What follows belongs to an exercise in optimizing a design on an open flow for small area, a short achievable clock period and few clock cycles per item; a production flow would make more cautious choices.
At most, simulation tests tie the RTL to the original design; equivalence was not proved.
The series may have gaps, and a smaller design here may also do less where the tests do not look.
For runs 2 to 8, 11, 12 and 15, only the layout was checked, not whether the RTL still works.

File: flow/run.sh
#!/bin/bash
# synth_recipe.tcl (not shown) runs the flow's synth.tcl, then flattens the netlist and writes it again
# the make line also repeats each setting of config.mk as NAME=value (left out here)
make -C /OpenROAD-flow-scripts/flow DESIGN_CONFIG=/design/flow/config.mk WORK_HOME=/design/flow/orfs CLKGATE_MAP_FILE= SYNTH_SCRIPT=/design/flow/synth_recipe.tcl finish
File: flow/config.mk
export PLATFORM = sky130hd
export DESIGN_NAME = fpga_gf2m
export DESIGN_NICKNAME = fpga_gf2m
export VERILOG_FILES = /design/flow/design.v
export SDC_FILE = /design/flow/constraint.sdc
export NUM_CORES = 8
export LEC_CHECK = 0
export CAP_MARGIN = 20
export CORE_MARGIN = 2
export CORE_UTILIZATION = 40
export SLEW_MARGIN = 20
File: flow/constraint.sdc
create_clock -name core_clock -period 14.5 [get_ports {clk}]
set_input_delay 2.9000 -clock core_clock [delete_from_list [all_inputs] [get_ports {clk}]]
set_output_delay 2.9000 -clock core_clock [all_outputs]
set_load 0.01 [all_outputs]
File: flow/design.v
module basc_element
	(
		input wire aj,
		input wire bj,
		input wire t_i1_j1,
		input wire t_i1_m1,
		input wire b_m1,
		input wire gj,
		output wire out_t_i1_m1,
		output wire out_b_m1,
		output wire out_aj,
		output wire out_bj,
	 	output wire t_i_j
		);
assign out_aj = aj;
assign out_bj = bj;
assign out_t_i1_m1 = t_i1_m1;
assign out_b_m1 = b_m1;
assign t_i_j = (b_m1&aj)^(t_i1_m1&gj)^t_i1_j1;
endmodule  
module one_bit
#(
	parameter DATA_WIDTH = 163
)(
	input wire b,
	input wire [DATA_WIDTH - 1 : 0] a,
	input wire [DATA_WIDTH - 1 : 0] g,
	input wire t_i1_m1,
	input wire [DATA_WIDTH - 1 : 0] t_i1_j1,
	output wire [DATA_WIDTH - 1 : 0] t_i_j,
	output wire [DATA_WIDTH - 1 : 0] out_a,
	output wire [DATA_WIDTH - 1 : 0] out_b
);
generate
	genvar i;
	for(i = DATA_WIDTH - 1; i >= 0; i = i - 1)
	begin: basic
		basc_element inst(
			.aj(a[i]),
			.bj(b),
			.t_i1_j1(t_i1_j1[i]),
			.t_i1_m1(t_i1_m1),
			.b_m1(b),
			.gj(g[i]),
			.out_t_i1_m1(),
			.out_b_m1(),
			.out_aj(out_a[i]),
			.out_bj(out_b[i]),
	 		.t_i_j(t_i_j[i])
			);
	end
endgenerate
endmodule
module serial
#(
    parameter DATA_WIDTH = 163,
	parameter DIGITAL = 32
)(
	input wire [DIGITAL - 1:0] b,
	input wire [DATA_WIDTH - 1 : 0] a,
	input wire [DATA_WIDTH - 1 : 0] g,
	input wire [DATA_WIDTH - 1 : 0] t_i1_j1,
	output wire [DATA_WIDTH - 1 : 0] t_i_j
);
generate
	genvar j;
	for(j = 0; j< DIGITAL + 1; j = j + 1)
	begin : inter_wire
		wire [DATA_WIDTH - 1 : 0] t_wire_i_j;
	end
endgenerate
assign t_i_j = inter_wire[DIGITAL].t_wire_i_j;
assign inter_wire[0].t_wire_i_j = t_i1_j1;
generate
	genvar i;
	for(i = 0; i < DIGITAL; i = i + 1)
	begin: array
		one_bit
		#(
		  .DATA_WIDTH(DATA_WIDTH)
		) instone_bit(
			.b(b[DIGITAL - i - 1]),
			.a(a),
			.g(g),
			.t_i1_m1(inter_wire[i].t_wire_i_j[DATA_WIDTH - 1]),
			.t_i1_j1({inter_wire[i].t_wire_i_j[DATA_WIDTH - 2:0], 1'b0}),
			.t_i_j(inter_wire[i + 1].t_wire_i_j)
			);
	end
endgenerate
endmodule  
module gf2m
#(
	parameter DIGITAL = 32,
	parameter DATA_WIDTH = 163
)(
	input wire rst,
	input wire clk,
	input wire start,
	input wire [DATA_WIDTH - 1 : 0] a,
	input wire [DATA_WIDTH - 1 : 0] g,
	input wire [DIGITAL - 1:0] b,
	output reg [DATA_WIDTH - 1 : 0] t_i_j,
	output reg done
);
parameter ITERATION_NUMBER = DATA_WIDTH / DIGITAL;
parameter IDLE = 1'b0;
parameter CAL  = 1'b1;
reg state;
reg [12:0] counter;
wire [DATA_WIDTH - 1 : 0] wire_t_i_j;
serial #(
    .DATA_WIDTH(DATA_WIDTH),
    .DIGITAL(DIGITAL)
)serial_8_bit(
	.b(b),
	.a(a),
	.g(g),
	.t_i1_j1(t_i_j),
	.t_i_j(wire_t_i_j)
);
always @(posedge clk or negedge rst) begin : proc_counter
	if(~rst) begin
		counter <= 0;
	end else begin
		case (state)
			IDLE: begin  
				counter <= 6'd0;
			end
			CAL: begin 
				if( counter < ITERATION_NUMBER) 
					counter <= counter + 1;
				else 
					counter <= 6'd0;
			end
			default :  ;
		endcase
	end
end
always @(posedge clk or negedge rst) begin : proc_t_i_j
	if(~rst) begin
		t_i_j <= 0;
	end else begin
		case (state)
			IDLE : t_i_j <= 0;
			CAL : t_i_j <= wire_t_i_j;
			default : t_i_j <= 0;
		endcase
	end
end
always @(posedge clk or negedge rst) begin : proc_done
	if(~rst) begin
		done <= 0;
	end else begin
		case (state)
			IDLE : done <= 0;
			CAL : begin 
				if( counter < ITERATION_NUMBER) 
					done <= 0;
				else 
					done <= 1'b1;
			end	
			default : done <= 0;
		endcase
	end
end
always @(posedge clk or negedge rst) begin : proc_state
	if(~rst) begin
		state <= IDLE;
	end else begin
		case (state)
			IDLE: begin : IDLE_STATE
				if (start)
					state <= CAL;
				else
					state <= state;
			end
			CAL: begin  : CAL_STATE
				if ( counter < ITERATION_NUMBER)
					state <= CAL;
				else
					state <= IDLE;
			end
			default : state <= IDLE;
		endcase
	end
end
endmodule
module fpga_gf2m
#(
	parameter DIGITAL = 32,
	parameter DATA_WIDTH = 163
)(
	input clk,     
	input rst,   
	input wire start,
	input wire [DATA_WIDTH - 1 : 0] a,
	input wire [DATA_WIDTH - 1 : 0] g,
	input wire [BWIDTH - 1:0] b,
	output reg [DATA_WIDTH - 1 : 0] t_i_j,
	output reg done
);
parameter ITERATION_NUMBER = DATA_WIDTH / DIGITAL;
parameter BWIDTH = (ITERATION_NUMBER + 1)*DIGITAL;
parameter IDLE = 2'b00;
parameter CAL  = 2'b01;
parameter DONE = 2'b10;
reg state;
reg [12:0] counter;
reg [DATA_WIDTH - 1 : 0] reg_a;
reg [DATA_WIDTH - 1 : 0] reg_g;
reg [BWIDTH - 1:0] reg_b;
wire [DIGITAL - 1:0] b_in;
wire [DATA_WIDTH - 1 : 0] out_t_i_j;
wire wire_done;
gf2m #(
    .DATA_WIDTH(DATA_WIDTH),
    .DIGITAL(DIGITAL)
)fpgainst(
	.rst(rst),
	.clk(clk),
	.start(start),
	.a(reg_a),
	.g(reg_g),
	.b(b_in),
	.t_i_j(out_t_i_j),
	.done(wire_done)
);
always @(posedge clk or negedge rst) begin : proc_done
	if(~rst) begin
		done <= 0;
	end else begin
		case (wire_done)
			1'b0: done <= (start && state == IDLE) ? 1'b0 : done;
			1'b1: done <= 1'b1;	
			default : done <= done;
		endcase
	end
end
always @(posedge clk or negedge rst) begin : proc_t_i_j
	if(~rst) begin
		t_i_j <= 0;
	end else begin
		case (wire_done)
			1'b0: t_i_j <= t_i_j;
			1'b1: t_i_j <= out_t_i_j;
			default : t_i_j <= t_i_j;
		endcase
	end
end
always @(posedge clk or negedge rst) begin : proc_counter
	if(~rst) begin
		counter <= 0;
	end else begin
		case (state)
			IDLE: begin 
				counter <= 12'd0;
			end
			CAL: begin 
				if(counter < ITERATION_NUMBER)
					counter <= counter + 1;
				else
					counter <= 12'd0;
			end
			default : counter <= 12'd0;
		endcase
	end
end
assign b_in = reg_b[(ITERATION_NUMBER + 1)*DIGITAL - 1  : (ITERATION_NUMBER )*DIGITAL];
always @(posedge clk or negedge rst) begin : reg_a34
	if(~rst) begin
		reg_a <= 0;
	end else begin
		case (state)
			IDLE: begin 
				if(start)
					reg_a <= a;
				else
					reg_a <= 0;
			end		
			default : reg_a <= reg_a;
		endcase
	end
end
always @(posedge clk or negedge rst) begin : reg_b24
	if(~rst) begin
		reg_b <= 0;
	end else begin
		case (state)
			IDLE: begin 
				if(start)
					reg_b <= b;
				else
					reg_b <= 0;
			end
			CAL:begin
			     reg_b <= reg_b <<< DIGITAL;
			end
			default : reg_b <= reg_b;
		endcase
	end
end
always @(posedge clk or negedge rst) begin : proc_reg_g32
	if(~rst) begin
		reg_g <= 0;
	end else begin
		case (state)
			IDLE: begin 
				if(start)
					reg_g <= g;
				else
					reg_g <= 0;
			end	 
		 	default : reg_g <= reg_g;
		 endcase 
	end
end
always @(posedge clk or negedge rst) begin : proc_state_machine
	if(~rst) begin
		state <= IDLE;
	end else begin
		 case (state)
		 	IDLE: begin 
		 		if(start) begin
		 			state <= CAL;
		 		end
		 		else begin 
		 			state <= state;
		 		end
		 	end
		 	CAL: begin 
		 		if (counter < ITERATION_NUMBER)
		 			state <= CAL;
		 		else 
		 			state <= DONE;
		 	end
		 	DONE: begin
		 		state <= DONE;
		 	end 
		 	default : state <= IDLE;
		 endcase
	end
end
endmodule
==> impl_metrics.ini, run 1 <==
[routing]
wl_um = 898000
detail_route.iter0.violations = 27200
detail_route.wl_per_cell_um = 28.7

[worst_setup_path]
critical_path_buf_inv_count = 9
critical_path.max_stage_delay_ns = 0.55
critical_path.startpoint_type = flop
cp_common_cell = buf_4
cpLargestDelayFamily = compound AO/OA/AOI/OAI gates
regToRegStartpoint = reg_b[191]$_DFF_PN0_
worst_ep_arrival_time_ns = 14.98
worst_setup_path_startpoint = reg_b[191]$_DFF_PN0_
ff2ff_path_depth = 53
timing.critical_path.to = fpgainst.t_i_j[36]$_DFF_PN0_
cp_data_required_time_ns = 15.37

[global_routing]
globalRouteOverflowTotal = 0
busiest_layer = met2
grt_max_degree = 155

[cells_and_area]
area_of_the_multi_input_gates_mm2 = 0.147
mostFrequentLayoutCell = nand2_1
final_core_util_pct = 43.9
largest_register_ff_count = 192
area_growth_syn_to_layout_pct = 9.43
finish.net_count = 25800

[synth]
synth_ff_type = dfrtp_1
xor_xnor_cell_area_share_of_the_yosys_netlist_pct = 49.7
netlist_instances = 26200
ys_seq_elements = 874
synthArstFlopShare_pct = 100
netlist.area_leader.share_pct = 40.5

[status]
status = no timing/DRC/antenna violations

[clock_network]
cts_max_path_buffers = 4
ctsRootBufferMaster = clkbuf_16
worstSkewPairLatency_ns = 1.00
cts_inserted_buffers = 121
tritoncts = done

[timing]
time_the_worst_path_needs_with_i_o_delays_and_setup_ns = 14.11
finalHoldViolCount = 0
layout_worst_path_cycle_share_pct = 97.3
worst_pin_slew_ns = 1.38
fmaxAchievable_mhz = 70.9
finalClockSkew_ns = 0.126
layout_setup_ws_ns = 0.392

[hold_path]
min_path_type = flop to flop

[die]
number_of_placed_i_o_pins = 685
design.die.area_mm2 = 0.451

[placed_design]
dp_hpwl_um = 588000
placed_area_mm2 = 0.190
Testbench counts for the RTL of run 1, summed over its fixed seeds: cycles 6,144, items 768.
[run 1: synth_stat cells (all sizes together), types with 6 or more instances]
cell type and n:
a211oi 66, a21o 47, xnor2 8253, a31oi 9
clkbuf 1915, o21a 7, and2 79, a311oi 10
a211o 8, or4 6, nand2 9497, nor3b 77
nor2 517, mux2 169, nand3 25, mux2i 11
dfrtp 874, xnor3 180, o41ai 14, nand4 13
a22o 512, or2 12, a21boi 8, a221oi 118
nor3 270, o31ai 19, clkinv 26, buf 701
nor4 9, a22oi 124, o211a 9, xor2 1379
a32oi 125, o22ai 59, a21oi 475, inv 97
and3 112, or3 6, o211ai 48, o2111ai 8
o21ai 235
[run 1: area by class of cell]
cell class	instances	share of cell area, %
inverter	123	0.242
tap	5928	3.80
sequential	874	11.3
multi-input combinational	22600	75.3
timing repair buffer	1540	7.21
clock inverter	63	0.330
antenna	45	0.0577
clock buffer	157	1.75
[run 1: what timing repair did]
| action | CTS | global route |
|---|---|---|
| hold endpoints to repair | 0 | 0 |
| pin swaps | 3 | 27 |
| buffers inserted | 8 | 30 |
| hold buffers | 0 | 0 |
| setup endpoints to repair | 160 | 163 |
| gates cloned | 1 | 1 |
| gates resized for setup | 14 | 69 |
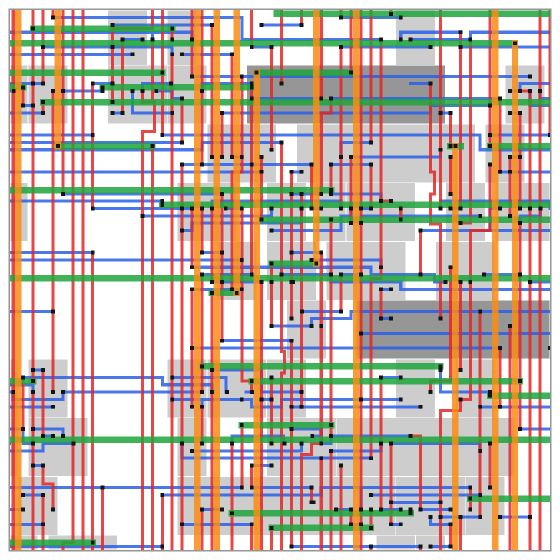
Figure 1: run 1, layout detail.
Window x 323 to 348, y 323 to 348 µm. Cells in grey, sequential cells in the stronger grey; small squares are vias.
Key: orange = M4; blue = M1; red = M2; green = M3
Netlist names of flops here include fpgainst.t_i_j (2). Most frequent: a21oi_1 (14), a22oi_1 (6). 38 logic cells have their middle in the window. Sequential cells in the window: 2.

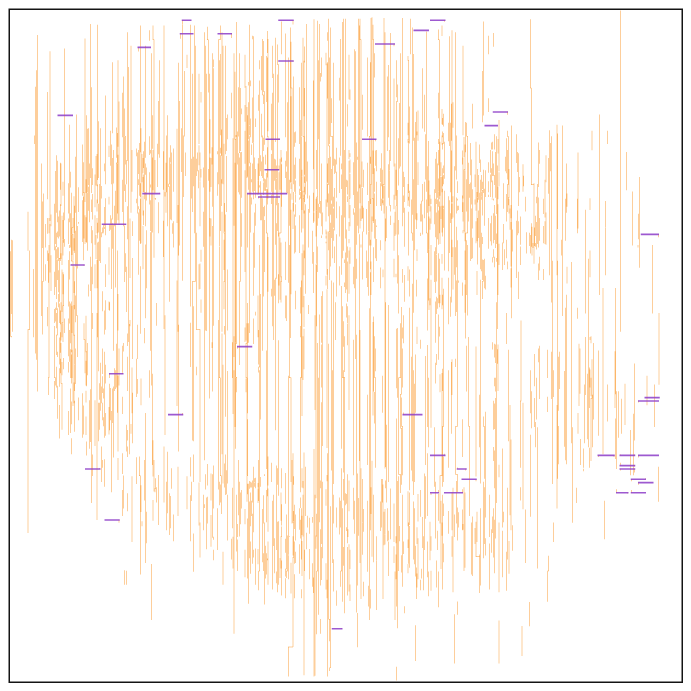
Figure 2: run 1, signal wires by layer.
Scale: 1 px per µm. Two of the layers only.
Key: purple = M5 [wire length 644 µm]; orange = M4 [wire length 85.5 mm]
total global-route track usage: 38.2%
total number of vias: 181,000

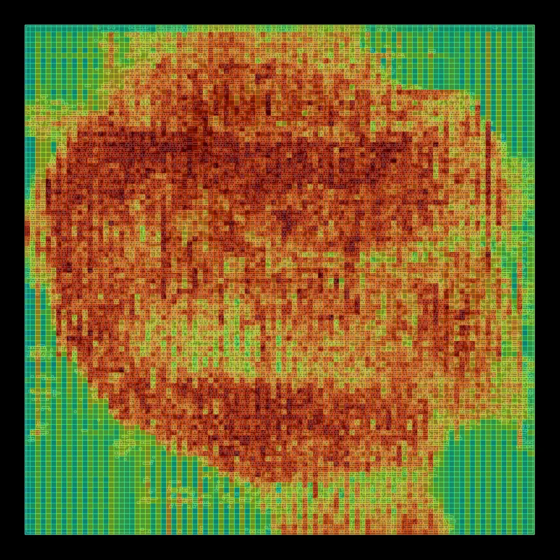
Figure 3: run 1, routing congestion.
M3 GR Usage: 12.6%
GR Util met1: 47.1%

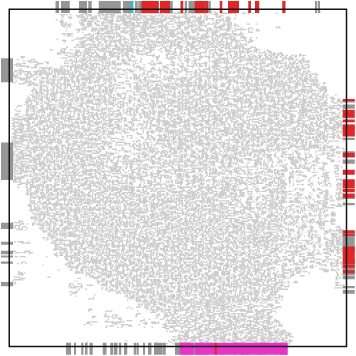
Figure 4: run 1, I/O pins on the die edge.
Scale: 0.5 px per µm. Pins as bars across the die edge, other pins in grey.
Key: magenta = b [pins 192, direction input, edge south]; red = g [pins 163, direction input, edge 90 north, 72 east, 1 south]; cyan = start [pins 1, direction input, edge north]
Die Y-Extent: 671 µm
Port-buffer cells: 684
die width: 671 µm

--- run 2 (diff from run 1) ---
==> flow/design.v (replaced) <==
module digit_step
#(
	parameter W = 163,
	parameter D = 18
)(
	input wire [W-1:0] t,
	input wire [W-1:0] a,
	input wire [W-1:0] g,
	input wire [D-1:0] bd,
	output wire [W-1:0] v
);
wire [D-1:0] m;
genvar i, k, j;
generate
	for (i = 0; i < D; i = i + 1) begin : q
		wire [2*i:0] early;
		assign early[0] = t[W-1-i];
		for (k = 0; k < i; k = k + 1) begin : pa
			assign early[1+k] = bd[D-1-k] & a[W-i+k];
		end
		for (k = 0; k < i; k = k + 1) begin : pg
			if (k < i - 1)
				assign early[1+i+k] = m[k] & g[W-i+k];
			else
				assign early[1+i+k] = 1'b0;
		end
		if (i == 0)
			assign m[i] = early[0];
		else
			assign m[i] = (^early) ^ (m[i-1] & g[W-1]);
	end
	for (j = 0; j < W; j = j + 1) begin : col
		wire [2*D:0] terms;
		if (j >= D)
			assign terms[2*D] = t[j-D];
		else
			assign terms[2*D] = 1'b0;
		for (k = 0; k < D; k = k + 1) begin : tk
			if (j - D + 1 + k >= 0 && j - D + 1 + k < W) begin : in
				assign terms[2*k]   = bd[D-1-k] & a[j-D+1+k];
				assign terms[2*k+1] = m[k] & g[j-D+1+k];
			end else begin : out
				assign terms[2*k]   = 1'b0;
				assign terms[2*k+1] = 1'b0;
			end
		end
		assign v[j] = ^terms;
	end
endgenerate
endmodule
module fpga_gf2m
#(
	parameter DIGITAL = 18,
	parameter DATA_WIDTH = 163
)(
	input clk,     
	input rst,   
	input wire start,
	input wire [DATA_WIDTH - 1 : 0] a,
	input wire [DATA_WIDTH - 1 : 0] g,
	input wire [191:0] b,
	output reg [DATA_WIDTH - 1 : 0] t_i_j,
	output reg done
);
localparam W = DATA_WIDTH;
localparam D = DIGITAL;
localparam K = (W - 1) / D;    
localparam CW = $clog2(K);
reg busy;
reg [CW-1:0] counter;
reg [W-1:0] reg_a;
reg [W-1:0] reg_g;
reg [W-2:0] reg_b;
wire accept = start & ~busy;
wire [W-1:0] next_t;
digit_step #(.W(W), .D(D)) step (
	.t(t_i_j),
	.a(reg_a),
	.g(reg_g),
	.bd(reg_b[W-2 -: D]),
	.v(next_t)
);
always @(posedge clk or negedge rst) begin : proc_ctrl
	if (~rst) begin
		busy <= 1'b0;
		done <= 1'b0;
		counter <= 0;
	end else if (accept) begin
		busy <= 1'b1;
		done <= 1'b0;
		counter <= 0;
	end else if (busy) begin
		counter <= counter + 1'b1;
		if (counter == K - 1) begin
			busy <= 1'b0;
			done <= 1'b1;
		end
	end
end
always @(posedge clk) begin : proc_operands
	if (~busy) begin
		reg_a <= a;
		reg_g <= g;
		reg_b <= b[W-2:0];
	end else begin
		reg_b <= reg_b << D;
	end
end
always @(posedge clk) begin : proc_t_i_j
	if (accept)
		t_i_j <= a & {W{b[W-1]}};
	else if (busy)
		t_i_j <= next_t;
end
endmodule
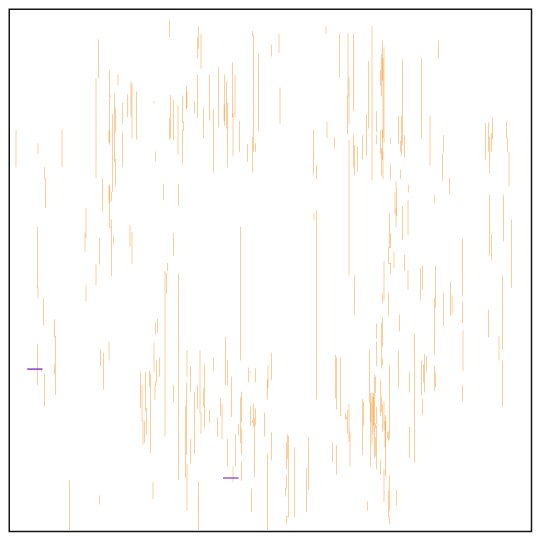
Figure 5: run 2, signal wires by layer.
Scale: 1 px per µm. Two of the layers only.
Key: purple = M5 [wire length 27.6 µm]; orange = M4 [wire length 10,500 µm]
total number of vias: 97,500
total global-route track usage: 27.2%
total length of routed wires: 383,000 µm

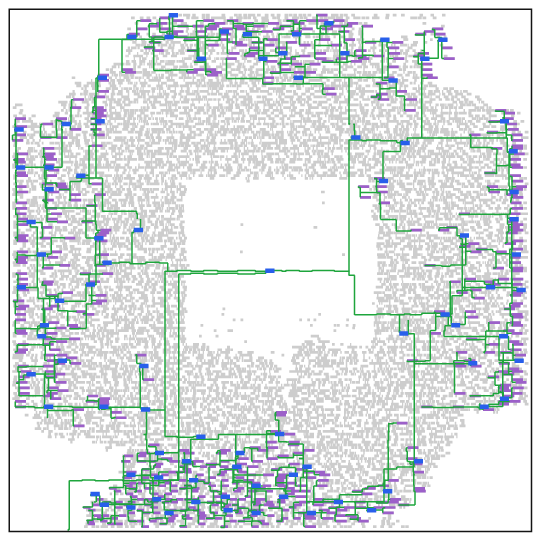
Figure 6: run 2, clock network drawn from the DEF.
Scale: 1 px per µm.
Key: blue = clock-net drivers [count 87]; green = clock wires [length 12,200 µm]; purple = flip-flops [count 657]
There are 88 routed clock nets. Position of the flops: widely spread.

==> run 2 against run 1 <==
- still clean on timing, DRC and antenna
- global-route usage decreased by 11 points
- critical path depth decreased by 23
- clock skew decreased by 0.087 ns
- critical path type unchanged
- highest routed layer unchanged
==> impl_metrics.ini, run 2 <==
[worst_setup_path]
cpLargestDelayFamily = XOR/XNOR gates
cp_data_required_time_ns = 14.94
critical_path_buf_inv_count = 3
critical_path.max_stage_delay_ns = 0.86
critical_path.startpoint_type = flop
worst_ep_arrival_time_ns = 12.06

[synth]
synthArstFlopShare_pct = 0.913
netlist_instances = 15300
synth_ff_type = edfxtp_1
ys_seq_elements = 657
post-synth-top-count-cell = nand2_1
synthTopCellsByCount = 5,685 x nand2_1, 4,855 x xnor2_1, 1,085 x clkbuf_1
netlist.area_leader.share_pct = 39.8

[cells_and_area]
area_growth_syn_to_layout_pct = 10.2
area_of_the_multi_input_gates_mm2 = 0.0830
area_share_clock_buf_inv_pct = 2.38
mostFrequentLayoutCell = nand2_1
n_sequential_cell = 657
multi_input_area_share_pct = 70.6
finish.net_count = 15400
area_share_nonclk_buffers_pct = 7.81
multi_input_comb_cells = 13200

[clock_network]
worstSkewPairLatency_ns = 0.74
cts_max_path_buffers = 3
post-cts-setup-buffer-count = 0
cts-hold-fix-buffers = 0
ctsResizeCount = 0
ctsRootBufferMaster = clkbuf_16

[global_routing]
m3_gr_usage_pct = 3.33
globalRouteOverflowTotal = 0
grt_max_degree = 140
busiest_layer = met2

[die]
die-width_um = 521
fp.dieH_um = 521
nWellTaps = 3533
design.die.area_mm2 = 0.271
number_of_placed_i_o_pins = 685

[hold_path]
min_path_type = flop to flop

[timing]
time_the_worst_path_needs_with_i_o_delays_and_setup_ns = 11.62
finalHoldViolCount = 0
finalClockSkew_ns = 0.0393
worst_pin_slew_ns = 1.22

[status]
status = no timing/DRC/antenna violations
[run 2: changes by cell type after synthesis, moves of 286 or more]
cell and delta:
nand2_1 -3812, xnor2_1 -3387, dfrtp_1 -868, clkbuf_1 -829, xor2_1 -568, a22o_1 -508, edfxtp_1 +489, nor2_1 -477
nor2b_1 +311, buf_1 -289, a21oi_1 -286
[run 2: path summary, 6_finish.rpt]
kind,start,endpoint,slack [ns],cells past startpoint
setup reg to reg,reg_a[162]$_DFFE_PN_,t_i_j[64]$_DFFE_PP_,2.88,30
hold reg to reg,reg_b[0]$_SDFF_PP0_,reg_b[18]$_DFF_P_,0.44,1
setup / recovery,reg_a[162]$_DFFE_PN_,t_i_j[64]$_DFFE_PP_,2.88,30
max in group asynchronous,rst,busy$_DFF_PN0_,11.84,1
hold / removal,reg_b[0]$_SDFF_PP0_,reg_b[18]$_DFF_P_,0.44,1
min in group asynchronous,rst,done$_DFFE_PN0P_,2.41,1
[run 2: through the flow]
step,utilization [%],cell area [µm²],setup WS [ns]
floorplan,-,107000,5.97
global placement,43.3,115000,2.81
detailed placement,43.3,115000,2.99
CTS,44.3,118000,2.97
global route,44.4,118000,2.28
finish,44.4,118000,2.88
Figure 7. Routing congestion (run 2).
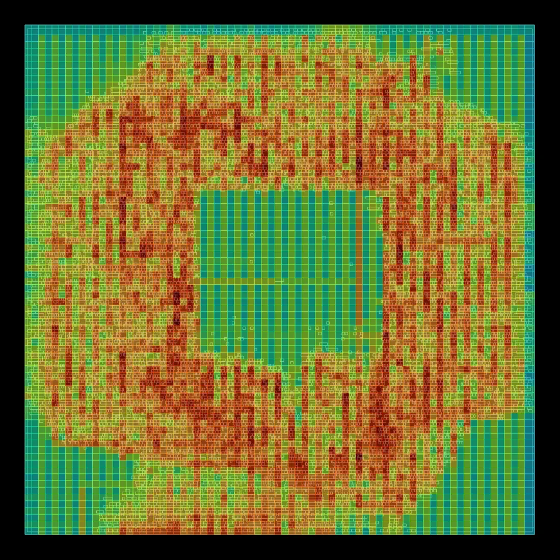

--- run 3 (diff from run 2) ---
--- a/flow/design.v
+++ b/flow/design.v
@@ -50,7 +50,7 @@
 endmodule
 module fpga_gf2m
 #(
-	parameter DIGITAL = 18,
+	parameter DIGITAL = 9,
 	parameter DATA_WIDTH = 163
 )(
 	input clk,     
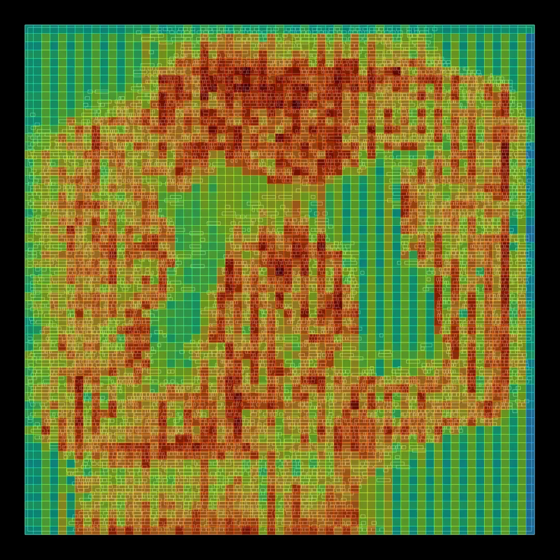
Figure 8: run 3, routing congestion.
GR Util met1: 34.7%
M3 GR Usage: 3.49%
total global-route track usage: 26.8%

==> run 3 against run 2 <==
- die area shrank 35%
- critical path type unchanged
- setup slack better by 3.2 ns
- still clean
- register-to-register slack improved by 3.2 ns
- count of clock-buffer cells in the layout fell by 12
- highest routed layer is now met4
- synthesized area fell by 35%
- wire length shrank 36%
- core utilization grew 1.4 points
- worst hold slack improved by 0.011 ns
==> impl_metrics.ini, run 3 <==
[status]
status = no timing/DRC/antenna violations

[die]
number_of_placed_i_o_pins = 685
core_area_mm2 = 0.173
fp.dieH_um = 421
design.die.area_mm2 = 0.177
die-width_um = 421

[clock_network]
post-cts-setup-buffer-count = 0
cts-hold-fix-buffers = 0
ctsRootBufferMaster = clkbuf_16
cts_max_path_buffers = 3
worstSkewPairLatency_ns = 0.78

[synth]
synthTopCellsByCount = 2,129 x nand2_1, 1,617 x xnor2_1, 653 x clkbuf_1
synth_ff_type = edfxtp_1
synthArstFlopShare_pct = 1.06
post-synth-top-count-cell = nand2_1
ys_seq_elements = 658
synthDominantAreaCellType = edfxtp_1
netlist.area_leader.share_pct = 21.1
netlist_instances = 8476

[routing]
wl_um = 246000
routed_via_count_divided_by_cell_count = 5.77

[worst_setup_path]
timing.critical_path.to = t_i_j[61]$_DFFE_PP_
regToRegStartpoint = reg_b[160]$_DFF_P_
r2r-end = t_i_j[61]$_DFFE_PP_
critical_path_buf_inv_count = 4
worst_ep_arrival_time_ns = 8.86
critical_path.max_stage_delay_ns = 0.93
cp_slowest_cell = buf_4
worst_setup_path_startpoint = reg_b[160]$_DFF_P_
cp_data_required_time_ns = 14.97
cpLargestDelayFamily = buffers and inverters
ff2ff_path_depth = 17
timing.reg2reg.setup_slack_ns = 6.12

[cells_and_area]
final_core_util_pct = 45.8
post-route-cell-area_mm2 = 0.0793
finish.net_count = 8898
mostFrequentLayoutCell = nand2_1

[timing]
hold_ws_ns = 0.454
finalHoldViolCount = 0
final-setup-viol-count = 0
time_the_worst_path_needs_with_i_o_delays_and_setup_ns = 8.38

[placed_design]
placed_area_mm2 = 0.0761
pre_cts_ws_ns = 5.80

[hold_path]
hold-path-endpoint = reg_b[151]$_DFF_P_
holdPathStages = 1
hp-start = reg_b[142]$_DFF_P_

[global_routing]
grt_max_degree = 193
globalRouteOverflowTotal = 0
busiest_layer = met2

[power]
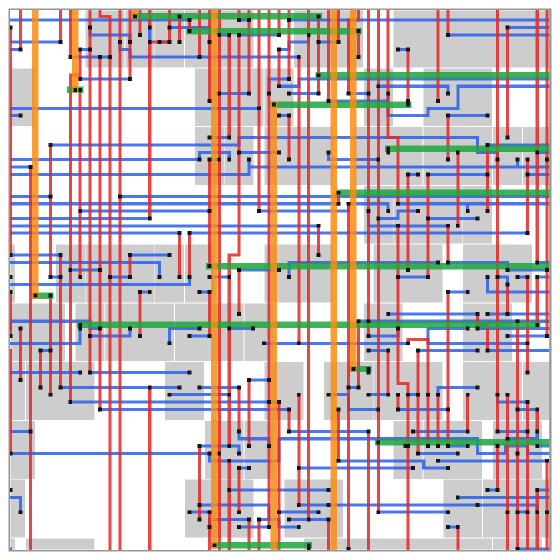
Figure 9: run 3, layout detail.
Window x 198 to 223, y 198 to 223 µm. Cells in grey, sequential cells in the stronger grey; small squares are vias.
Key: red = M2; orange = M4; blue = M1; green = M3
50 logic cells have their middle in the window. Sequential cells in the window: 0. Most frequent: nand2_1 (14), xnor2_1 (12).

## run 3: kinds of logic (layout without fill, tap and decap cells)
logic type                 Yosys count  count (layout)  share of synthesized area, %
buffers and inverters             1075            1045                          6.08
DFF                                658             658                          26.0
muxes                              158             158                          2.56
xor gates and xnor gates          2280            2280                          32.4
adders and majority gates            2               2                        0.0360
and+or+nand+nor                   2823            2823                          17.1
other                                0              21                             0
AOI/OAI and AO/OA                 1480            1480                          15.9
## run 3: metal layers
metal	vias to the layer above	part of all wire [%]
met5	-	0
met4	0	5.9
met3	536	7.5
met2	3196	46
met1	30000	40
li1	28500	-
## run 3: area by class of cell
| type | instances | area (µm²) |
|---|---|---|
| antenna | 21 | 52.6 |
| clock buffer | 103 | 2350 |
| clock inverter | 57 | 773 |
| fill | 16500 | 93900 |
| inverter | 161 | 624 |
| multi-input combinational | 6743 | 47300 |
| sequential | 658 | 18100 |
| tap | 2325 | 2910 |
| timing repair buffer | 724 | 7180 |
Figure 10. I/O pins on the die edge (run 3).
Scale: 1 px per µm. Pins as bars across the die edge, other pins in grey.
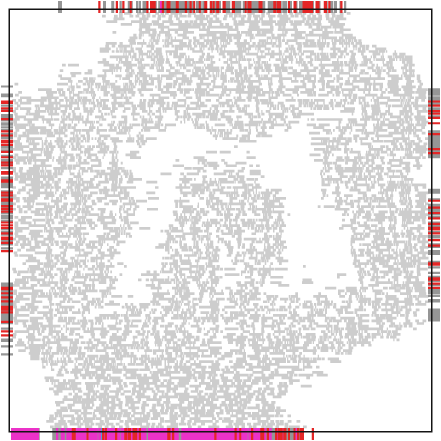

--- run 4 (diff from run 3) ---
--- a/flow/design.v
+++ b/flow/design.v
@@ -50,7 +50,7 @@
 endmodule
 module fpga_gf2m
 #(
-	parameter DIGITAL = 9,
+	parameter DIGITAL = 18,
 	parameter DATA_WIDTH = 163
 )(
 	input clk,     
--- a/flow/config.mk
+++ b/flow/config.mk
@@ -8,4 +8,5 @@
 export CAP_MARGIN = 20
 export CORE_MARGIN = 2
 export CORE_UTILIZATION = 40
+export SETUP_SLACK_MARGIN = 5
 export SLEW_MARGIN = 20
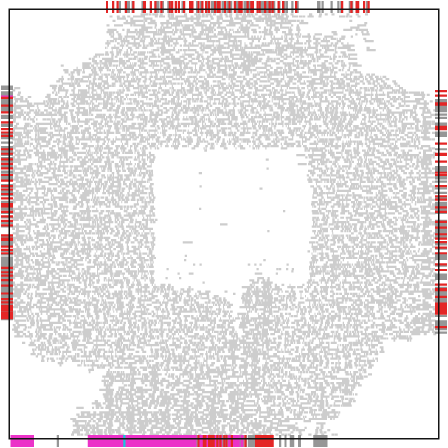
Figure 11: run 4, I/O pins on the die edge.
Pins as bars across the die edge, other pins in grey.
Key: red = g [pins 163, direction input, edge 48 west, 47 north, 40 east, 28 south]; cyan = start [pins 1, direction input, edge south]; magenta = b [pins 192, direction input, edge 191 south, 1 west]
die width: 521 µm
Die Y-Extent: 521 µm
Port-buffer cells: 655

==> run 4 against run 3 <==
- count of clock-buffer cells in the layout up 12
- die area increased by 53%
- register-to-register slack lost 0.76 ns
- final cell count up 72%
- still clean on timing, DRC and antenna
- clock skew shrank 0.033 ns
- final area rose by 49%
- global-route usage increased by 0.90 points
- highest routed layer is now met5
- synthesized area increased by 54%
- setup slack worse by 0.76 ns
==> impl_metrics.ini, run 4 <==
[die]
core_area_mm2 = 0.265
design.die.area_mm2 = 0.271
number_of_placed_i_o_pins = 685

[worst_setup_path]
worst_setup_path_startpoint = reg_g[162]$_DFFE_PN_
critical_path_buf_inv_count = 6
worst_ep_arrival_time_ns = 9.60
r2r-end = t_i_j[71]$_DFFE_PP_
timing.reg2reg.setup_slack_ns = 5.35
cp_slowest_cell = xnor3_1

[status]
status = no timing/DRC/antenna violations

[synth]
post_synthesis_share_of_cell_area_spent_on_full_adders_half_adders_and_majority_gates_pct = 0.0234
mux_contribution_to_synthesized_area_pct = 1.65
ys_seq_elements = 657
synth_top_family_by_area = XOR/XNOR gates
xor_xnor_cell_area_share_of_the_yosys_netlist_pct = 47.0
synth_ff_type = edfxtp_1
synthTopCellsByCount = 5,685 x nand2_1, 4,855 x xnor2_1, 1,085 x clkbuf_1
netlist.area_leader.share_pct = 39.8

[routing]
met2WireLength_um = 177000
dr.max_layer_used = met5
met3_wirelength_um = 34600
wl_um = 394000

[cells_and_area]
final_core_util_pct = 44.7

[clock_network]
worstSkewPairLatency_ns = 0.75
post-cts-setup-buffer-count = 23
cts-hold-fix-buffers = 0

[global_routing]
grt_max_degree = 135

[timing]
time_the_worst_path_needs_with_i_o_delays_and_setup_ns = 9.15

[hold_path]
holdPathStages = 1
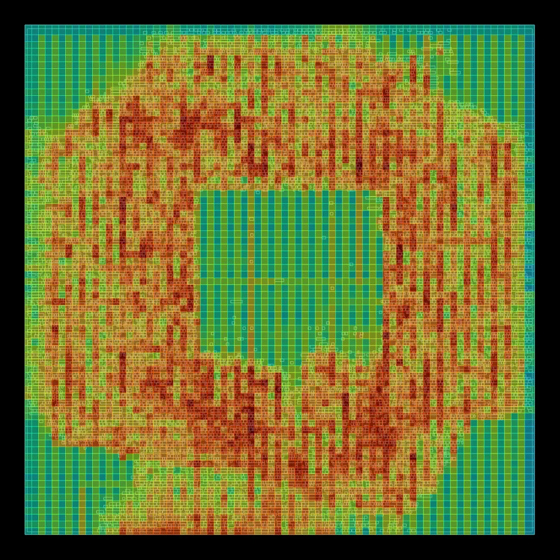
Figure 12: run 4, routing congestion.
layer with the highest usage: met2
global routing usage on met2: 44.3%
M3 GR Usage: 3.46%
WL per Instance: 21.2 µm

## run 4: cell families (layout without fill, tap and decap cells)
family,Yosys count,after routing
compound gates,1059,1059
xor+xnor,5692,5695
fa+ha+maj,2,2
buf+inv,1525,1181
flops,657,657
mux,158,158
other cells,0,3
simple gates,6248,6251
## run 4: cell type report
cell class	instances	area, µm²	share of cell area (%)
antenna	3	7.51	0.00633
timing repair buffer	1010	9810	8.27
sequential	657	18100	15.3
tap	3533	4420	3.73
clock inverter	37	402	0.339
inverter	19	86.3	0.0728
multi-input combinational	13200	83300	70.3
clock buffer	115	2400	2.02
## run 4: metrics by stage
step                instances  worst slack [ns]  cell area, µm²  hold slack (ns)
floorplan               15300              5.97          107000            0.433
global placement        18300              2.81          115000            0.435
detailed placement      18300              2.99          115000            0.439
CTS                     18500              5.00          118000            0.444
global route            18500              5.01          119000            0.442
finish                  18500              5.35          119000            0.441
Figure 13. Signal wires by layer (run 4).
Scale: 1 px per µm. Two of the layers only.
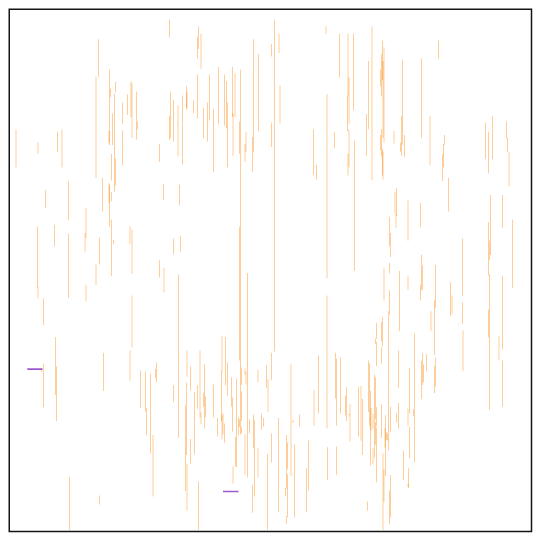

--- run 5 (diff from run 4) ---
==> flow/flow/run.sh (new file) <==
#!/bin/bash
# Standard ORFS layout, with repair_timing aiming for extra setup slack.
echo "export SETUP_SLACK_MARGIN = 10" >> config.mk
bash standard.sh > standard.log 2>&1
==> flow/standard.sh (new file) <==
#!/bin/bash
# synth_recipe.tcl (not shown) runs the flow's synth.tcl, then flattens the netlist and writes it again
# the make line also repeats each setting of config.mk as NAME=value (left out here)
make -C /OpenROAD-flow-scripts/flow DESIGN_CONFIG=/design/flow/config.mk WORK_HOME=/design/flow/orfs CLKGATE_MAP_FILE= SYNTH_SCRIPT=/design/flow/synth_recipe.tcl "${@:-finish}"
--- a/flow/config.mk
+++ b/flow/config.mk
@@ -8,5 +8,5 @@
 export CAP_MARGIN = 20
 export CORE_MARGIN = 2
 export CORE_UTILIZATION = 40
-export SETUP_SLACK_MARGIN = 5
 export SLEW_MARGIN = 20
+export SETUP_SLACK_MARGIN = 10
removed: flow/run.sh
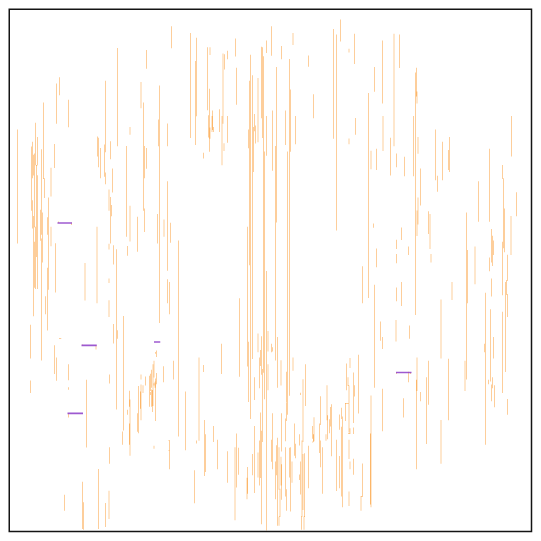
Figure 14: run 5, signal wires by layer.
Scale: 1 px per µm. Two of the layers only.
Key: orange = M4 [wire length 16,100 µm]; purple = M5 [wire length 58.9 µm]

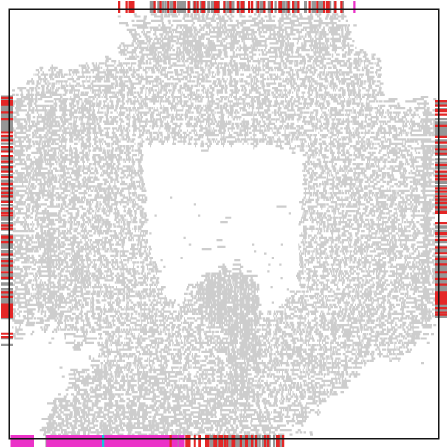
Figure 15: run 5, I/O pins on the die edge.
Pins as bars across the die edge, other pins in grey.
Key: red = g [pins 163, direction input, edge 50 west, 45 east, 41 north, 27 south]; magenta = b [pins 192, direction input, edge 191 south, 1 north]; cyan = start [pins 1, direction input, edge south]

==> run 5 against run 4 <==
- global-route usage up 1.4 points
- critical path type unchanged
- worst hold slack improved by 0.013 ns
- clock skew grew 0.046 ns
- via count up 2.6%
- final area is 5.2% higher
- synthesized area did not move
- critical path depth did not move
==> impl_metrics.ini, run 5 <==
[synth]
ys_seq_elements = 657
mux_contribution_to_synthesized_area_pct = 1.65
netlist.area_leader.share_pct = 39.8
synthTopCellsByCount = 5,685 x nand2_1, 4,855 x xnor2_1, 1,085 x clkbuf_1
synth_ff_type = edfxtp_1

[worst_setup_path]
worst_ep_arrival_time_ns = 8.66
worst_setup_path_startpoint = reg_a[162]$_DFFE_PN_

[status]
status = no timing/DRC/antenna violations

[die]
number_of_placed_i_o_pins = 685
core_area_mm2 = 0.265

[cells_and_area]
multi_input_comb_cells = 13200
finalNonFillerCells = 18900
final.signal_inverter_count = 20
area_share_clock_buf_inv_pct = 2.25

[clock_network]
cts-hold-fix-buffers = 0

[timing]
hold_ws_ns = 0.454

[placed_design]
placed_area_mm2 = 0.115

[global_routing]
global_route.usage.met2_pct = 46.2
## run 5: changes by cell type in the layout (fill, tap and decap cells not counted), moves of 37 or more
| cell | previous run | this run |
|---|---|---|
| buf_4 | 308 | 551 |
| clkdlybuf4s15_1 | 0 | 49 |
| dlygate4sd2_1 | 0 | 78 |
| clkdlybuf4s50_1 | 654 | 490 |
| o21ai_1 | 255 | 218 |
| buf_16 | 3 | 52 |
| a22oi_1 | 153 | 100 |
| a22oi_2 | 1 | 54 |
| o21ai_2 | 0 | 37 |
## run 5: how the worst min path moves through the flow
stage,startpoint,to,slack (ns),cells after the start
6_report,reg_b[20]$_DFF_P_,reg_b[38]$_DFF_P_,0.45,1
3_5_place_dp,reg_b[4]$_SDFF_PP0_,reg_b[22]$_DFF_P_,0.44,1
5_1_grt,reg_b[107]$_DFF_P_,reg_b[125]$_DFF_P_,0.46,1
3_3_place_gp,reg_b[68]$_DFF_P_,reg_b[86]$_DFF_P_,0.43,1
4_1_cts,reg_b[136]$_DFF_P_,reg_b[154]$_DFF_P_,0.45,1
2_1_floorplan,reg_b[136]$_DFF_P_,reg_b[154]$_DFF_P_,0.43,1
Figure 16. Routing congestion (run 5).
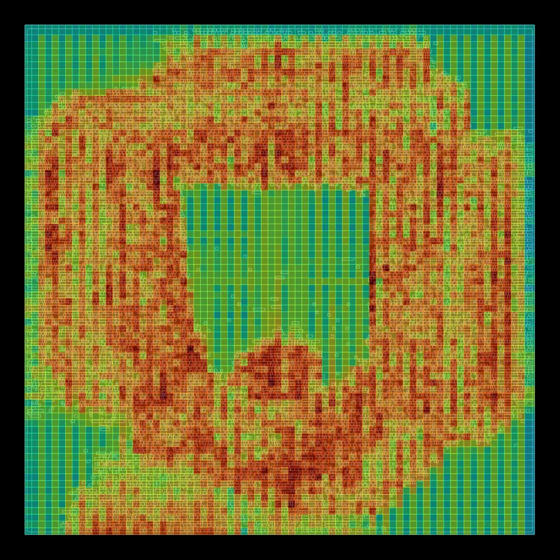

==> run 6: a larger rewrite; changed files in full <==
==> flow/design.v <==
module mu_calc
#(
	parameter W = 163,
	parameter D = 20
)(
	input wire [W-1:0] g,
	output wire [D:0] mu
);
localparam N = D + 1;            
localparam integer STEPS = (N > 1 ? 1 : 0) + (N > 2 ? 1 : 0) + (N > 4 ? 1 : 0) + (N > 8 ? 1 : 0) + (N > 16 ? 1 : 0) + (N > 32 ? 1 : 0) + (N > 64 ? 1 : 0) + (N > 128 ? 1 : 0);
wire [N-1:0] fx;                 
assign fx[0] = 1'b1;
genvar i, k, st;
generate
	for (i = 1; i < N; i = i + 1) begin : fc
		assign fx[i] = g[W-i];
	end
	for (st = 0; st <= STEPS; st = st + 1) begin : nw
		wire [N-1:0] s;
		if (st == 0) begin : init
			assign s = {{(N-1){1'b0}}, 1'b1};
		end else begin : step
			for (k = 0; k < N; k = k + 1) begin : sk
				if (k < (1 << st)) begin : ex
					wire [k/2:0] terms;
					for (i = 0; i <= k / 2; i = i + 1) begin : ti
						if (i == 0)
							assign terms[i] = fx[k];
						else
							assign terms[i] = nw[st-1].s[i] & fx[k-2*i];
					end
					assign s[k] = ^terms;
				end else begin : nx
					assign s[k] = 1'b0;
				end
			end
		end
	end
	for (k = 0; k <= D; k = k + 1) begin : mb
		assign mu[D-k] = nw[STEPS].s[k];
	end
endgenerate
endmodule
module barrett_step
#(
	parameter W = 163,
	parameter D = 20
)(
	input wire [W-1:0] t,
	input wire [W-1:0] a,
	input wire [W-1:0] g,
	input wire [D-1:0] bd,
	input wire [D-1:0] pre_h,
	input wire [D:0] mu,
	output wire [W-1:0] v
);
wire [D-1:0] uh = t[W-1 -: D] ^ pre_h;
wire [D-1:0] q;
genvar i, k, j;
generate
	for (i = 0; i < D; i = i + 1) begin : qbit
		wire [D-1-i:0] terms;
		for (k = i; k < D; k = k + 1) begin : tk
			assign terms[k-i] = uh[k] & mu[D+i-k];
		end
		assign q[i] = ^terms;
	end
	for (j = 0; j < W; j = j + 1) begin : col
		wire [D:0] early;
		wire [D-1:0] late;
		if (j >= D)
			assign early[D] = t[j-D];
		else
			assign early[D] = 1'b0;
		for (k = 0; k < D; k = k + 1) begin : tk
			if (j - k >= 0) begin : in
				assign early[k] = bd[k] & a[j-k];
				assign late[k]  = q[k] & g[j-k];
			end else begin : out
				assign early[k] = 1'b0;
				assign late[k]  = 1'b0;
			end
		end
		assign v[j] = (^early) ^ (^late);
	end
endgenerate
endmodule
module digit_high
#(
	parameter W = 163,
	parameter D = 20
)(
	input wire [W-1:0] a,
	input wire [D-1:0] bd,
	output wire [D-1:0] h
);
genvar i, k;
generate
	for (i = 0; i < D; i = i + 1) begin : hb
		if (i == D - 1) begin : top
			assign h[i] = 1'b0;
		end else begin : mid
			wire [D-2-i:0] terms;
			for (k = i + 1; k < D; k = k + 1) begin : tk
				assign terms[k-i-1] = bd[k] & a[W+i-k];
			end
			assign h[i] = ^terms;
		end
	end
endgenerate
endmodule
module fpga_gf2m
#(
	parameter DIGITAL = 20,
	parameter DATA_WIDTH = 163
)(
	input clk,     
	input rst,   
	input wire start,
	input wire [DATA_WIDTH - 1 : 0] a,
	input wire [DATA_WIDTH - 1 : 0] g,
	input wire [191:0] b,
	output reg [DATA_WIDTH - 1 : 0] t_i_j,
	output reg done
);
localparam W = DATA_WIDTH;
localparam D = DIGITAL;
localparam K = (W - 1) / D + 1;              
localparam F = W - (K - 1) * D;              
localparam BW = K * D;                       
reg busy;
reg first;
reg last;                
reg [W-1:0] acc;         
reg [5:0] counter;
reg [W-1:0] reg_a;
reg [W-1:0] reg_g;
reg [BW-1:0] reg_b;
reg [D-1:0] pre_h;       
reg [D:0] mu;
wire accept = start & ~busy;
wire [D-1:0] cur_digit = reg_b[BW-1 -: D];
wire [D-1:0] nxt_digit = reg_b[BW-1-D -: D];
wire [D-1:0] first_digit = {{(D-F){1'b0}}, b[W-1 -: F]};
wire [W-1:0] next_t;
wire [D-1:0] nxt_pre_h;
wire [D-1:0] first_pre_h;
wire [D:0] mu_full;
wire [D:0] mu_first;
barrett_step #(.W(W), .D(D)) step (
	.t(acc),
	.a(reg_a),
	.g(reg_g),
	.bd(cur_digit),
	.pre_h(pre_h),
	.mu(mu),
	.v(next_t)
);
digit_high #(.W(W), .D(D)) hi_next (
	.a(reg_a),
	.bd(nxt_digit),
	.h(nxt_pre_h)
);
digit_high #(.W(W), .D(D)) hi_first (
	.a(a),
	.bd(first_digit),
	.h(first_pre_h)
);
mu_calc #(.W(W), .D(D)) mu_now (
	.g(reg_g),
	.mu(mu_full)
);
mu_calc #(.W(W), .D(F)) mu_in (
	.g(g),
	.mu(mu_first[D:D-F])
);
assign mu_first[D-F-1:0] = {(D-F){1'b0}};
always @(posedge clk or negedge rst) begin : proc_ctrl
	if (~rst) begin
		busy <= 1'b0;
		first <= 1'b0;
		last <= 1'b0;
		done <= 1'b0;
		counter <= 6'd0;
	end else if (accept) begin
		busy <= 1'b1;
		first <= 1'b1;
		last <= (K == 1);
		done <= 1'b0;
		counter <= 6'd0;
	end else if (busy) begin
		first <= 1'b0;
		last <= (counter == K - 2);
		counter <= counter + 1'b1;
		if (counter == K - 1) begin
			busy <= 1'b0;
			done <= 1'b1;
		end
	end
end
always @(posedge clk) begin : proc_operands
	if (~busy) begin
		reg_a <= a;
		reg_g <= g;
		reg_b <= {{(BW-W){1'b0}}, b[W-1:0]};
		pre_h <= first_pre_h;
		mu <= mu_first;
	end else begin
		reg_b <= reg_b << D;
		pre_h <= nxt_pre_h;
		if (first)
			mu <= mu_full;
	end
end
always @(posedge clk) begin : proc_acc
	if (busy)
		acc <= next_t;
	else
		acc <= {W{1'b0}};
end
always @(posedge clk) begin : proc_t_i_j
	if (last)
		t_i_j <= next_t;
end
endmodule
==> flow/flow/run.sh <==
#!/bin/bash
# Standard ORFS layout (standard.sh), with repair_timing asked to
# aim for extra setup slack and smaller port buffers.
cat >> config.mk <<'EOC'
export SETUP_SLACK_MARGIN = 10
export BUFFER_PORTS_ARGS = -buffer_cell sky130_fd_sc_hd__buf_2
EOC
bash standard.sh > standard.log 2>&1
==> flow/config.mk <==
export PLATFORM = sky130hd
export DESIGN_NAME = fpga_gf2m
export DESIGN_NICKNAME = fpga_gf2m
export VERILOG_FILES = /design/flow/design.v
export SDC_FILE = /design/flow/constraint.sdc
export NUM_CORES = 8
export LEC_CHECK = 0
export CAP_MARGIN = 20
export CORE_MARGIN = 2
export CORE_UTILIZATION = 40
export SLEW_MARGIN = 20
export SETUP_SLACK_MARGIN = 10
export BUFFER_PORTS_ARGS = -buffer_cell sky130_fd_sc_hd__buf_2
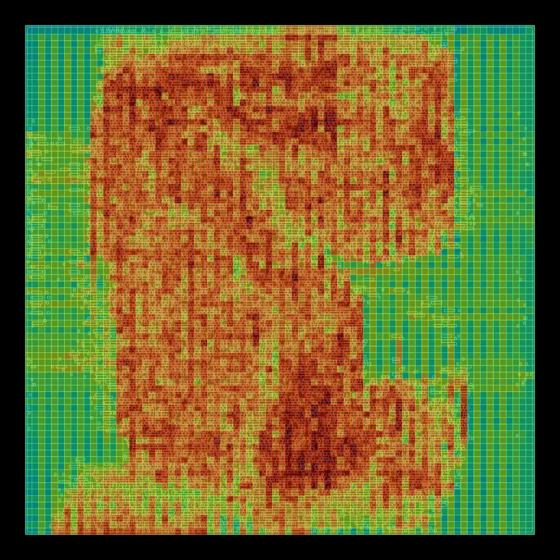
Figure 17: run 6, routing congestion.
M3 GR Usage: 10.4%
Core Util, Final: 44.2%
WL per Instance: 25.2 µm
GR Util met1: 43.3%

==> run 6 against run 5 <==
- via count rose by 3.9%
- clock skew rose by 0.0043 ns
- critical path depth fell by 32
- die area rose by 7.8%
- global-route usage rose by 3.0 points
- setup slack improved by 3.4 ns
- still clean on timing, DRC and antenna
- core utilization fell by 2.8 points
- sequential share of layout area rose by 3.3 points
- final area rose by 1.8%
- synthesized area rose by 7.9%
==> impl_metrics.ini, run 6 <==
[status]
status = no timing/DRC/antenna violations

[cells_and_area]
area_share_clock_buf_inv_pct = 2.82
mostFrequentLayoutCell = nand2_1
finalNonFillerCells = 19400
area_of_the_multi_input_gates_mm2 = 0.0885
largest_register_ff_count = 180
ff_latch_area_mm2 = 0.0227
final.signal_inverter_count = 11
multi_input_comb_cells = 13500
n_sequential_cell = 880

[die]
nWellTaps = 3781
design.die.area_mm2 = 0.292
number_of_placed_i_o_pins = 685
core_area_mm2 = 0.287
floorplan.initialDensity_pct = 40.1

[clock_network]
clk_pin_slew_ns = 0.06
cts_max_path_buffers = 3
cts-hold-fix-buffers = 0
tritoncts = done
worstSkewPairLatency_ns = 0.84
ctsHtreeMaxLevel = 3

[worst_setup_path]
cp_max_fo = 1
timing.reg2reg.setup_slack_ns = 9.92
critical_path.max_stage_delay_ns = 0.77
critical_path.startpoint_type = flop
critical_path_buf_inv_count = 1
worst_ep_arrival_time_ns = 1.86

[global_routing]
global_route.usage.met2_pct = 45.1
grt_pass1_vias = 95600
busiest_layer = met2

[synth]
ys_seq_elements = 880
netlist.area_leader.share_pct = 38.6
synthDominantAreaCellType = xnor2_1
synth_ff_type = edfxtp_1
synth.yosys.seq_area_share_pct = 19.6
synthTopCellsByCount = 6,575 x nand2_1, 5,077 x xnor2_1, 1,156 x xor2_1
synthDistinctLibCells = 41

[timing]
setup-tns-final_ns = 0
worst_pin_slew_ns = 1.22
finalClockSkew_ns = 0.0914
rsz0062_at_grt = yes
hold_ws_ns = 0.413
slew-limit-headroom_pct = 18.3

[hold_path]
min_path_type = flop to flop

[placed_design]
placed_area_mm2 = 0.120
gp_congestion = 0.907

[routing]
drc_errors = 0
dr_total_vias = 104000
dr.max_layer_used = met5
m1WireLength_um = 192000
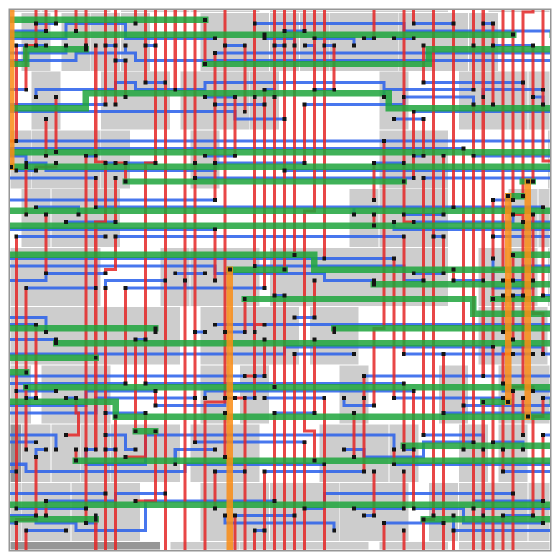
Figure 18: run 6, layout detail.
Window x 258 to 283, y 258 to 283 µm. Cells in grey, sequential cells in the stronger grey; small squares are vias.
Key: blue = M1; red = M2; green = M3; orange = M4
Most frequent: nand2_1 (32), xnor2_1 (19), xor2_1 (4). Sequential cells in the window: 0. 61 logic cells have their middle in the window.

[run 6: worst paths after layout]
kind                                     endpoint                  start  depth (start not counted)
max                                     t_i_j[91]    t_i_j[91]$_DFFE_PP_                          1
min                            reg_b[123]$_DFF_P_     reg_b[103]$_DFF_P_                          1
max reg2reg                  t_i_j[160]$_DFFE_PP_  reg_b[171]$_SDFF_PN0_                         11
min reg2reg                    reg_b[123]$_DFF_P_     reg_b[103]$_DFF_P_                          1
max in group asynchronous          busy$_DFF_PN0_                    rst                          1
min in group asynchronous  counter[1]$_DFFE_PN0P_                    rst                          1
[run 6: timing repair]
| action | 4_1_cts | 5_1_grt |
|---|---|---|
| gates cloned | 14 | 0 |
| pin swaps | 7 | 6 |
| setup buffers | 31 | 18 |
| resized for setup | 215 | 119 |
| endpoints found under the setup margin | 343 | 241 |
[run 6: cell families after synthesis]
logic type	synth area share, %
xor gates and xnor gates	51.0
DFF	19.6
muxes	1.47
and+or+nand+nor	22.8
AOI/OAI and AO/OA	0.180
buffers and inverters	4.88
adders and majority gates	0.0761
Figure 19. Signal wires by layer (run 6).
Scale: 1 px per µm. Two of the layers only.
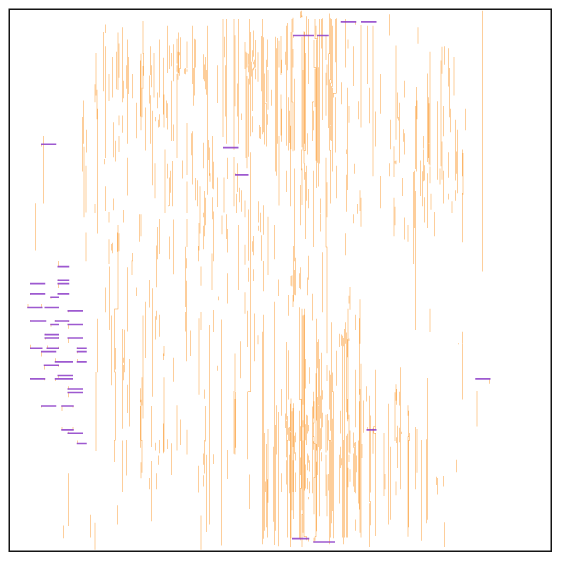

--- run 7 (diff from run 6) ---
--- a/flow/design.v
+++ b/flow/design.v
@@ -219,7 +219,9 @@
 		acc <= {W{1'b0}};
 end
 always @(posedge clk) begin : proc_t_i_j
-	if (last)
+	if (accept)
+		t_i_j <= {W{1'b0}};
+	else if (last)
 		t_i_j <= next_t;
 end
 endmodule
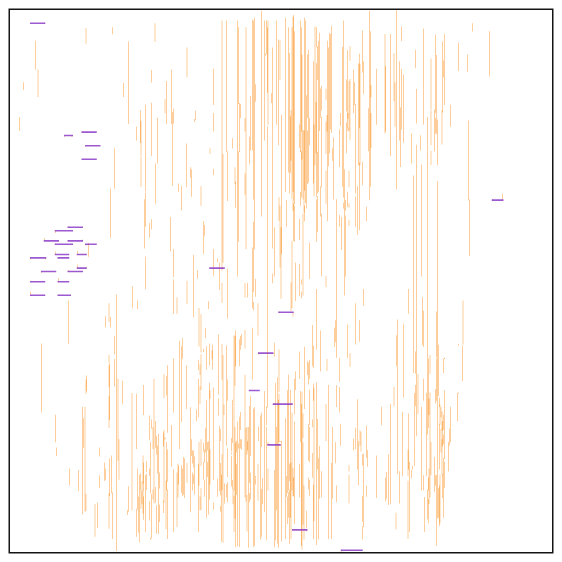
Figure 20: run 7, signal wires by layer.
Scale: 1 px per µm. Two of the layers only.
Key: purple = M5 [wire length 404 µm]; orange = M4 [wire length 31.0 mm]
WL per Instance: 25.0 µm
total global-route track usage: 32.1%
total number of vias: 105,000
total length of routed wires: 493,000 µm

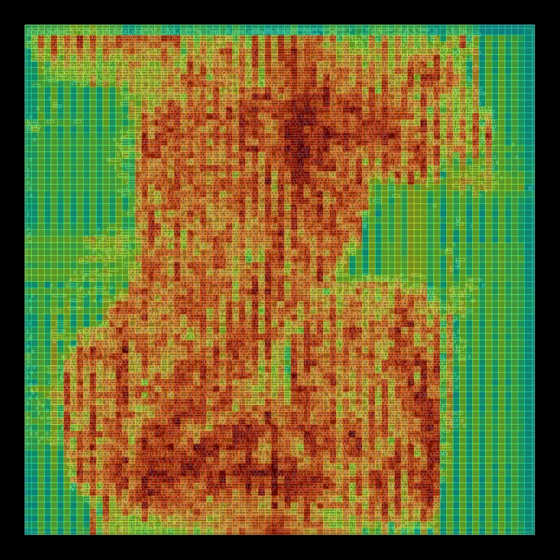
Figure 21: run 7, routing congestion.
Core Util, Final: 44.2%
global routing usage on met2: 46.3%
GR Util met1: 42.5%
M3 GR Usage: 9.20%

==> run 7 against run 6 <==
- still clean on timing, DRC and antenna
- register-to-register slack gained 0.05 ns
- global-route usage fell by 0.073 points
- sequential cell count unchanged
- count of clock-buffer cells in the layout decreased by 5
- clock skew is 0.034 ns lower
==> impl_metrics.ini, run 7 <==
[status]
status = no timing/DRC/antenna violations

[hold_path]
min_path_type = flop to flop
hp-start = reg_b[15]$_SDFF_PP0_
holdPathStages = 1

[worst_setup_path]
worst_setup_path_startpoint = acc[151]$_SDFF_PN0_
regToRegStartpoint = acc[151]$_SDFF_PN0_
cp_max_fo = 52
critical_path.max_stage_delay_ns = 0.77
worst_ep_arrival_time_ns = 5.24
critical_path_buf_inv_count = 2
r2r-end = t_i_j[57]$_SDFFE_PP0P_
ff2ff_path_depth = 14

[timing]
finalClockSkew_ns = 0.0574
worst_pin_slew_ns = 1.19
setup-tns-final_ns = 0
slew-limit-headroom_pct = 20.6
rsz0062_at_grt = yes

[synth]
synthTopCellsByCount = 6,575 x nand2_1, 5,008 x xnor2_1, 1,247 x xor2_1
synthDominantAreaCellType = xnor2_1
ys_seq_elements = 880
synth_ff_type = dfxtp_1
synth.yosys.seq_area_share_pct = 18.1

[die]
core_area_mm2 = 0.288
floorplan.initialDensity_pct = 40.2
design.die.area_mm2 = 0.294

[placed_design]
gp_congestion = 0.977
placed_area_mm2 = 0.121

[routing]
dr.max_layer_used = met5
m1WireLength_um = 190000
drc_errors = 0

[clock_network]
post-cts-setup-buffer-count = 35
cts-hold-fix-buffers = 0
tritoncts = done
worstSkewPairLatency_ns = 0.83

[cells_and_area]
finalNonFillerCells = 19700
mostFrequentLayoutCell = nand2_1

[global_routing]
busiest_layer = met2
grt_pass1_vias = 95200
==> run 7: changes by cell type after synthesis, moves of 21 or more <==
cell,delta
mux2i_1,+150
edfxtp_1,-163
clkbuf_1,-28
xor2_1,+91
buf_1,+51
buf_2,+21
nor2_1,+173
xnor2_1,-69
dfxtp_1,+163
==> run 7: cell families (layout without fill, tap and decap cells) <==
| logic type | after synthesis | after routing | share of synthesized area [%] |
|---|---|---|---|
| xor+xnor | 6427 | 6439 | 50.6 |
| mux | 301 | 301 | 2.76 |
| other cells | 0 | 18 | 0 |
| buf+inv | 1455 | 1242 | 4.98 |
| flops | 880 | 880 | 18.1 |
| compound gates | 44 | 44 | 0.260 |
| fa+ha+maj | 7 | 7 | 0.0756 |
| simple gates | 7014 | 7014 | 23.2 |
==> run 7: layout make-up <==
type | instances | area [µm²] | share of cell area (%)
diodes | 18 | 45.0 | 0.0354
clock buffers | 126 | 2760 | 2.17
clock inverters | 71 | 781 | 0.614
inverters | 8 | 37.5 | 0.0295
multi-input cells | 13800 | 90500 | 71.1
flip-flops and latches | 880 | 21100 | 16.6
well taps | 3781 | 4730 | 3.72
repair buffers | 1037 | 7340 | 5.77
Figure 22. Layout detail (run 7).
Window x 258 to 283, y 258 to 283 µm. Cells in grey, sequential cells in the stronger grey; small squares are vias.
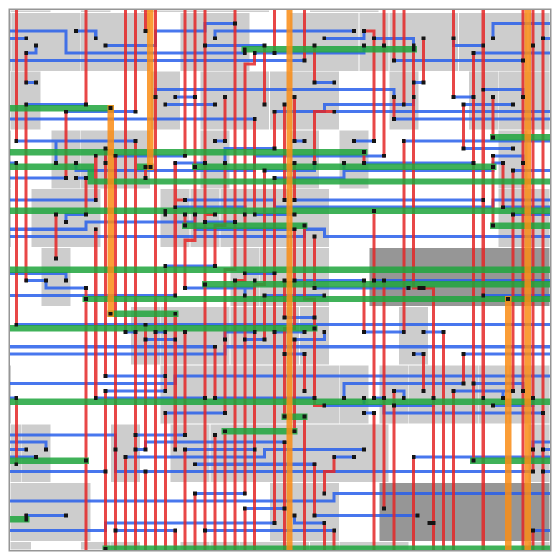

--- run 8 (diff from run 7) ---
==> flow/flow/run.sh (replaced) <==
#!/bin/bash
# Standard ORFS layout (standard.sh), with repair_timing asked to
# aim for extra setup slack and smaller port buffers.
cat >> config.mk <<'EOC'
export SETUP_SLACK_MARGIN = 10.3
export BUFFER_PORTS_ARGS = -buffer_cell sky130_fd_sc_hd__buf_2
EOC
bash standard.sh > standard.log 2>&1
--- a/flow/config.mk
+++ b/flow/config.mk
@@ -9,5 +9,5 @@
 export CORE_MARGIN = 2
 export CORE_UTILIZATION = 40
 export SLEW_MARGIN = 20
-export SETUP_SLACK_MARGIN = 10
+export SETUP_SLACK_MARGIN = 10.3
 export BUFFER_PORTS_ARGS = -buffer_cell sky130_fd_sc_hd__buf_2
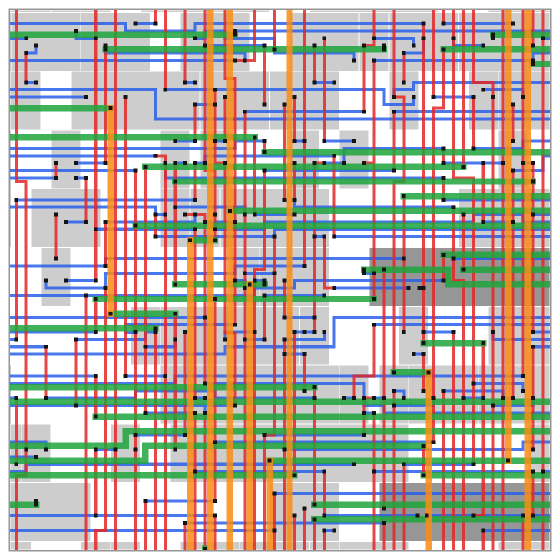
Figure 23: run 8, layout detail.
Window x 258 to 283, y 258 to 283 µm. Cells in grey, sequential cells in the stronger grey; small squares are vias.
Key: blue = M1; red = M2; orange = M4; green = M3
Most frequent: nand2_1 (23), xnor2_1 (14), xor2_1 (3). 48 logic cells have their middle in the window. Sequential cells in the window: 2. Netlist names of flops here include reg_a (2).

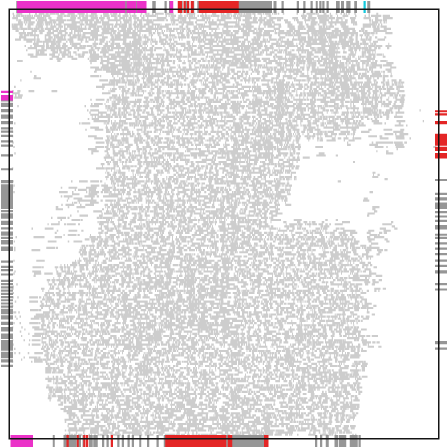
Figure 24: run 8, I/O pins on the die edge.
Pins as bars across the die edge, other pins in grey.
Key: magenta = b [pins 192, direction input, edge 158 north, 29 south, 5 west]; cyan = start [pins 1, direction input, edge north]; red = g [pins 163, direction input, edge 86 south, 58 north, 19 east]
All pins by edge: 319 north, 223 south, 98 west, 45 east.

==> run 8 against run 7 <==
- still clean
- final area is 3.1% higher
- via count is 2.6% higher
- synthesized area stayed put
- wire length is 6.1% higher
- sequential share of layout area is 0.32 points lower
- register-to-register slack better by 0.19 ns
- first-iteration DRC count is 9.4% higher
- critical path depth is 1 lower
- global-route usage is 0.67 points higher
- worst hold slack worse by 0.0093 ns
- critical path type unchanged
- critical endpoint is now t_i_j[113]$_SDFFE_PP0P_
==> impl_metrics.ini, run 8 <==
[status]
status = no timing/DRC/antenna violations

[hold_path]
min_path_type = flop to flop
holdPathStages = 1

[die]
core_area_mm2 = 0.288
floorplan.initialDensity_pct = 40.2

[clock_network]
cts-hold-fix-buffers = 0
worstSkewPairLatency_ns = 0.83

[timing]
slew-limit-headroom_pct = 19.7
rsz0062_at_grt = yes
setup-tns-final_ns = 0
finalClockSkew_ns = 0.0630
worst_pin_slew_ns = 1.21

[synth]
xor_xnor_cell_area_share_of_the_yosys_netlist_pct = 50.6
synth_top_family_by_area = XOR/XNOR gates
post_synthesis_share_of_cell_area_spent_on_full_adders_half_adders_and_majority_gates_pct = 0.0757
ys_seq_elements = 880
synth-compound-area-share_pct = 0.260
synth.yosys.seq_area_share_pct = 18.1
mux_contribution_to_synthesized_area_pct = 2.76
synthTopCellsByCount = 6,575 x nand2_1, 5,008 x xnor2_1, 1,247 x xor2_1
synth-simple-area-share_pct = 23.2

[global_routing]
global_route.usage.met2_pct = 47.0
m3_gr_usage_pct = 9.88
grt_pass1_vias = 96500
busiest_layer = met2
grt_use_total_pct = 32.7

[placed_design]
placed_area_mm2 = 0.121

[routing]
detail_route.wl_per_cell_um = 26.4
m1WireLength_um = 195000
dr.max_layer_used = met5
dr_total_vias = 108000

[worst_setup_path]
regToRegStartpoint = reg_b[174]$_SDFF_PN0_
worst_ep_arrival_time_ns = 5.06
critical_path.max_stage_delay_ns = 0.69
ff2ff_path_depth = 13

[cells_and_area]
finalNonFillerCells = 19800
final_core_util_pct = 45.6
mostFrequentLayoutCell = nand2_1
[run 8: changes by cell type in the layout (fill, tap and decap cells not counted), sizes merged]
cell    before   now
buf       1031  1101
clkbuf     131   164
bufbuf       1     9
diode       18    26
[run 8: cell type report]
class / count / area, µm²
fill: 28200 / 157000
multi-input combinational: 13800 / 91200
sequential: 880 / 21300
timing repair buffer: 1148 / 10300
tap: 3781 / 4730
clock buffer: 126 / 2760
clock inverter: 71 / 781
antenna: 26 / 65.1
inverter: 8 / 37.5
[run 8: worst paths after layout]
kind / end / slack (ns)
setup / recovery: t_i_j[113]$_SDFFE_PP0P_ / 10.16
hold / removal: reg_b[132]$_DFF_P_ / 0.44
setup reg to reg: t_i_j[113]$_SDFFE_PP0P_ / 10.16
hold reg to reg: reg_b[132]$_DFF_P_ / 0.44
max in group asynchronous: last$_DFFE_PN0P_ / 12.32
min in group asynchronous: counter[2]$_DFFE_PN0P_ / 1.96
[run 8: what timing repair did]
item | in CTS | in global routing
pin swaps | 29 | 57
resized for setup | 637 | 161
cloned | 24 | 37
buffers inserted | 64 | 49
endpoints found under the setup margin | 431 | 319
Figure 25. Routing congestion (run 8).
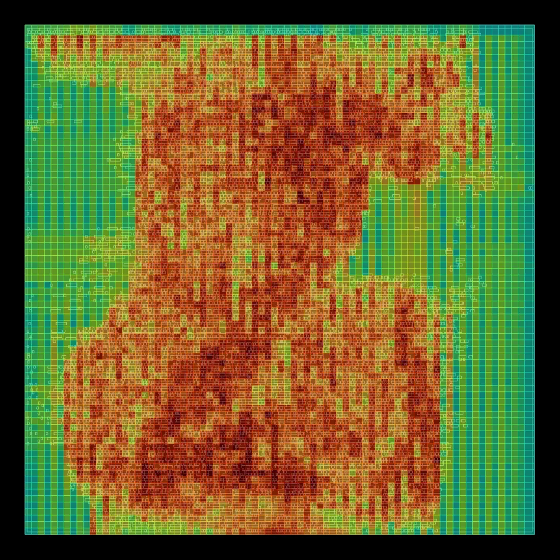

--- run 9 (diff from run 8) ---
--- a/flow/design.v
+++ b/flow/design.v
@@ -130,8 +130,6 @@
 localparam BW = K * D;                       
 reg busy;
 reg first;
-reg last;                
-reg [W-1:0] acc;         
 reg [5:0] counter;
 reg [W-1:0] reg_a;
 reg [W-1:0] reg_g;
@@ -148,7 +146,7 @@
 wire [D:0] mu_full;
 wire [D:0] mu_first;
 barrett_step #(.W(W), .D(D)) step (
-	.t(acc),
+	.t(t_i_j),
 	.a(reg_a),
 	.g(reg_g),
 	.bd(cur_digit),
@@ -179,18 +177,15 @@
 	if (~rst) begin
 		busy <= 1'b0;
 		first <= 1'b0;
-		last <= 1'b0;
 		done <= 1'b0;
 		counter <= 6'd0;
 	end else if (accept) begin
 		busy <= 1'b1;
 		first <= 1'b1;
-		last <= (K == 1);
 		done <= 1'b0;
 		counter <= 6'd0;
 	end else if (busy) begin
 		first <= 1'b0;
-		last <= (counter == K - 2);
 		counter <= counter + 1'b1;
 		if (counter == K - 1) begin
 			busy <= 1'b0;
@@ -212,16 +207,10 @@
 			mu <= mu_full;
 	end
 end
-always @(posedge clk) begin : proc_acc
-	if (busy)
-		acc <= next_t;
-	else
-		acc <= {W{1'b0}};
-end
 always @(posedge clk) begin : proc_t_i_j
 	if (accept)
 		t_i_j <= {W{1'b0}};
-	else if (last)
+	else if (busy)
 		t_i_j <= next_t;
 end
 endmodule
==> flow/flow/run.sh (replaced) <==
#!/bin/bash
# Standard ORFS layout (standard.sh), with repair_timing asked to
# aim for extra setup slack and smaller port buffers.
cat >> config.mk <<'EOC'
export SETUP_SLACK_MARGIN = 10
export BUFFER_PORTS_ARGS = -buffer_cell sky130_fd_sc_hd__buf_2
EOC
bash standard.sh > standard.log 2>&1
--- a/flow/config.mk
+++ b/flow/config.mk
@@ -9,5 +9,5 @@
 export CORE_MARGIN = 2
 export CORE_UTILIZATION = 40
 export SLEW_MARGIN = 20
-export SETUP_SLACK_MARGIN = 10.3
+export SETUP_SLACK_MARGIN = 10
 export BUFFER_PORTS_ARGS = -buffer_cell sky130_fd_sc_hd__buf_2
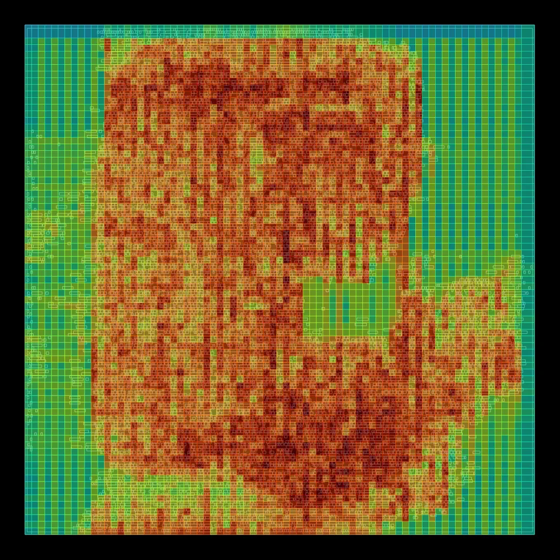
Figure 26: run 9, routing congestion.
total global-route track usage: 33.8%
global routing usage on met2: 48.9%
WL per Instance: 26.1 µm

==> run 9 against run 8 <==
- still clean on timing, DRC and antenna
- wire length fell by 4.1%
- final cell count fell by 3.2%
- via count fell by 2.8%
- sequential share of layout area fell by 1.5 points
- die area fell by 4.0%
- critical path depth did not move
- synthesized cell count fell by 2.7%
- count of clock-buffer cells in the layout rose by 2
- register-to-register slack got worse by 0.21 ns
==> impl_metrics.ini, run 9 <==
[cells_and_area]
final_core_util_pct = 44.0
mostFrequentLayoutCell = nand2_1

[clock_network]
worstSkewPairLatency_ns = 0.93
post-cts-setup-buffer-count = 20
cts-hold-fix-buffers = 0
ctsResizeCount = 210

[worst_setup_path]
worst_ep_arrival_time_ns = 5.33
ff2ff_path_depth = 13
critical_path.max_stage_delay_ns = 0.69
timing.reg2reg.setup_slack_ns = 9.94
regToRegStartpoint = reg_b[171]$_SDFF_PN0_
r2r-end = t_i_j[91]$_SDFFE_PP0P_
timing.critical_path.to = t_i_j[91]$_SDFFE_PP0P_

[timing]
setup-tns-final_ns = 0
worst_pin_slew_ns = 1.24
finalClockSkew_ns = 0.101
slew-limit-headroom_pct = 17.3

[global_routing]
globalRouteOverflowTotal = 0
grt_pass1_vias = 94800
m3_gr_usage_pct = 9.65

[routing]
m1WireLength_um = 191000
dr.max_layer_used = met5

[synth]
synth.yosys.seq_area_share_pct = 15.9
ys_seq_elements = 716
synthTopCellsByCount = 6,589 x nand2_1, 5,079 x xnor2_1, 1,156 x xor2_1

[die]
floorplan.initialDensity_pct = 40.2
core_area_mm2 = 0.276

[hold_path]
holdPathStages = 1
hold-path-endpoint = reg_b[75]$_DFF_P_
min_path_type = flop to flop

[placed_design]
placed_area_mm2 = 0.116

[status]
status = no timing/DRC/antenna violations

[power]
Testbench counts for the RTL of run 9, summed over its fixed seeds: cycles 7,680, items 768.
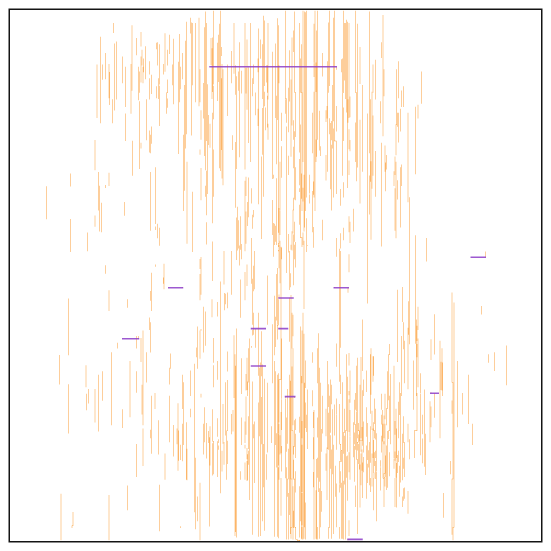
Figure 27: run 9, signal wires by layer.
Scale: 1 px per µm. Two of the layers only.
Key: orange = M4 [wire length 34.6 mm]; purple = M5 [wire length 263 µm]
total length of routed wires: 502,000 µm
total number of vias: 105,000

==> run 9: cell count changes after synthesis, sizes merged, moves of 87 or more <==
cell	before	now
nor2	218	42
dfxtp	541	378
and2	167	17
mux2i	158	8
buf	418	322
xor2	1252	1161
clkbuf	1029	1116
==> run 9: kinds of logic (layout without fill, tap and decap cells) <==
family / after synthesis / in the layout / share of synthesized area (%)
simple gates: 6762 / 6762 / 23.2
xor+xnor: 6417 / 6433 / 52.8
buf+inv: 1446 / 1219 / 5.16
flops: 716 / 716 / 15.9
compound gates: 194 / 194 / 1.37
mux: 151 / 151 / 1.52
fa+ha+maj: 7 / 7 / 0.0788
other cells: 0 / 19 / 0
==> run 9: area by class of cell <==
type	count	area, µm²
well taps	3705	4640
repair buffers	1030	7120
fillers	27700	155000
clock inverters	53	544
clock buffers	128	2700
multi-input cells	13500	88600
flip-flops and latches	716	17900
inverters	8	37.5
diodes	19	47.5
Figure 28. I/O pins on the die edge (run 9).
Pins as bars across the die edge, other pins in grey.
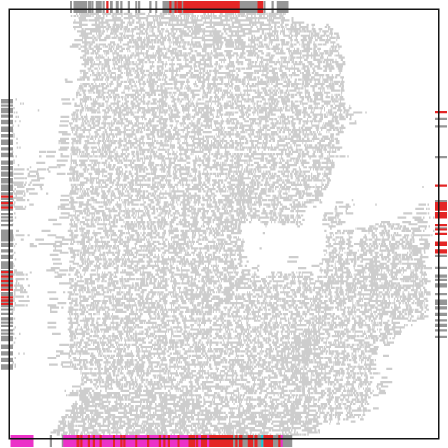

--- run 10 (diff from run 9) ---
==> flow/flow/run.sh (replaced) <==
#!/bin/bash
# Standard ORFS layout (standard.sh), with repair_timing asked to
# aim for extra setup slack.
echo "export SETUP_SLACK_MARGIN = 10" >> config.mk
bash standard.sh > standard.log 2>&1
--- a/flow/config.mk
+++ b/flow/config.mk
@@ -10,4 +10,3 @@
 export CORE_UTILIZATION = 40
 export SLEW_MARGIN = 20
 export SETUP_SLACK_MARGIN = 10
-export BUFFER_PORTS_ARGS = -buffer_cell sky130_fd_sc_hd__buf_2
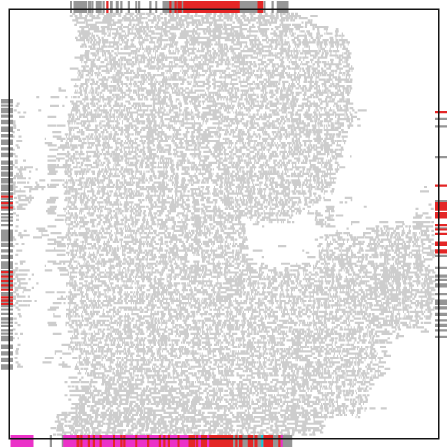
Figure 29: run 10, I/O pins on the die edge.
Pins as bars across the die edge, other pins in grey.
Key: magenta = b [pins 192, direction input, edge south]; cyan = start [pins 1, direction input, edge south]; red = g [pins 163, direction input, edge 75 north, 57 south, 20 east, 11 west]
All pins by edge: 339 south, 183 north, 116 west, 47 east.

==> run 10 against run 9 <==
- final area grew 2.8%
- final cell count grew 0.15%
- still clean
- global-route usage decreased by 0.20 points
- synthesized area stayed put
- count of clock-buffer cells in the layout rose by 5
- die area unchanged
- synthesized cell count unchanged
- clock skew shrank 0.0084 ns
- critical path type is now flop to primary output
- critical path depth decreased by 12
- via count about the same
==> impl_metrics.ini, run 10 <==
[status]
status = no timing/DRC/antenna violations

[hold_path]
min_path_type = flop to flop

[die]
floorplan.initialDensity_pct = 40.2
core_area_mm2 = 0.276

[clock_network]
cts-hold-fix-buffers = 0
clk_pin_slew_ns = 0.06
worstSkewPairLatency_ns = 0.90
ctsHtreeMaxLevel = 3

[worst_setup_path]
critical_path.max_stage_delay_ns = 0.50
worst_ep_arrival_time_ns = 1.61
cp_max_fo = 3

[global_routing]
global_route.usage.met2_pct = 49.3
globalRouteOverflowTotal = 0
grt_pass1_vias = 94800

[cells_and_area]
mostFrequentLayoutCell = nand2_1
area_growth_syn_to_layout_pct = 12.5
final_core_util_pct = 45.2

[synth]
post_synthesis_share_of_cell_area_spent_on_full_adders_half_adders_and_majority_gates_pct = 0.0788
synth.yosys.seq_area_share_pct = 15.9
synth_top_family_by_area = XOR/XNOR gates
ys_seq_elements = 716
synthTopCellsByCount = 6,589 x nand2_1, 5,079 x xnor2_1, 1,156 x xor2_1
post_synth_main_area_contributors = xnor2_1 40%, nand2_1 22%, xor2_1 9.1%, edfxtp_1 8.9%, dfxtp_1 6.8%
synth-simple-area-share_pct = 23.2
mux_contribution_to_synthesized_area_pct = 1.52
synth-compound-area-share_pct = 1.37

[placed_design]
place.port_buffers = 655
placed_area_mm2 = 0.119

[timing]
worst_pin_slew_ns = 1.24
final-setup-viol-count = 0
finalClockSkew_ns = 0.0924
slew-limit-headroom_pct = 17.3
setup-tns-final_ns = 0

[routing]
dr_total_vias = 105000
dr.max_layer_used = met5
wl_um = 501000
m1WireLength_um = 190000

[power]
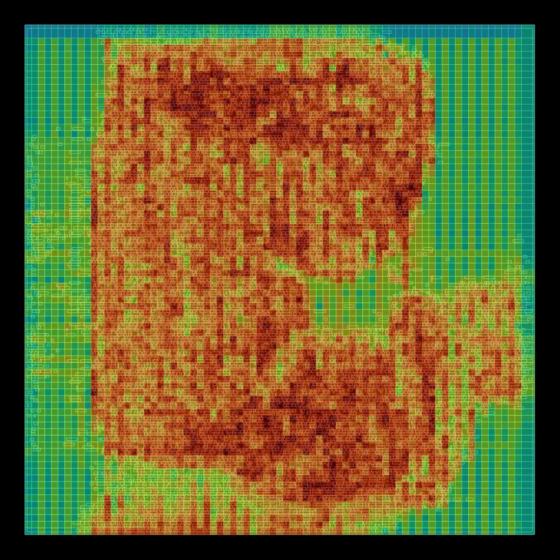
Figure 30: run 10, routing congestion.
total global-route track usage: 33.6%
GR Util met1: 44.0%
M3 GR Usage: 8.71%

-- run 10: cell type report --
type | count | area (µm²)
Antenna cell | 25 | 62.6
Clock buffer | 133 | 2790
Clock inverter | 53 | 571
Fill cell | 27600 | 152000
Inverter | 8 | 37.5
Multi-Input combinational cell | 13500 | 88400
Sequential cell | 716 | 18200
Tap cell | 3705 | 4640
Timing Repair Buffer | 1053 | 10200
-- run 10: timing repair --
action,in CTS,in global routing
gates cloned,13,9
endpoints found under the setup margin,326,141
resized for setup,747,59
buffers inserted,50,13
hold endpoints to repair,0,0
pin swaps,6,8
-- run 10: path summary, 6_finish.rpt --
kind / start / endpoint / slack (ns) / cells past startpoint
setup / recovery: t_i_j[94]$_SDFFE_PP0P_ / t_i_j[94] / 9.99 / 1
hold / removal: reg_b[93]$_DFF_P_ / reg_b[113]$_DFF_P_ / 0.45 / 1
setup reg to reg: reg_b[167]$_SDFF_PN0_ / t_i_j[88]$_SDFFE_PP0P_ / 10.00 / 13
hold reg to reg: reg_b[93]$_DFF_P_ / reg_b[113]$_DFF_P_ / 0.45 / 1
max in group asynchronous: rst / busy$_DFF_PN0_ / 11.77 / 1
min in group asynchronous: rst / counter[4]$_DFFE_PN0P_ / 2.33 / 1
--- run 11 (diff from run 10) ---
--- a/flow/design.v
+++ b/flow/design.v
@@ -56,6 +56,7 @@
 );
 wire [D-1:0] uh = t[W-1 -: D] ^ pre_h;
 wire [D-1:0] q;
+localparam P = (D + 1) / 2;              
 genvar i, k, j;
 generate
 	for (i = 0; i < D; i = i + 1) begin : qbit
@@ -65,20 +66,51 @@
 		end
 		assign q[i] = ^terms;
 	end
+	wire [W:0] a_e = {a, 1'b0};            
+	wire [W:0] g_e = {g, 1'b0};
+	wire [W-1:0] ax = a ^ a_e[W-1:0];       
+	wire [W-1:0] gx = g ^ g_e[W-1:0];
+	wire [P-1:0] b_lo, b_hi, b_both;        
+	wire [P-1:0] q_lo, q_hi, q_both;
+	for (k = 0; k < P; k = k + 1) begin : sel
+		wire b0 = bd[2*k];
+		wire b1 = (2*k+1 < D) ? bd[2*k+1] : 1'b0;
+		wire q0 = q[2*k];
+		wire q1 = (2*k+1 < D) ? q[2*k+1] : 1'b0;
+		assign b_lo[k] = b0 & ~b1;
+		assign b_hi[k] = b1 & ~b0;
+		assign b_both[k] = b0 & b1;
+		assign q_lo[k] = q0 & ~q1;
+		assign q_hi[k] = q1 & ~q0;
+		assign q_both[k] = q0 & q1;
+	end
 	for (j = 0; j < W; j = j + 1) begin : col
-		wire [D:0] early;
-		wire [D-1:0] late;
+		wire [P:0] early;
+		wire [P-1:0] late;
+		wire [P-1:0] early_n;
+		wire [P-1:0] late_n;
 		if (j >= D)
-			assign early[D] = t[j-D];
+			assign early[P] = t[j-D];
 		else
-			assign early[D] = 1'b0;
-		for (k = 0; k < D; k = k + 1) begin : tk
-			if (j - k >= 0) begin : in
-				assign early[k] = bd[k] & a[j-k];
-				assign late[k]  = q[k] & g[j-k];
+			assign early[P] = 1'b0;
+		for (k = 0; k < P; k = k + 1) begin : tk
+			if (j - 2*k >= 0 && 2*k + 1 == D) begin : single
+				assign early[k] = bd[2*k] & a[j-2*k];
+				assign late[k]  = q[2*k] & g[j-2*k];
+				assign early_n[k] = 1'b0;
+				assign late_n[k]  = 1'b0;
+			end else if (j - 2*k >= 0) begin : in
+				sel3n sa (.s0(b_lo[k]), .s1(b_hi[k]), .s2(b_both[k]),
+					.x0(a[j-2*k]), .x1(a_e[j-2*k]), .x2(ax[j-2*k]), .y(early_n[k]));
+				sel3n sg (.s0(q_lo[k]), .s1(q_hi[k]), .s2(q_both[k]),
+					.x0(g[j-2*k]), .x1(g_e[j-2*k]), .x2(gx[j-2*k]), .y(late_n[k]));
+				assign early[k] = ~early_n[k];
+				assign late[k]  = ~late_n[k];
 			end else begin : out
 				assign early[k] = 1'b0;
 				assign late[k]  = 1'b0;
+				assign early_n[k] = 1'b0;
+				assign late_n[k]  = 1'b0;
 			end
 		end
 		assign v[j] = (^early) ^ (^late);
@@ -108,6 +140,18 @@
 		end
 	end
 endgenerate
+endmodule
+module sel3n
+(
+	input wire s0,
+	input wire s1,
+	input wire s2,
+	input wire x0,
+	input wire x1,
+	input wire x2,
+	output wire y
+);
+assign y = ~((s0 & x0) | (s1 & x1) | (s2 & x2));
 endmodule
 module fpga_gf2m
 #(
==> flow/flow/run.sh (replaced) <==
#!/bin/bash
# Standard ORFS layout (standard.sh), with repair_timing asked to
# aim for extra setup slack and smaller port buffers.
cat >> config.mk <<'EOC'
export SETUP_SLACK_MARGIN = 10
export BUFFER_PORTS_ARGS = -buffer_cell sky130_fd_sc_hd__buf_2
EOC
bash standard.sh > standard.log 2>&1
--- a/flow/config.mk
+++ b/flow/config.mk
@@ -8,5 +8,8 @@
 export CAP_MARGIN = 20
 export CORE_MARGIN = 2
 export CORE_UTILIZATION = 40
+export MIN_ROUTING_LAYER = met2
 export SLEW_MARGIN = 20
+export SYNTH_HIERARCHICAL = 1
 export SETUP_SLACK_MARGIN = 10
+export BUFFER_PORTS_ARGS = -buffer_cell sky130_fd_sc_hd__buf_2
==> run 11 against run 10 <==
- the run now fails in 5_1_grt
- synthesized cell count shrank 39%
- synthesized area is 17% lower
==> impl_metrics.ini, run 11 <==
[status]
status = did not finish
failed_stage = 5_1_grt
firstError = [ERROR GRT-0116] Global routing finished with congestion. Check the congestion regions in the DRC Viewer.

[clock_network]
cts_max_path_buffers = 3
cts_inserted_buffers = 93
cts-hold-fix-buffers = 0
ctsRootBufferMaster = clkbuf_16
ctsHtreeMaxLevel = 3

[global_routing]
globalRouteOverflowTotal = 201
grt_use_total_pct = 76.2
grt_max_degree = 182
grt_pass1_vias = 167000
grt_first_pass_wirelength_um = 897000

[placed_design]
dp_hpwl_um = 302000
gp_congestion = 1.06
placed_cells_incl_taps = 13500
placed_area_mm2 = 0.103
place.port_buffers = 655

[die]
floorplan.initialDensity_pct = 40.3
fp.dieH_um = 486
die-width_um = 486
number_of_placed_i_o_pins = 685
placementRows = 176

[synth]
netlist_instances = 9514
synthesis.area_mm2 = 0.0927
avgSynthCellArea_um2 = 9.75
yosysWarningCount = 7
## run 11: timing repair
item | 4_1_cts
hold endpoints to repair | 0
endpoints found under the setup margin | 204
pin swaps | 22
gates resized for setup | 239
gates cloned | 25
setup buffers | 61
## run 11: metrics by stage
stage	utilization, %	hold slack [ns]	setup WS [ns]
after detailed placement	44.6	0.440	8.02
after floorplan	-	0.429	9.52
after global placement	44.5	0.435	8.02
after CTS	47.0	0.455	10.00
## run 11: worst min path at each step
stage	cells past startpoint	end	start
after floorplan	1	reg_b[168]$_SDFF_PN0_	reg_b[148]$_DFF_P_
after global placement	1	reg_b[26]$_DFF_P_	reg_b[6]$_SDFF_PP0_
after detailed placement	1	reg_b[141]$_DFF_P_	reg_b[121]$_DFF_P_
after CTS	1	reg_b[73]$_DFF_P_	reg_b[53]$_DFF_P_
## run 11: metal layers
metal | track usage, % | GRT overflow
met3 | 83.1 | 141
met4 | 60.1 | 20
met2 | 80.0 | 11
met1 | - | -
met5 | 59.6 | 29
==> run 12: a larger rewrite; changed files in full <==
==> flow/design.v <==
module mu_calc
#(
	parameter W = 163,
	parameter D = 20
)(
	input wire [W-1:0] g,
	output wire [D:0] mu
);
localparam N = D + 1;            
localparam integer STEPS = (N > 1 ? 1 : 0) + (N > 2 ? 1 : 0) + (N > 4 ? 1 : 0) + (N > 8 ? 1 : 0) + (N > 16 ? 1 : 0) + (N > 32 ? 1 : 0) + (N > 64 ? 1 : 0) + (N > 128 ? 1 : 0);
wire [N-1:0] fx;                 
assign fx[0] = 1'b1;
genvar i, k, st;
generate
	for (i = 1; i < N; i = i + 1) begin : fc
		assign fx[i] = g[W-i];
	end
	for (st = 0; st <= STEPS; st = st + 1) begin : nw
		wire [N-1:0] s;
		if (st == 0) begin : init
			assign s = {{(N-1){1'b0}}, 1'b1};
		end else begin : step
			for (k = 0; k < N; k = k + 1) begin : sk
				if (k < (1 << st)) begin : ex
					wire [k/2:0] terms;
					for (i = 0; i <= k / 2; i = i + 1) begin : ti
						if (i == 0)
							assign terms[i] = fx[k];
						else
							assign terms[i] = nw[st-1].s[i] & fx[k-2*i];
					end
					assign s[k] = ^terms;
				end else begin : nx
					assign s[k] = 1'b0;
				end
			end
		end
	end
	for (k = 0; k <= D; k = k + 1) begin : mb
		assign mu[D-k] = nw[STEPS].s[k];
	end
endgenerate
endmodule
module barrett_step
#(
	parameter W = 163,
	parameter D = 20
)(
	input wire [W-1:0] t,
	input wire [W-1:0] a,
	input wire [W-1:0] g,
	input wire [D-1:0] bd,
	input wire [D-1:0] pre_h,
	input wire [D:0] mu,
	output wire [W-1:0] v
);
wire [D-1:0] uh = t[W-1 -: D] ^ pre_h;
wire [D-1:0] q;
genvar i, k, j;
generate
	for (i = 0; i < D; i = i + 1) begin : qbit
		wire [D-1-i:0] terms;
		for (k = i; k < D; k = k + 1) begin : tk
			assign terms[k-i] = uh[k] & mu[D+i-k];
		end
		assign q[i] = ^terms;
	end
	localparam NB = (W + D - 1) / D;
	wire [NB*D-1:0] a_pad = {{(NB*D-W){1'b0}}, a};
	wire [(NB+1)*D-1:0] ab_part [0:NB-1];
	for (k = 0; k < NB; k = k + 1) begin : blk
		wire [2*D-2:0] p;
		kmul #(.N(D)) km (.x(a_pad[k*D +: D]), .y(bd), .p(p));
		if (k == 0) begin : first
			assign ab_part[k] = {{(NB*D-2*D+D+1){1'b0}}, p};
		end else begin : next
			assign ab_part[k] = ab_part[k-1] ^ ({{((NB+1)*D-2*D+1){1'b0}}, p} << (k*D));
		end
	end
	wire [(NB+1)*D-1:0] ab = ab_part[NB-1];
	for (j = 0; j < W; j = j + 1) begin : col
		wire early;
		wire [D-1:0] late;
		if (j >= D)
			assign early = t[j-D] ^ ab[j];
		else
			assign early = ab[j];
		for (k = 0; k < D; k = k + 1) begin : tk
			if (j - k >= 0) begin : in
				assign late[k] = q[k] & g[j-k];
			end else begin : out
				assign late[k] = 1'b0;
			end
		end
		assign v[j] = early ^ (^late);
	end
endgenerate
endmodule
module digit_high
#(
	parameter W = 163,
	parameter D = 20
)(
	input wire [W-1:0] a,
	input wire [D-1:0] bd,
	output wire [D-1:0] h
);
genvar i, k;
generate
	for (i = 0; i < D; i = i + 1) begin : hb
		if (i == D - 1) begin : top
			assign h[i] = 1'b0;
		end else begin : mid
			wire [D-2-i:0] terms;
			for (k = i + 1; k < D; k = k + 1) begin : tk
				assign terms[k-i-1] = bd[k] & a[W+i-k];
			end
			assign h[i] = ^terms;
		end
	end
endgenerate
endmodule
module kmul
#(
	parameter N = 20
)(
	input wire [N-1:0] x,
	input wire [N-1:0] y,
	output wire [2*N-2:0] p
);
genvar i, k;
generate
	if (N <= 5 || N % 2) begin : school
		for (k = 0; k < 2 * N - 1; k = k + 1) begin : pk
			localparam LO = (k < N) ? 0 : k - N + 1;
			localparam HI = (k < N) ? k : N - 1;
			wire [HI-LO:0] terms;
			for (i = LO; i <= HI; i = i + 1) begin : ti
				assign terms[i-LO] = x[i] & y[k-i];
			end
			assign p[k] = ^terms;
		end
	end else begin : kara
		localparam H = N / 2;
		wire [2*H-2:0] pl, ph, pm;
		kmul #(.N(H)) ml (.x(x[H-1:0]), .y(y[H-1:0]), .p(pl));
		kmul #(.N(H)) mh (.x(x[N-1:H]), .y(y[N-1:H]), .p(ph));
		kmul #(.N(H)) mm (.x(x[H-1:0] ^ x[N-1:H]), .y(y[H-1:0] ^ y[N-1:H]), .p(pm));
		wire [2*H-2:0] mid = pm ^ pl ^ ph;
		assign p = {ph, 1'b0, pl} ^ ({{(2*N-1-(2*H-1)){1'b0}}, mid} << H);
	end
endgenerate
endmodule
module fpga_gf2m
#(
	parameter DIGITAL = 22,
	parameter DATA_WIDTH = 163
)(
	input clk,     
	input rst,   
	input wire start,
	input wire [DATA_WIDTH - 1 : 0] a,
	input wire [DATA_WIDTH - 1 : 0] g,
	input wire [191:0] b,
	output reg [DATA_WIDTH - 1 : 0] t_i_j,
	output reg done
);
localparam W = DATA_WIDTH;
localparam D = DIGITAL;
localparam K = (W - 1) / D + 1;              
localparam F = W - (K - 1) * D;              
localparam BW = K * D;                       
reg busy;
reg first;
reg last;                
reg [W-1:0] acc;         
reg [5:0] counter;
reg [W-1:0] reg_a;
reg [W-1:0] reg_g;
reg [BW-1:0] reg_b;
reg [D-1:0] pre_h;       
reg [D:0] mu;
wire accept = start & ~busy;
wire [D-1:0] cur_digit = reg_b[BW-1 -: D];
wire [D-1:0] nxt_digit = reg_b[BW-1-D -: D];
wire [D-1:0] first_digit = {{(D-F){1'b0}}, b[W-1 -: F]};
wire [W-1:0] next_t;
wire [D-1:0] nxt_pre_h;
wire [D-1:0] first_pre_h;
wire [D:0] mu_full;
wire [D:0] mu_first;
barrett_step #(.W(W), .D(D)) step (
	.t(acc),
	.a(reg_a),
	.g(reg_g),
	.bd(cur_digit),
	.pre_h(pre_h),
	.mu(mu),
	.v(next_t)
);
digit_high #(.W(W), .D(D)) hi_next (
	.a(reg_a),
	.bd(nxt_digit),
	.h(nxt_pre_h)
);
digit_high #(.W(W), .D(D)) hi_first (
	.a(a),
	.bd(first_digit),
	.h(first_pre_h)
);
mu_calc #(.W(W), .D(D)) mu_now (
	.g(reg_g),
	.mu(mu_full)
);
mu_calc #(.W(W), .D(F)) mu_in (
	.g(g),
	.mu(mu_first[D:D-F])
);
assign mu_first[D-F-1:0] = {(D-F){1'b0}};
always @(posedge clk or negedge rst) begin : proc_ctrl
	if (~rst) begin
		busy <= 1'b0;
		first <= 1'b0;
		last <= 1'b0;
		done <= 1'b0;
		counter <= 6'd0;
	end else if (accept) begin
		busy <= 1'b1;
		first <= 1'b1;
		last <= (K == 1);
		done <= 1'b0;
		counter <= 6'd0;
	end else if (busy) begin
		first <= 1'b0;
		last <= (counter == K - 2);
		counter <= counter + 1'b1;
		if (counter == K - 1) begin
			busy <= 1'b0;
			done <= 1'b1;
		end
	end
end
always @(posedge clk) begin : proc_operands
	if (~busy) begin
		reg_a <= a;
		reg_g <= g;
		reg_b <= {{(BW-W){1'b0}}, b[W-1:0]};
		pre_h <= first_pre_h;
		mu <= mu_first;
	end else begin
		reg_b <= reg_b << D;
		pre_h <= nxt_pre_h;
		if (first)
			mu <= mu_full;
	end
end
always @(posedge clk) begin : proc_acc
	if (busy)
		acc <= next_t;
	else
		acc <= {W{1'b0}};
end
always @(posedge clk) begin : proc_t_i_j
	if (accept)
		t_i_j <= {W{1'b0}};
	else if (last)
		t_i_j <= next_t;
end
endmodule
==> flow/flow/run.sh <==
#!/bin/bash
# Standard ORFS layout (standard.sh), with repair_timing asked to
# aim for extra setup slack and smaller port buffers.
cat >> config.mk <<'EOC'
export SETUP_SLACK_MARGIN = 10.3
export BUFFER_PORTS_ARGS = -buffer_cell sky130_fd_sc_hd__buf_2
EOC
bash standard.sh > standard.log 2>&1
==> flow/config.mk <==
export PLATFORM = sky130hd
export DESIGN_NAME = fpga_gf2m
export DESIGN_NICKNAME = fpga_gf2m
export VERILOG_FILES = /design/flow/design.v
export SDC_FILE = /design/flow/constraint.sdc
export NUM_CORES = 8
export LEC_CHECK = 0
export CAP_MARGIN = 20
export CORE_MARGIN = 2
export CORE_UTILIZATION = 40
export SLEW_MARGIN = 20
export SETUP_SLACK_MARGIN = 10.3
export BUFFER_PORTS_ARGS = -buffer_cell sky130_fd_sc_hd__buf_2
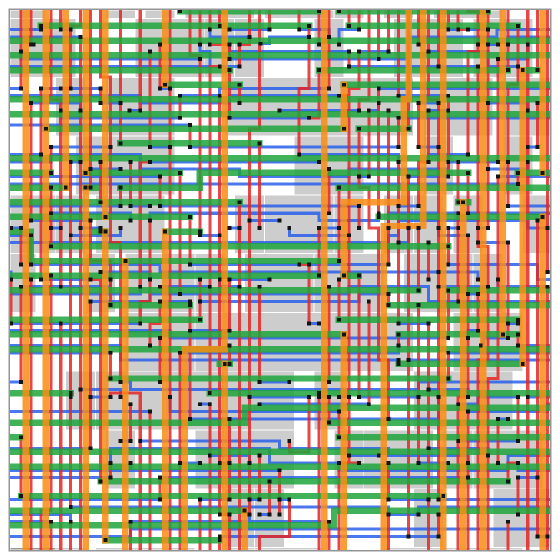
Figure 31: run 12, layout detail.
Window x 261 to 286, y 261 to 286 µm. Cells in grey, sequential cells in the stronger grey; small squares are vias.
Key: red = M2; green = M3; orange = M4; blue = M1
Most frequent: nand2_1 (29), xnor2_1 (18), xor2_1 (6). 56 logic cells have their middle in the window. Sequential cells in the window: 0.

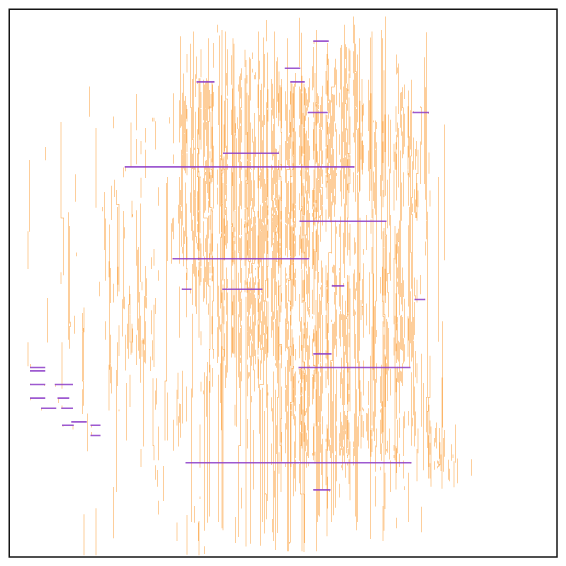
Figure 32: run 12, signal wires by layer.
Scale: 1 px per µm. Two of the layers only.
Key: purple = M5 [wire length 1,170 µm]; orange = M4 [wire length 54.3 mm]
total number of vias: 117,000
total length of routed wires: 587,000 µm

==> run 12 against run 11 <==
- the run now finishes clean
- synthesized cell count is 70% higher
- synthesized area is 27% higher
==> impl_metrics.ini, run 12 <==
[routing]
dr.max_layer_used = met5
detail_route.wl_per_cell_um = 28.6
m1WireLength_um = 207000
met2WireLength_um = 220000

[placed_design]
gp_congestion = 0.968
place.port_buffers = 655
dp_hpwl_um = 319000
placed_area_mm2 = 0.124

[global_routing]
antenna_found_initial = 67
busiest_layer = met2
grt_use_met1_pct = 44.7
grt_first_pass_wirelength_um = 764000
global_route.usage.met2_pct = 48.1
globalRouteOverflowTotal = 0
grt_use_total_pct = 35.0
grt_pass1_vias = 102000
m3_gr_usage_pct = 14.9
grt_max_degree = 125

[worst_setup_path]
cp.depth = 14
cp_data_required_time_ns = 15.17
cp_max_fo = 26

[clock_network]
ctsRootBufferMaster = clkbuf_16
cts_max_path_buffers = 3
ctsResizeCount = 754
cts-hold-fix-buffers = 0
cts_inserted_buffers = 102
ctsHtreeMaxLevel = 3
post-cts-setup-buffer-count = 155

[cells_and_area]
finish.net_count = 17000
largest_register_ff_count = 176

[synth]
yosysWarningCount = 2
synth-simple-area-share_pct = 22.6
synthesis.area_mm2 = 0.118
avgSynthCellArea_um2 = 7.27
post-synth-top-count-cell = nand2_1
netlist_instances = 16200
synth_top_family_by_area = XOR/XNOR gates

[die]
die-width_um = 546
floorplan.initialDensity_pct = 40.1
placementRows = 199
fp.dieH_um = 546
number_of_placed_i_o_pins = 685

[timing]
rsz0062_at_grt = yes
layout_worst_path_cycle_share_pct = 30.8

[status]
status = no timing/DRC/antenna violations
run 12: metrics by stage:
stage	cells	setup slack (ns)
2_1_floorplan	16200	10.43
3_5_place_dp	19800	8.54
4_1_cts	20200	10.22
6_report	20500	10.03
5_1_grt	20500	10.15
3_3_place_gp	19800	8.55
run 12: area by class of cell:
type	count	area (µm²)
tap	3919	4900
clock buffer	135	2950
sequential	880	21400
multi-input combinational	13900	93700
fill	28300	154000
clock inverter	56	646
inverter	12	52.6
timing repair buffer	1540	15200
antenna	60	150
run 12: how the worst min path moves through the flow:
stage	from	endpoint	slack, ns	cells past startpoint
after floorplan	reg_b[78]$_DFF_P_	reg_b[100]$_DFF_P_	0.43	1
after global placement	reg_b[95]$_DFF_P_	reg_b[117]$_DFF_P_	0.44	1
after detailed placement	reg_b[24]$_DFF_P_	reg_b[46]$_DFF_P_	0.44	1
after CTS	reg_b[0]$_SDFF_PP0_	reg_b[22]$_DFF_P_	0.45	1
after global routing	reg_b[66]$_DFF_P_	reg_b[88]$_DFF_P_	0.46	1
final	reg_b[90]$_DFF_P_	reg_b[112]$_DFF_P_	0.45	1
Figure 33. Routing congestion (run 12).
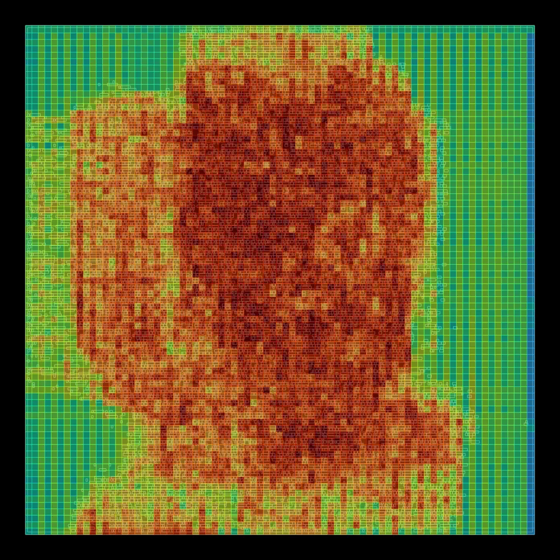

--- run 13 (diff from run 12) ---
--- a/flow/design.v
+++ b/flow/design.v
@@ -153,7 +153,7 @@
 endmodule
 module fpga_gf2m
 #(
-	parameter DIGITAL = 22,
+	parameter DIGITAL = 20,
 	parameter DATA_WIDTH = 163
 )(
 	input clk,     
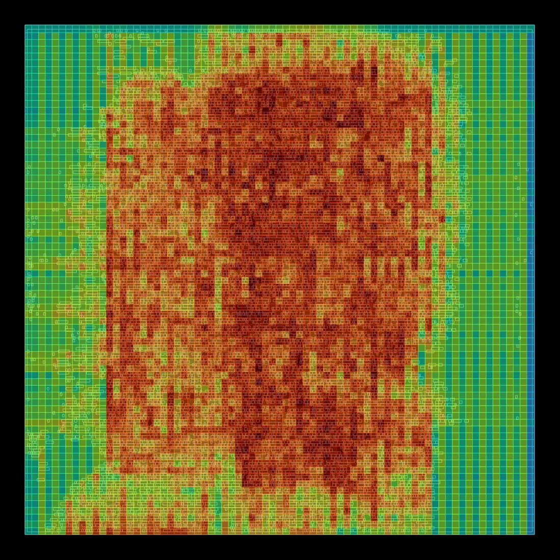
Figure 34: run 13, routing congestion.
WL per Instance: 27.7 µm
M3 GR Usage: 15.8%

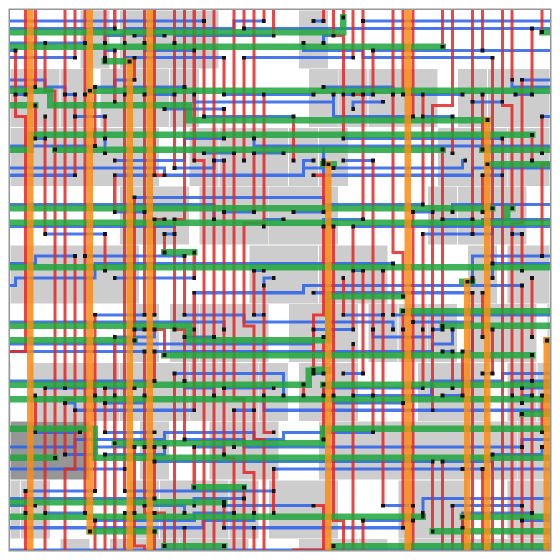
Figure 35: run 13, layout detail.
Window x 247 to 272, y 247 to 272 µm. Cells in grey, sequential cells in the stronger grey; small squares are vias.
Key: blue = M1; red = M2; orange = M4; green = M3
58 logic cells have their middle in the window. Sequential cells in the window: 0. Most frequent: nand2_1 (28), xnor2_1 (19), xor2_1 (7).

==> run 13 against run 12 <==
- still clean on timing, DRC and antenna
- synthesized cell count shrank 12%
==> impl_metrics.ini, run 13 <==
[cells_and_area]
largest_register_ff_count = 180
finalNonFillerCells = 18000
area_of_the_multi_input_gates_mm2 = 0.0834
ff_latch_area_mm2 = 0.0212

[status]
status = no timing/DRC/antenna violations

[clock_network]
cts_max_path_buffers = 3
ctsRootBufferMaster = clkbuf_16
cts_inserted_buffers = 103
cts-hold-fix-buffers = 0

[synth]
avgSynthCellArea_um2 = 7.48
synth-simple-area-share_pct = 21.0
synthesis.area_mm2 = 0.106
yosysWarningCount = 2
netlist_instances = 14200
synth_top_family_by_area = XOR/XNOR gates

[die]
floorplan.initialDensity_pct = 40.3
die-width_um = 518
placementRows = 188
number_of_placed_i_o_pins = 685
fp.dieH_um = 518

[worst_setup_path]
cp.depth = 14
cp_data_required_time_ns = 15.13

[global_routing]
grt_pass1_vias = 87600
globalRouteOverflowTotal = 0
grt_use_total_pct = 34.0
grt_use_met1_pct = 43.5
global_route.usage.met2_pct = 46.3
antenna_found_initial = 82
busiest_layer = met2
grt_first_pass_wirelength_um = 668000
grt_max_degree = 186

[placed_design]
dp_hpwl_um = 309000
placed_cells_incl_taps = 17500
gp_congestion = 1.01

[hold_path]
hp-start = reg_b[136]$_DFF_P_

[routing]
dr_total_vias = 99100
met2WireLength_um = 189000
wl_um = 497000
m1WireLength_um = 185000

[timing]
layout_worst_path_cycle_share_pct = 29.6
rsz0062_at_grt = yes
layout_setup_ws_ns = 10.21
Testbench counts for the RTL of run 13, summed over its fixed seeds: cycles 7,680, items 768.
-- run 13: changes by cell type in the layout (fill, tap and decap cells not counted), sizes merged, moves of 16 or more --
cell | before | now
buf | 1463 | 1183
clkbuf | 197 | 169
diode | 60 | 29
inv | 26 | 42
mux2 | 145 | 161
nand2 | 5675 | 4455
nor2 | 1107 | 1152
xnor2 | 5258 | 4549
xnor3 | 226 | 182
xor2 | 1099 | 1117
-- run 13: layout make-up --
class                      instances  share of cell area [%]
multi-input combinational      12100                    67.0
sequential                       880                    17.1
clock inverter                    62                   0.618
tap                             3515                    3.53
inverter                          25                  0.0814
timing repair buffer            1244                    9.30
antenna                           29                  0.0583
clock buffer                     132                    2.31
-- run 13: metrics by stage --
step | hold slack [ns] | utilization [%] | cell area [µm²]
detailed placement | 0.439 | 42.5 | 112000
CTS | 0.454 | 46.0 | 121000
floorplan | 0.433 | - | 106000
global placement | 0.437 | 42.5 | 112000
global route | 0.463 | 47.4 | 124000
finish | 0.446 | 47.4 | 124000
-- run 13: what timing repair did --
item / in CTS / in global routing
resized for setup: 837 / 233
endpoints found under the setup margin: 478 / 277
gates cloned: 40 / 33
pin swaps: 47 / 59
buffers inserted: 86 / 124
Figure 36. I/O pins on the die edge (run 13).
Pins as bars across the die edge, other pins in grey.
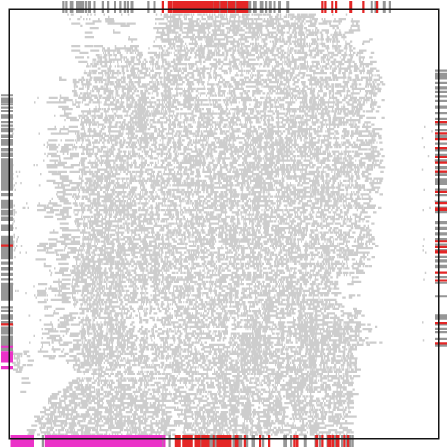

--- run 14 (diff from run 13) ---
--- a/flow/config.mk
+++ b/flow/config.mk
@@ -7,7 +7,7 @@
 export LEC_CHECK = 0
 export CAP_MARGIN = 20
 export CORE_MARGIN = 2
-export CORE_UTILIZATION = 40
+export CORE_UTILIZATION = 50
 export SLEW_MARGIN = 20
 export SETUP_SLACK_MARGIN = 10.3
 export BUFFER_PORTS_ARGS = -buffer_cell sky130_fd_sc_hd__buf_2
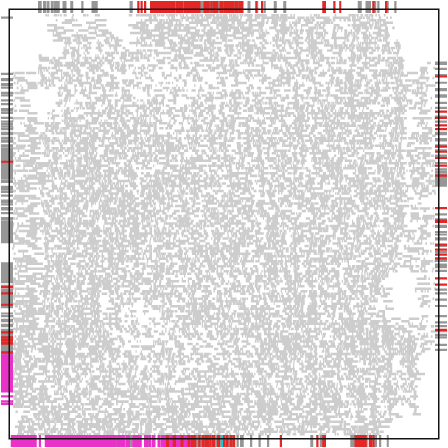
Figure 37: run 14, I/O pins on the die edge.
Pins as bars across the die edge, other pins in grey.
Key: red = g [pins 163, direction input, edge 84 north, 49 south, 20 east, 10 west]; magenta = b [pins 192, direction input, edge 159 south, 33 west]; cyan = start [pins 1, direction input, edge south]
die width: 464 µm
Die Y-Extent: 464 µm

==> run 14 against run 13 <==
- still clean on timing, DRC and antenna
- setup slack lost 0.052 ns
- register-to-register slack worse by 0.05 ns
- critical path depth fell by 3
- core utilization up 12 points
- clock skew is 0.0090 ns lower
- largest cell class unchanged
==> impl_metrics.ini, run 14 <==
[clock_network]
cts_max_path_buffers = 3
ctsResizeCount = 747
cts_inserted_buffers = 105
post-cts-setup-buffer-count = 85
cts-hold-fix-buffers = 0

[cells_and_area]
final_core_util_pct = 59.0
largestClassByArea = multi-input combinational cells
buffers_excl_clock = 1249
layout.clock_buffers = 135
ff_latch_area_mm2 = 0.0213
multi_input_comb_cells = 12100
post-route-cell-area_mm2 = 0.124
area_share_clock_buf_inv_pct = 2.93
area_of_the_multi_input_gates_mm2 = 0.0841
seq_area_share_pct = 17.2
multi_input_area_share_pct = 67.9
final.signal_inverter_count = 25
n_sequential_cell = 880

[global_routing]
grt_use_met1_pct = 55.9
busiest_layer = met2
grt_first_pass_wirelength_um = 676000
m3_gr_usage_pct = 20.7
globalRouteOverflowTotal = 0
antenna_found_initial = 20
grt_pass1_vias = 92500
grt_use_total_pct = 43.1
global_route.usage.met2_pct = 57.9

[die]
nWellTaps = 2805
placementRows = 168
design.die.area_mm2 = 0.215
floorplan.initialDensity_pct = 50.4
number_of_placed_i_o_pins = 685

[routing]
dr_total_vias = 101000
wl_um = 499000
detail_route.wl_per_cell_um = 28.9

[timing]
rsz0062_at_grt = yes
layout_worst_path_cycle_share_pct = 29.9
layout_setup_ws_ns = 10.16

[placed_design]
dp_hpwl_um = 320000
placed_area_mm2 = 0.111
placed_cells_incl_taps = 16800

[synth]
synthesis.area_mm2 = 0.106
netlist_instances = 14200
avgSynthCellArea_um2 = 7.48
yosysWarningCount = 2

[worst_setup_path]
path_class = flop to flop
cp_data_required_time_ns = 15.15

[status]
status = no timing/DRC/antenna violations
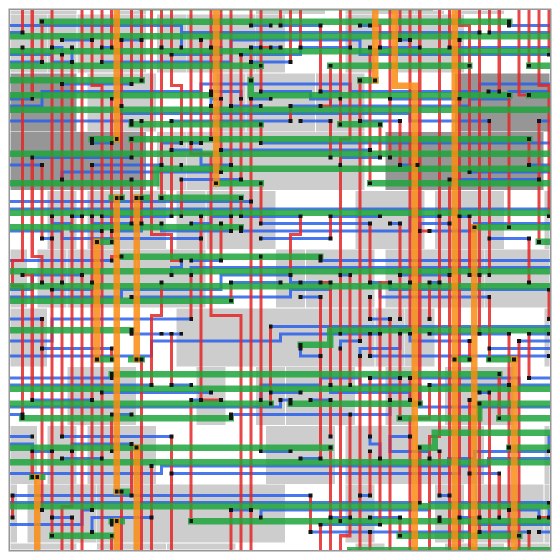
Figure 38: run 14, layout detail.
Window x 220 to 245, y 220 to 245 µm. Cells in grey, sequential cells in the stronger grey; small squares are vias.
Key: orange = M4; blue = M1; red = M2; green = M3
49 logic cells have their middle in the window. Most frequent: nand2_1 (18), xnor2_1 (18), xor2_1 (4). Netlist names of flops here include acc (2), t_i_j (1). Sequential cells in the window: 3.

## run 14: layer usage
metal	part of all wire (%)	up-vias
li1	-	43000
met1	37	47900
met2	38	8135
met3	17	1821
met4	7.0	12
met5	0.11	-
## run 14: cell families after synthesis
kind of cell	after synthesis	synth area share, %
xor+xnor	5835	50.6
buf+inv	1198	4.74
fa+ha+maj	7	0.0827
mux	251	2.56
simple gates	5791	21.0
compound gates	188	1.24
flops	880	19.8
## run 14: worst paths after layout
kind                            cells after the start  slack [ns]                from                endpoint
max in group asynchronous                           1       12.28                 rst          busy$_DFF_PN0_
worst min register to register                      1        0.45   reg_b[40]$_DFF_P_       reg_b[60]$_DFF_P_
min in group asynchronous                           1        1.98                 rst        done$_DFFE_PN0P_
worst max-delay path                               11       10.16  reg_b[161]$_DFF_P_  t_i_j[97]$_SDFFE_PP0P_
worst max register to register                     11       10.16  reg_b[161]$_DFF_P_  t_i_j[97]$_SDFFE_PP0P_
worst min-delay path                                1        0.45   reg_b[40]$_DFF_P_       reg_b[60]$_DFF_P_
Figure 39. Routing congestion (run 14).
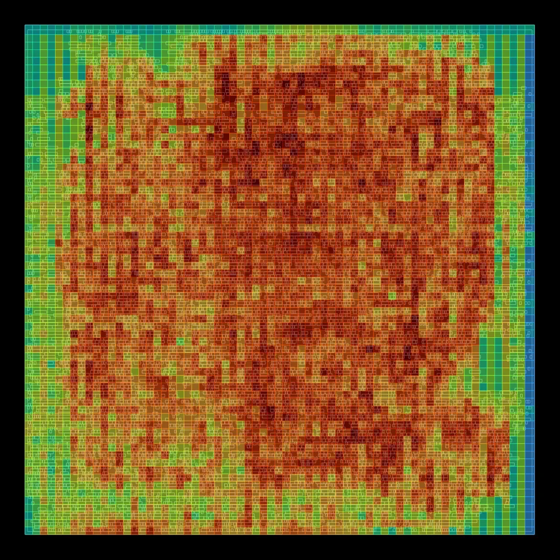

--- run 15 (diff from run 14) ---
--- a/flow/design.v
+++ b/flow/design.v
@@ -172,8 +172,6 @@
 localparam BW = K * D;                       
 reg busy;
 reg first;
-reg last;                
-reg [W-1:0] acc;         
 reg [5:0] counter;
 reg [W-1:0] reg_a;
 reg [W-1:0] reg_g;
@@ -190,7 +188,7 @@
 wire [D:0] mu_full;
 wire [D:0] mu_first;
 barrett_step #(.W(W), .D(D)) step (
-	.t(acc),
+	.t(t_i_j),
 	.a(reg_a),
 	.g(reg_g),
 	.bd(cur_digit),
@@ -221,18 +219,15 @@
 	if (~rst) begin
 		busy <= 1'b0;
 		first <= 1'b0;
-		last <= 1'b0;
 		done <= 1'b0;
 		counter <= 6'd0;
 	end else if (accept) begin
 		busy <= 1'b1;
 		first <= 1'b1;
-		last <= (K == 1);
 		done <= 1'b0;
 		counter <= 6'd0;
 	end else if (busy) begin
 		first <= 1'b0;
-		last <= (counter == K - 2);
 		counter <= counter + 1'b1;
 		if (counter == K - 1) begin
 			busy <= 1'b0;
@@ -254,16 +249,10 @@
 			mu <= mu_full;
 	end
 end
-always @(posedge clk) begin : proc_acc
-	if (busy)
-		acc <= next_t;
-	else
-		acc <= {W{1'b0}};
-end
 always @(posedge clk) begin : proc_t_i_j
 	if (accept)
 		t_i_j <= {W{1'b0}};
-	else if (last)
+	else if (busy)
 		t_i_j <= next_t;
 end
 endmodule
--- a/flow/config.mk
+++ b/flow/config.mk
@@ -7,7 +7,7 @@
 export LEC_CHECK = 0
 export CAP_MARGIN = 20
 export CORE_MARGIN = 2
-export CORE_UTILIZATION = 50
+export CORE_UTILIZATION = 40
 export SLEW_MARGIN = 20
 export SETUP_SLACK_MARGIN = 10.3
 export BUFFER_PORTS_ARGS = -buffer_cell sky130_fd_sc_hd__buf_2
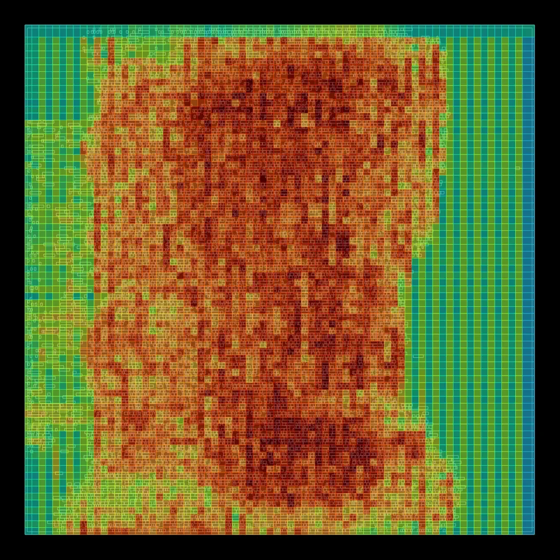
Figure 40: run 15, routing congestion.
total global-route track usage: 35.6%
GR Util met1: 45.9%
M3 GR Usage: 13.5%
WL per Instance: 28.2 µm
global routing usage on met2: 48.7%

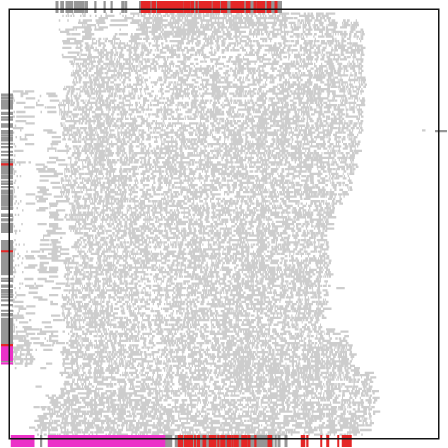
Figure 41: run 15, I/O pins on the die edge.
Pins as bars across the die edge, other pins in grey.
Key: red = g [pins 163, direction input, edge 97 north, 63 south, 3 west]; magenta = b [pins 192, direction input, edge 178 south, 14 west]; cyan = start [pins 1, direction input, edge south]
All pins by edge: 325 south, 212 north, 147 west, 1 east.
die width: 509 µm
Die Y-Extent: 509 µm

==> run 15 against run 14 <==
- still clean on timing, DRC and antenna
- largest cell class unchanged
- sequential share of layout area decreased by 1.8 points
- worst hold slack got worse by 0.020 ns
- wire length decreased by 2.1%
==> impl_metrics.ini, run 15 <==
[global_routing]
grt_pass1_vias = 85500
antenna_found_initial = 24
busiest_layer = met2
grt_first_pass_wirelength_um = 664000
globalRouteOverflowTotal = 0

[synth]
xor_xnor_cell_area_share_of_the_yosys_netlist_pct = 52.9
netlist_instances = 13700
netlist.area_leader.share_pct = 39.6
mux_contribution_to_synthesized_area_pct = 1.78
post_synthesis_share_of_cell_area_spent_on_full_adders_half_adders_and_majority_gates_pct = 0.0859
synth_top_family_by_area = XOR/XNOR gates
yosysWarningCount = 2
synth-compound-area-share_pct = 1.58
avgSynthCellArea_um2 = 7.43
synthesis.area_mm2 = 0.102
synth-simple-area-share_pct = 21.3

[clock_network]
cts_inserted_buffers = 87
ctsRootBufferMaster = clkbuf_16
cts_max_path_buffers = 3
clk_pin_slew_ns = 0.07

[routing]
wl_um = 489000
dr.max_layer_used = met5
m1WireLength_um = 179000
met2WireLength_um = 189000
drc_errors = 0
met3_wirelength_um = 76300

[cells_and_area]
post-route-cell-area_mm2 = 0.118
final_core_util_pct = 46.6

[worst_setup_path]
cp_data_required_time_ns = 15.18
timing.critical_path.to = t_i_j[79]$_SDFFE_PP0P_
ff2ff_path_depth = 14
regToRegStartpoint = reg_b[163]$_SDFF_PN0_
path_class = flop to flop
cp.depth = 14
timing.reg2reg.setup_slack_ns = 10.05
timing.critical_path.cells = xnor2_4, buf_12, buf_6, xor2_2, buf_4, nand2_1, xnor2_1, xnor2_1, xnor2_2, xnor3_2, xnor3_1, xnor3_1, xnor2_4, a21o_1
r2r-end = t_i_j[79]$_SDFFE_PP0P_
worst_setup_path_startpoint = reg_b[163]$_SDFF_PN0_

[timing]
rsz0062_at_grt = yes
worst_pin_slew_ns = 1.27
layout_setup_ws_ns = 10.05
time_the_worst_path_needs_with_i_o_delays_and_setup_ns = 4.45
layout_worst_path_cycle_share_pct = 30.7

[hold_path]
hold-path-endpoint = reg_b[82]$_DFF_P_
holdPathStages = 1
hp-start = reg_b[62]$_DFF_P_

[die]
placementRows = 185
floorplan.initialDensity_pct = 40.2
number_of_placed_i_o_pins = 685
design.die.area_mm2 = 0.259

[placed_design]
placed_cells_incl_taps = 16900
placed_area_mm2 = 0.107
dp_hpwl_um = 313000

[status]
status = no timing/DRC/antenna violations
[run 15: cell types whose count changed after synthesis, moves of 63 or more]
cell and change:
nor3b_1 +100, dfxtp_1 -163, xnor2_1 +68, nor2_1 -206, and2_1 -75, a211oi_1 -87
mux2i_1 -76, xor2_1 -175, o22ai_1 +63, a21o_1 +99
[run 15: what timing repair did]
action | in CTS | in global routing
setup buffers | 182 | 55
resized for setup | 875 | 219
pin swaps | 36 | 48
setup endpoints to repair | 325 | 208
endpoints found under the hold margin | 0 | 0
cloned | 28 | 17
hold buffers | 0 | 0
[run 15: cell type report]
| cell class | instances | area, µm² | share of cell area (%) |
|---|---|---|---|
| multi-input combinational | 11800 | 81900 | 69.3 |
| timing repair buffer | 1242 | 10800 | 9.10 |
| tap | 3366 | 4210 | 3.56 |
| inverter | 18 | 75.1 | 0.0635 |
| clock inverter | 44 | 584 | 0.494 |
| clock buffer | 119 | 2460 | 2.08 |
| antenna | 4 | 10.0 | 0.00847 |
| sequential | 716 | 18200 | 15.4 |

## port drivers added, routing unchanged
No port has a modelled driver above. Below, the same layouts with a new extraction and two added sets of constraints.
Step 1: set_driving_cell puts a clkbuf_16 on clk and a buf_2 on each other input, an assumption about the parent block.
Step 2 adds t to the input delays and takes it off the output delays; t is the mean of the earliest and latest rising clock arrival at the registers after step 1. Input paths then give back, and output paths get back, about the clock's delay inside the block.
a / b / c = ideal ports / drivers / drivers and shift; a / b = the first two.
run	shift t [ns]	slack for setup (ns)	worst register clock-pin slew, ns	worst data-port slew with drivers (ns)
run 1	1.064	0.392 / 0.392 / 0.392	0.08 / 0.08	0.16
run 2	0.820	2.880 / 2.880 / 2.880	0.07 / 0.07	0.16
run 3	0.839	6.117 / 6.117 / 6.117	0.08 / 0.08	0.23
run 4	0.818	5.354 / 5.354 / 5.354	0.07 / 0.07	0.16
run 5	0.889	6.310 / 6.310 / 6.310	0.07 / 0.07	0.09
run 6	0.893	9.742 / 9.642 / 9.920	0.08 / 0.08	0.14
run 7	0.902	9.971 / 9.893 / 9.463	0.08 / 0.08	0.32
run 8	0.902	10.159 / 10.106 / 9.839	0.08 / 0.08	0.34
run 9	0.976	9.945 / 9.873 / 8.937	0.08 / 0.08	0.43
run 10	0.952	9.989 / 9.893 / 9.132	0.08 / 0.08	0.23
run 12	0.904	10.031 / 10.031 / 9.574	0.08 / 0.08	0.10
run 13	0.883	10.212 / 10.140 / 9.612	0.08 / 0.08	0.09
run 14	0.899	10.161 / 10.113 / 9.664	0.07 / 0.07	0.11
run 15	0.861	10.053 / 10.053 / 9.506	0.07 / 0.07	0.10
After both steps setup and hold are still met in every run listed. For run 9, which loses most, drivers alone change the setup slack by -0.072 ns; drivers and shift together by -1.008 ns.
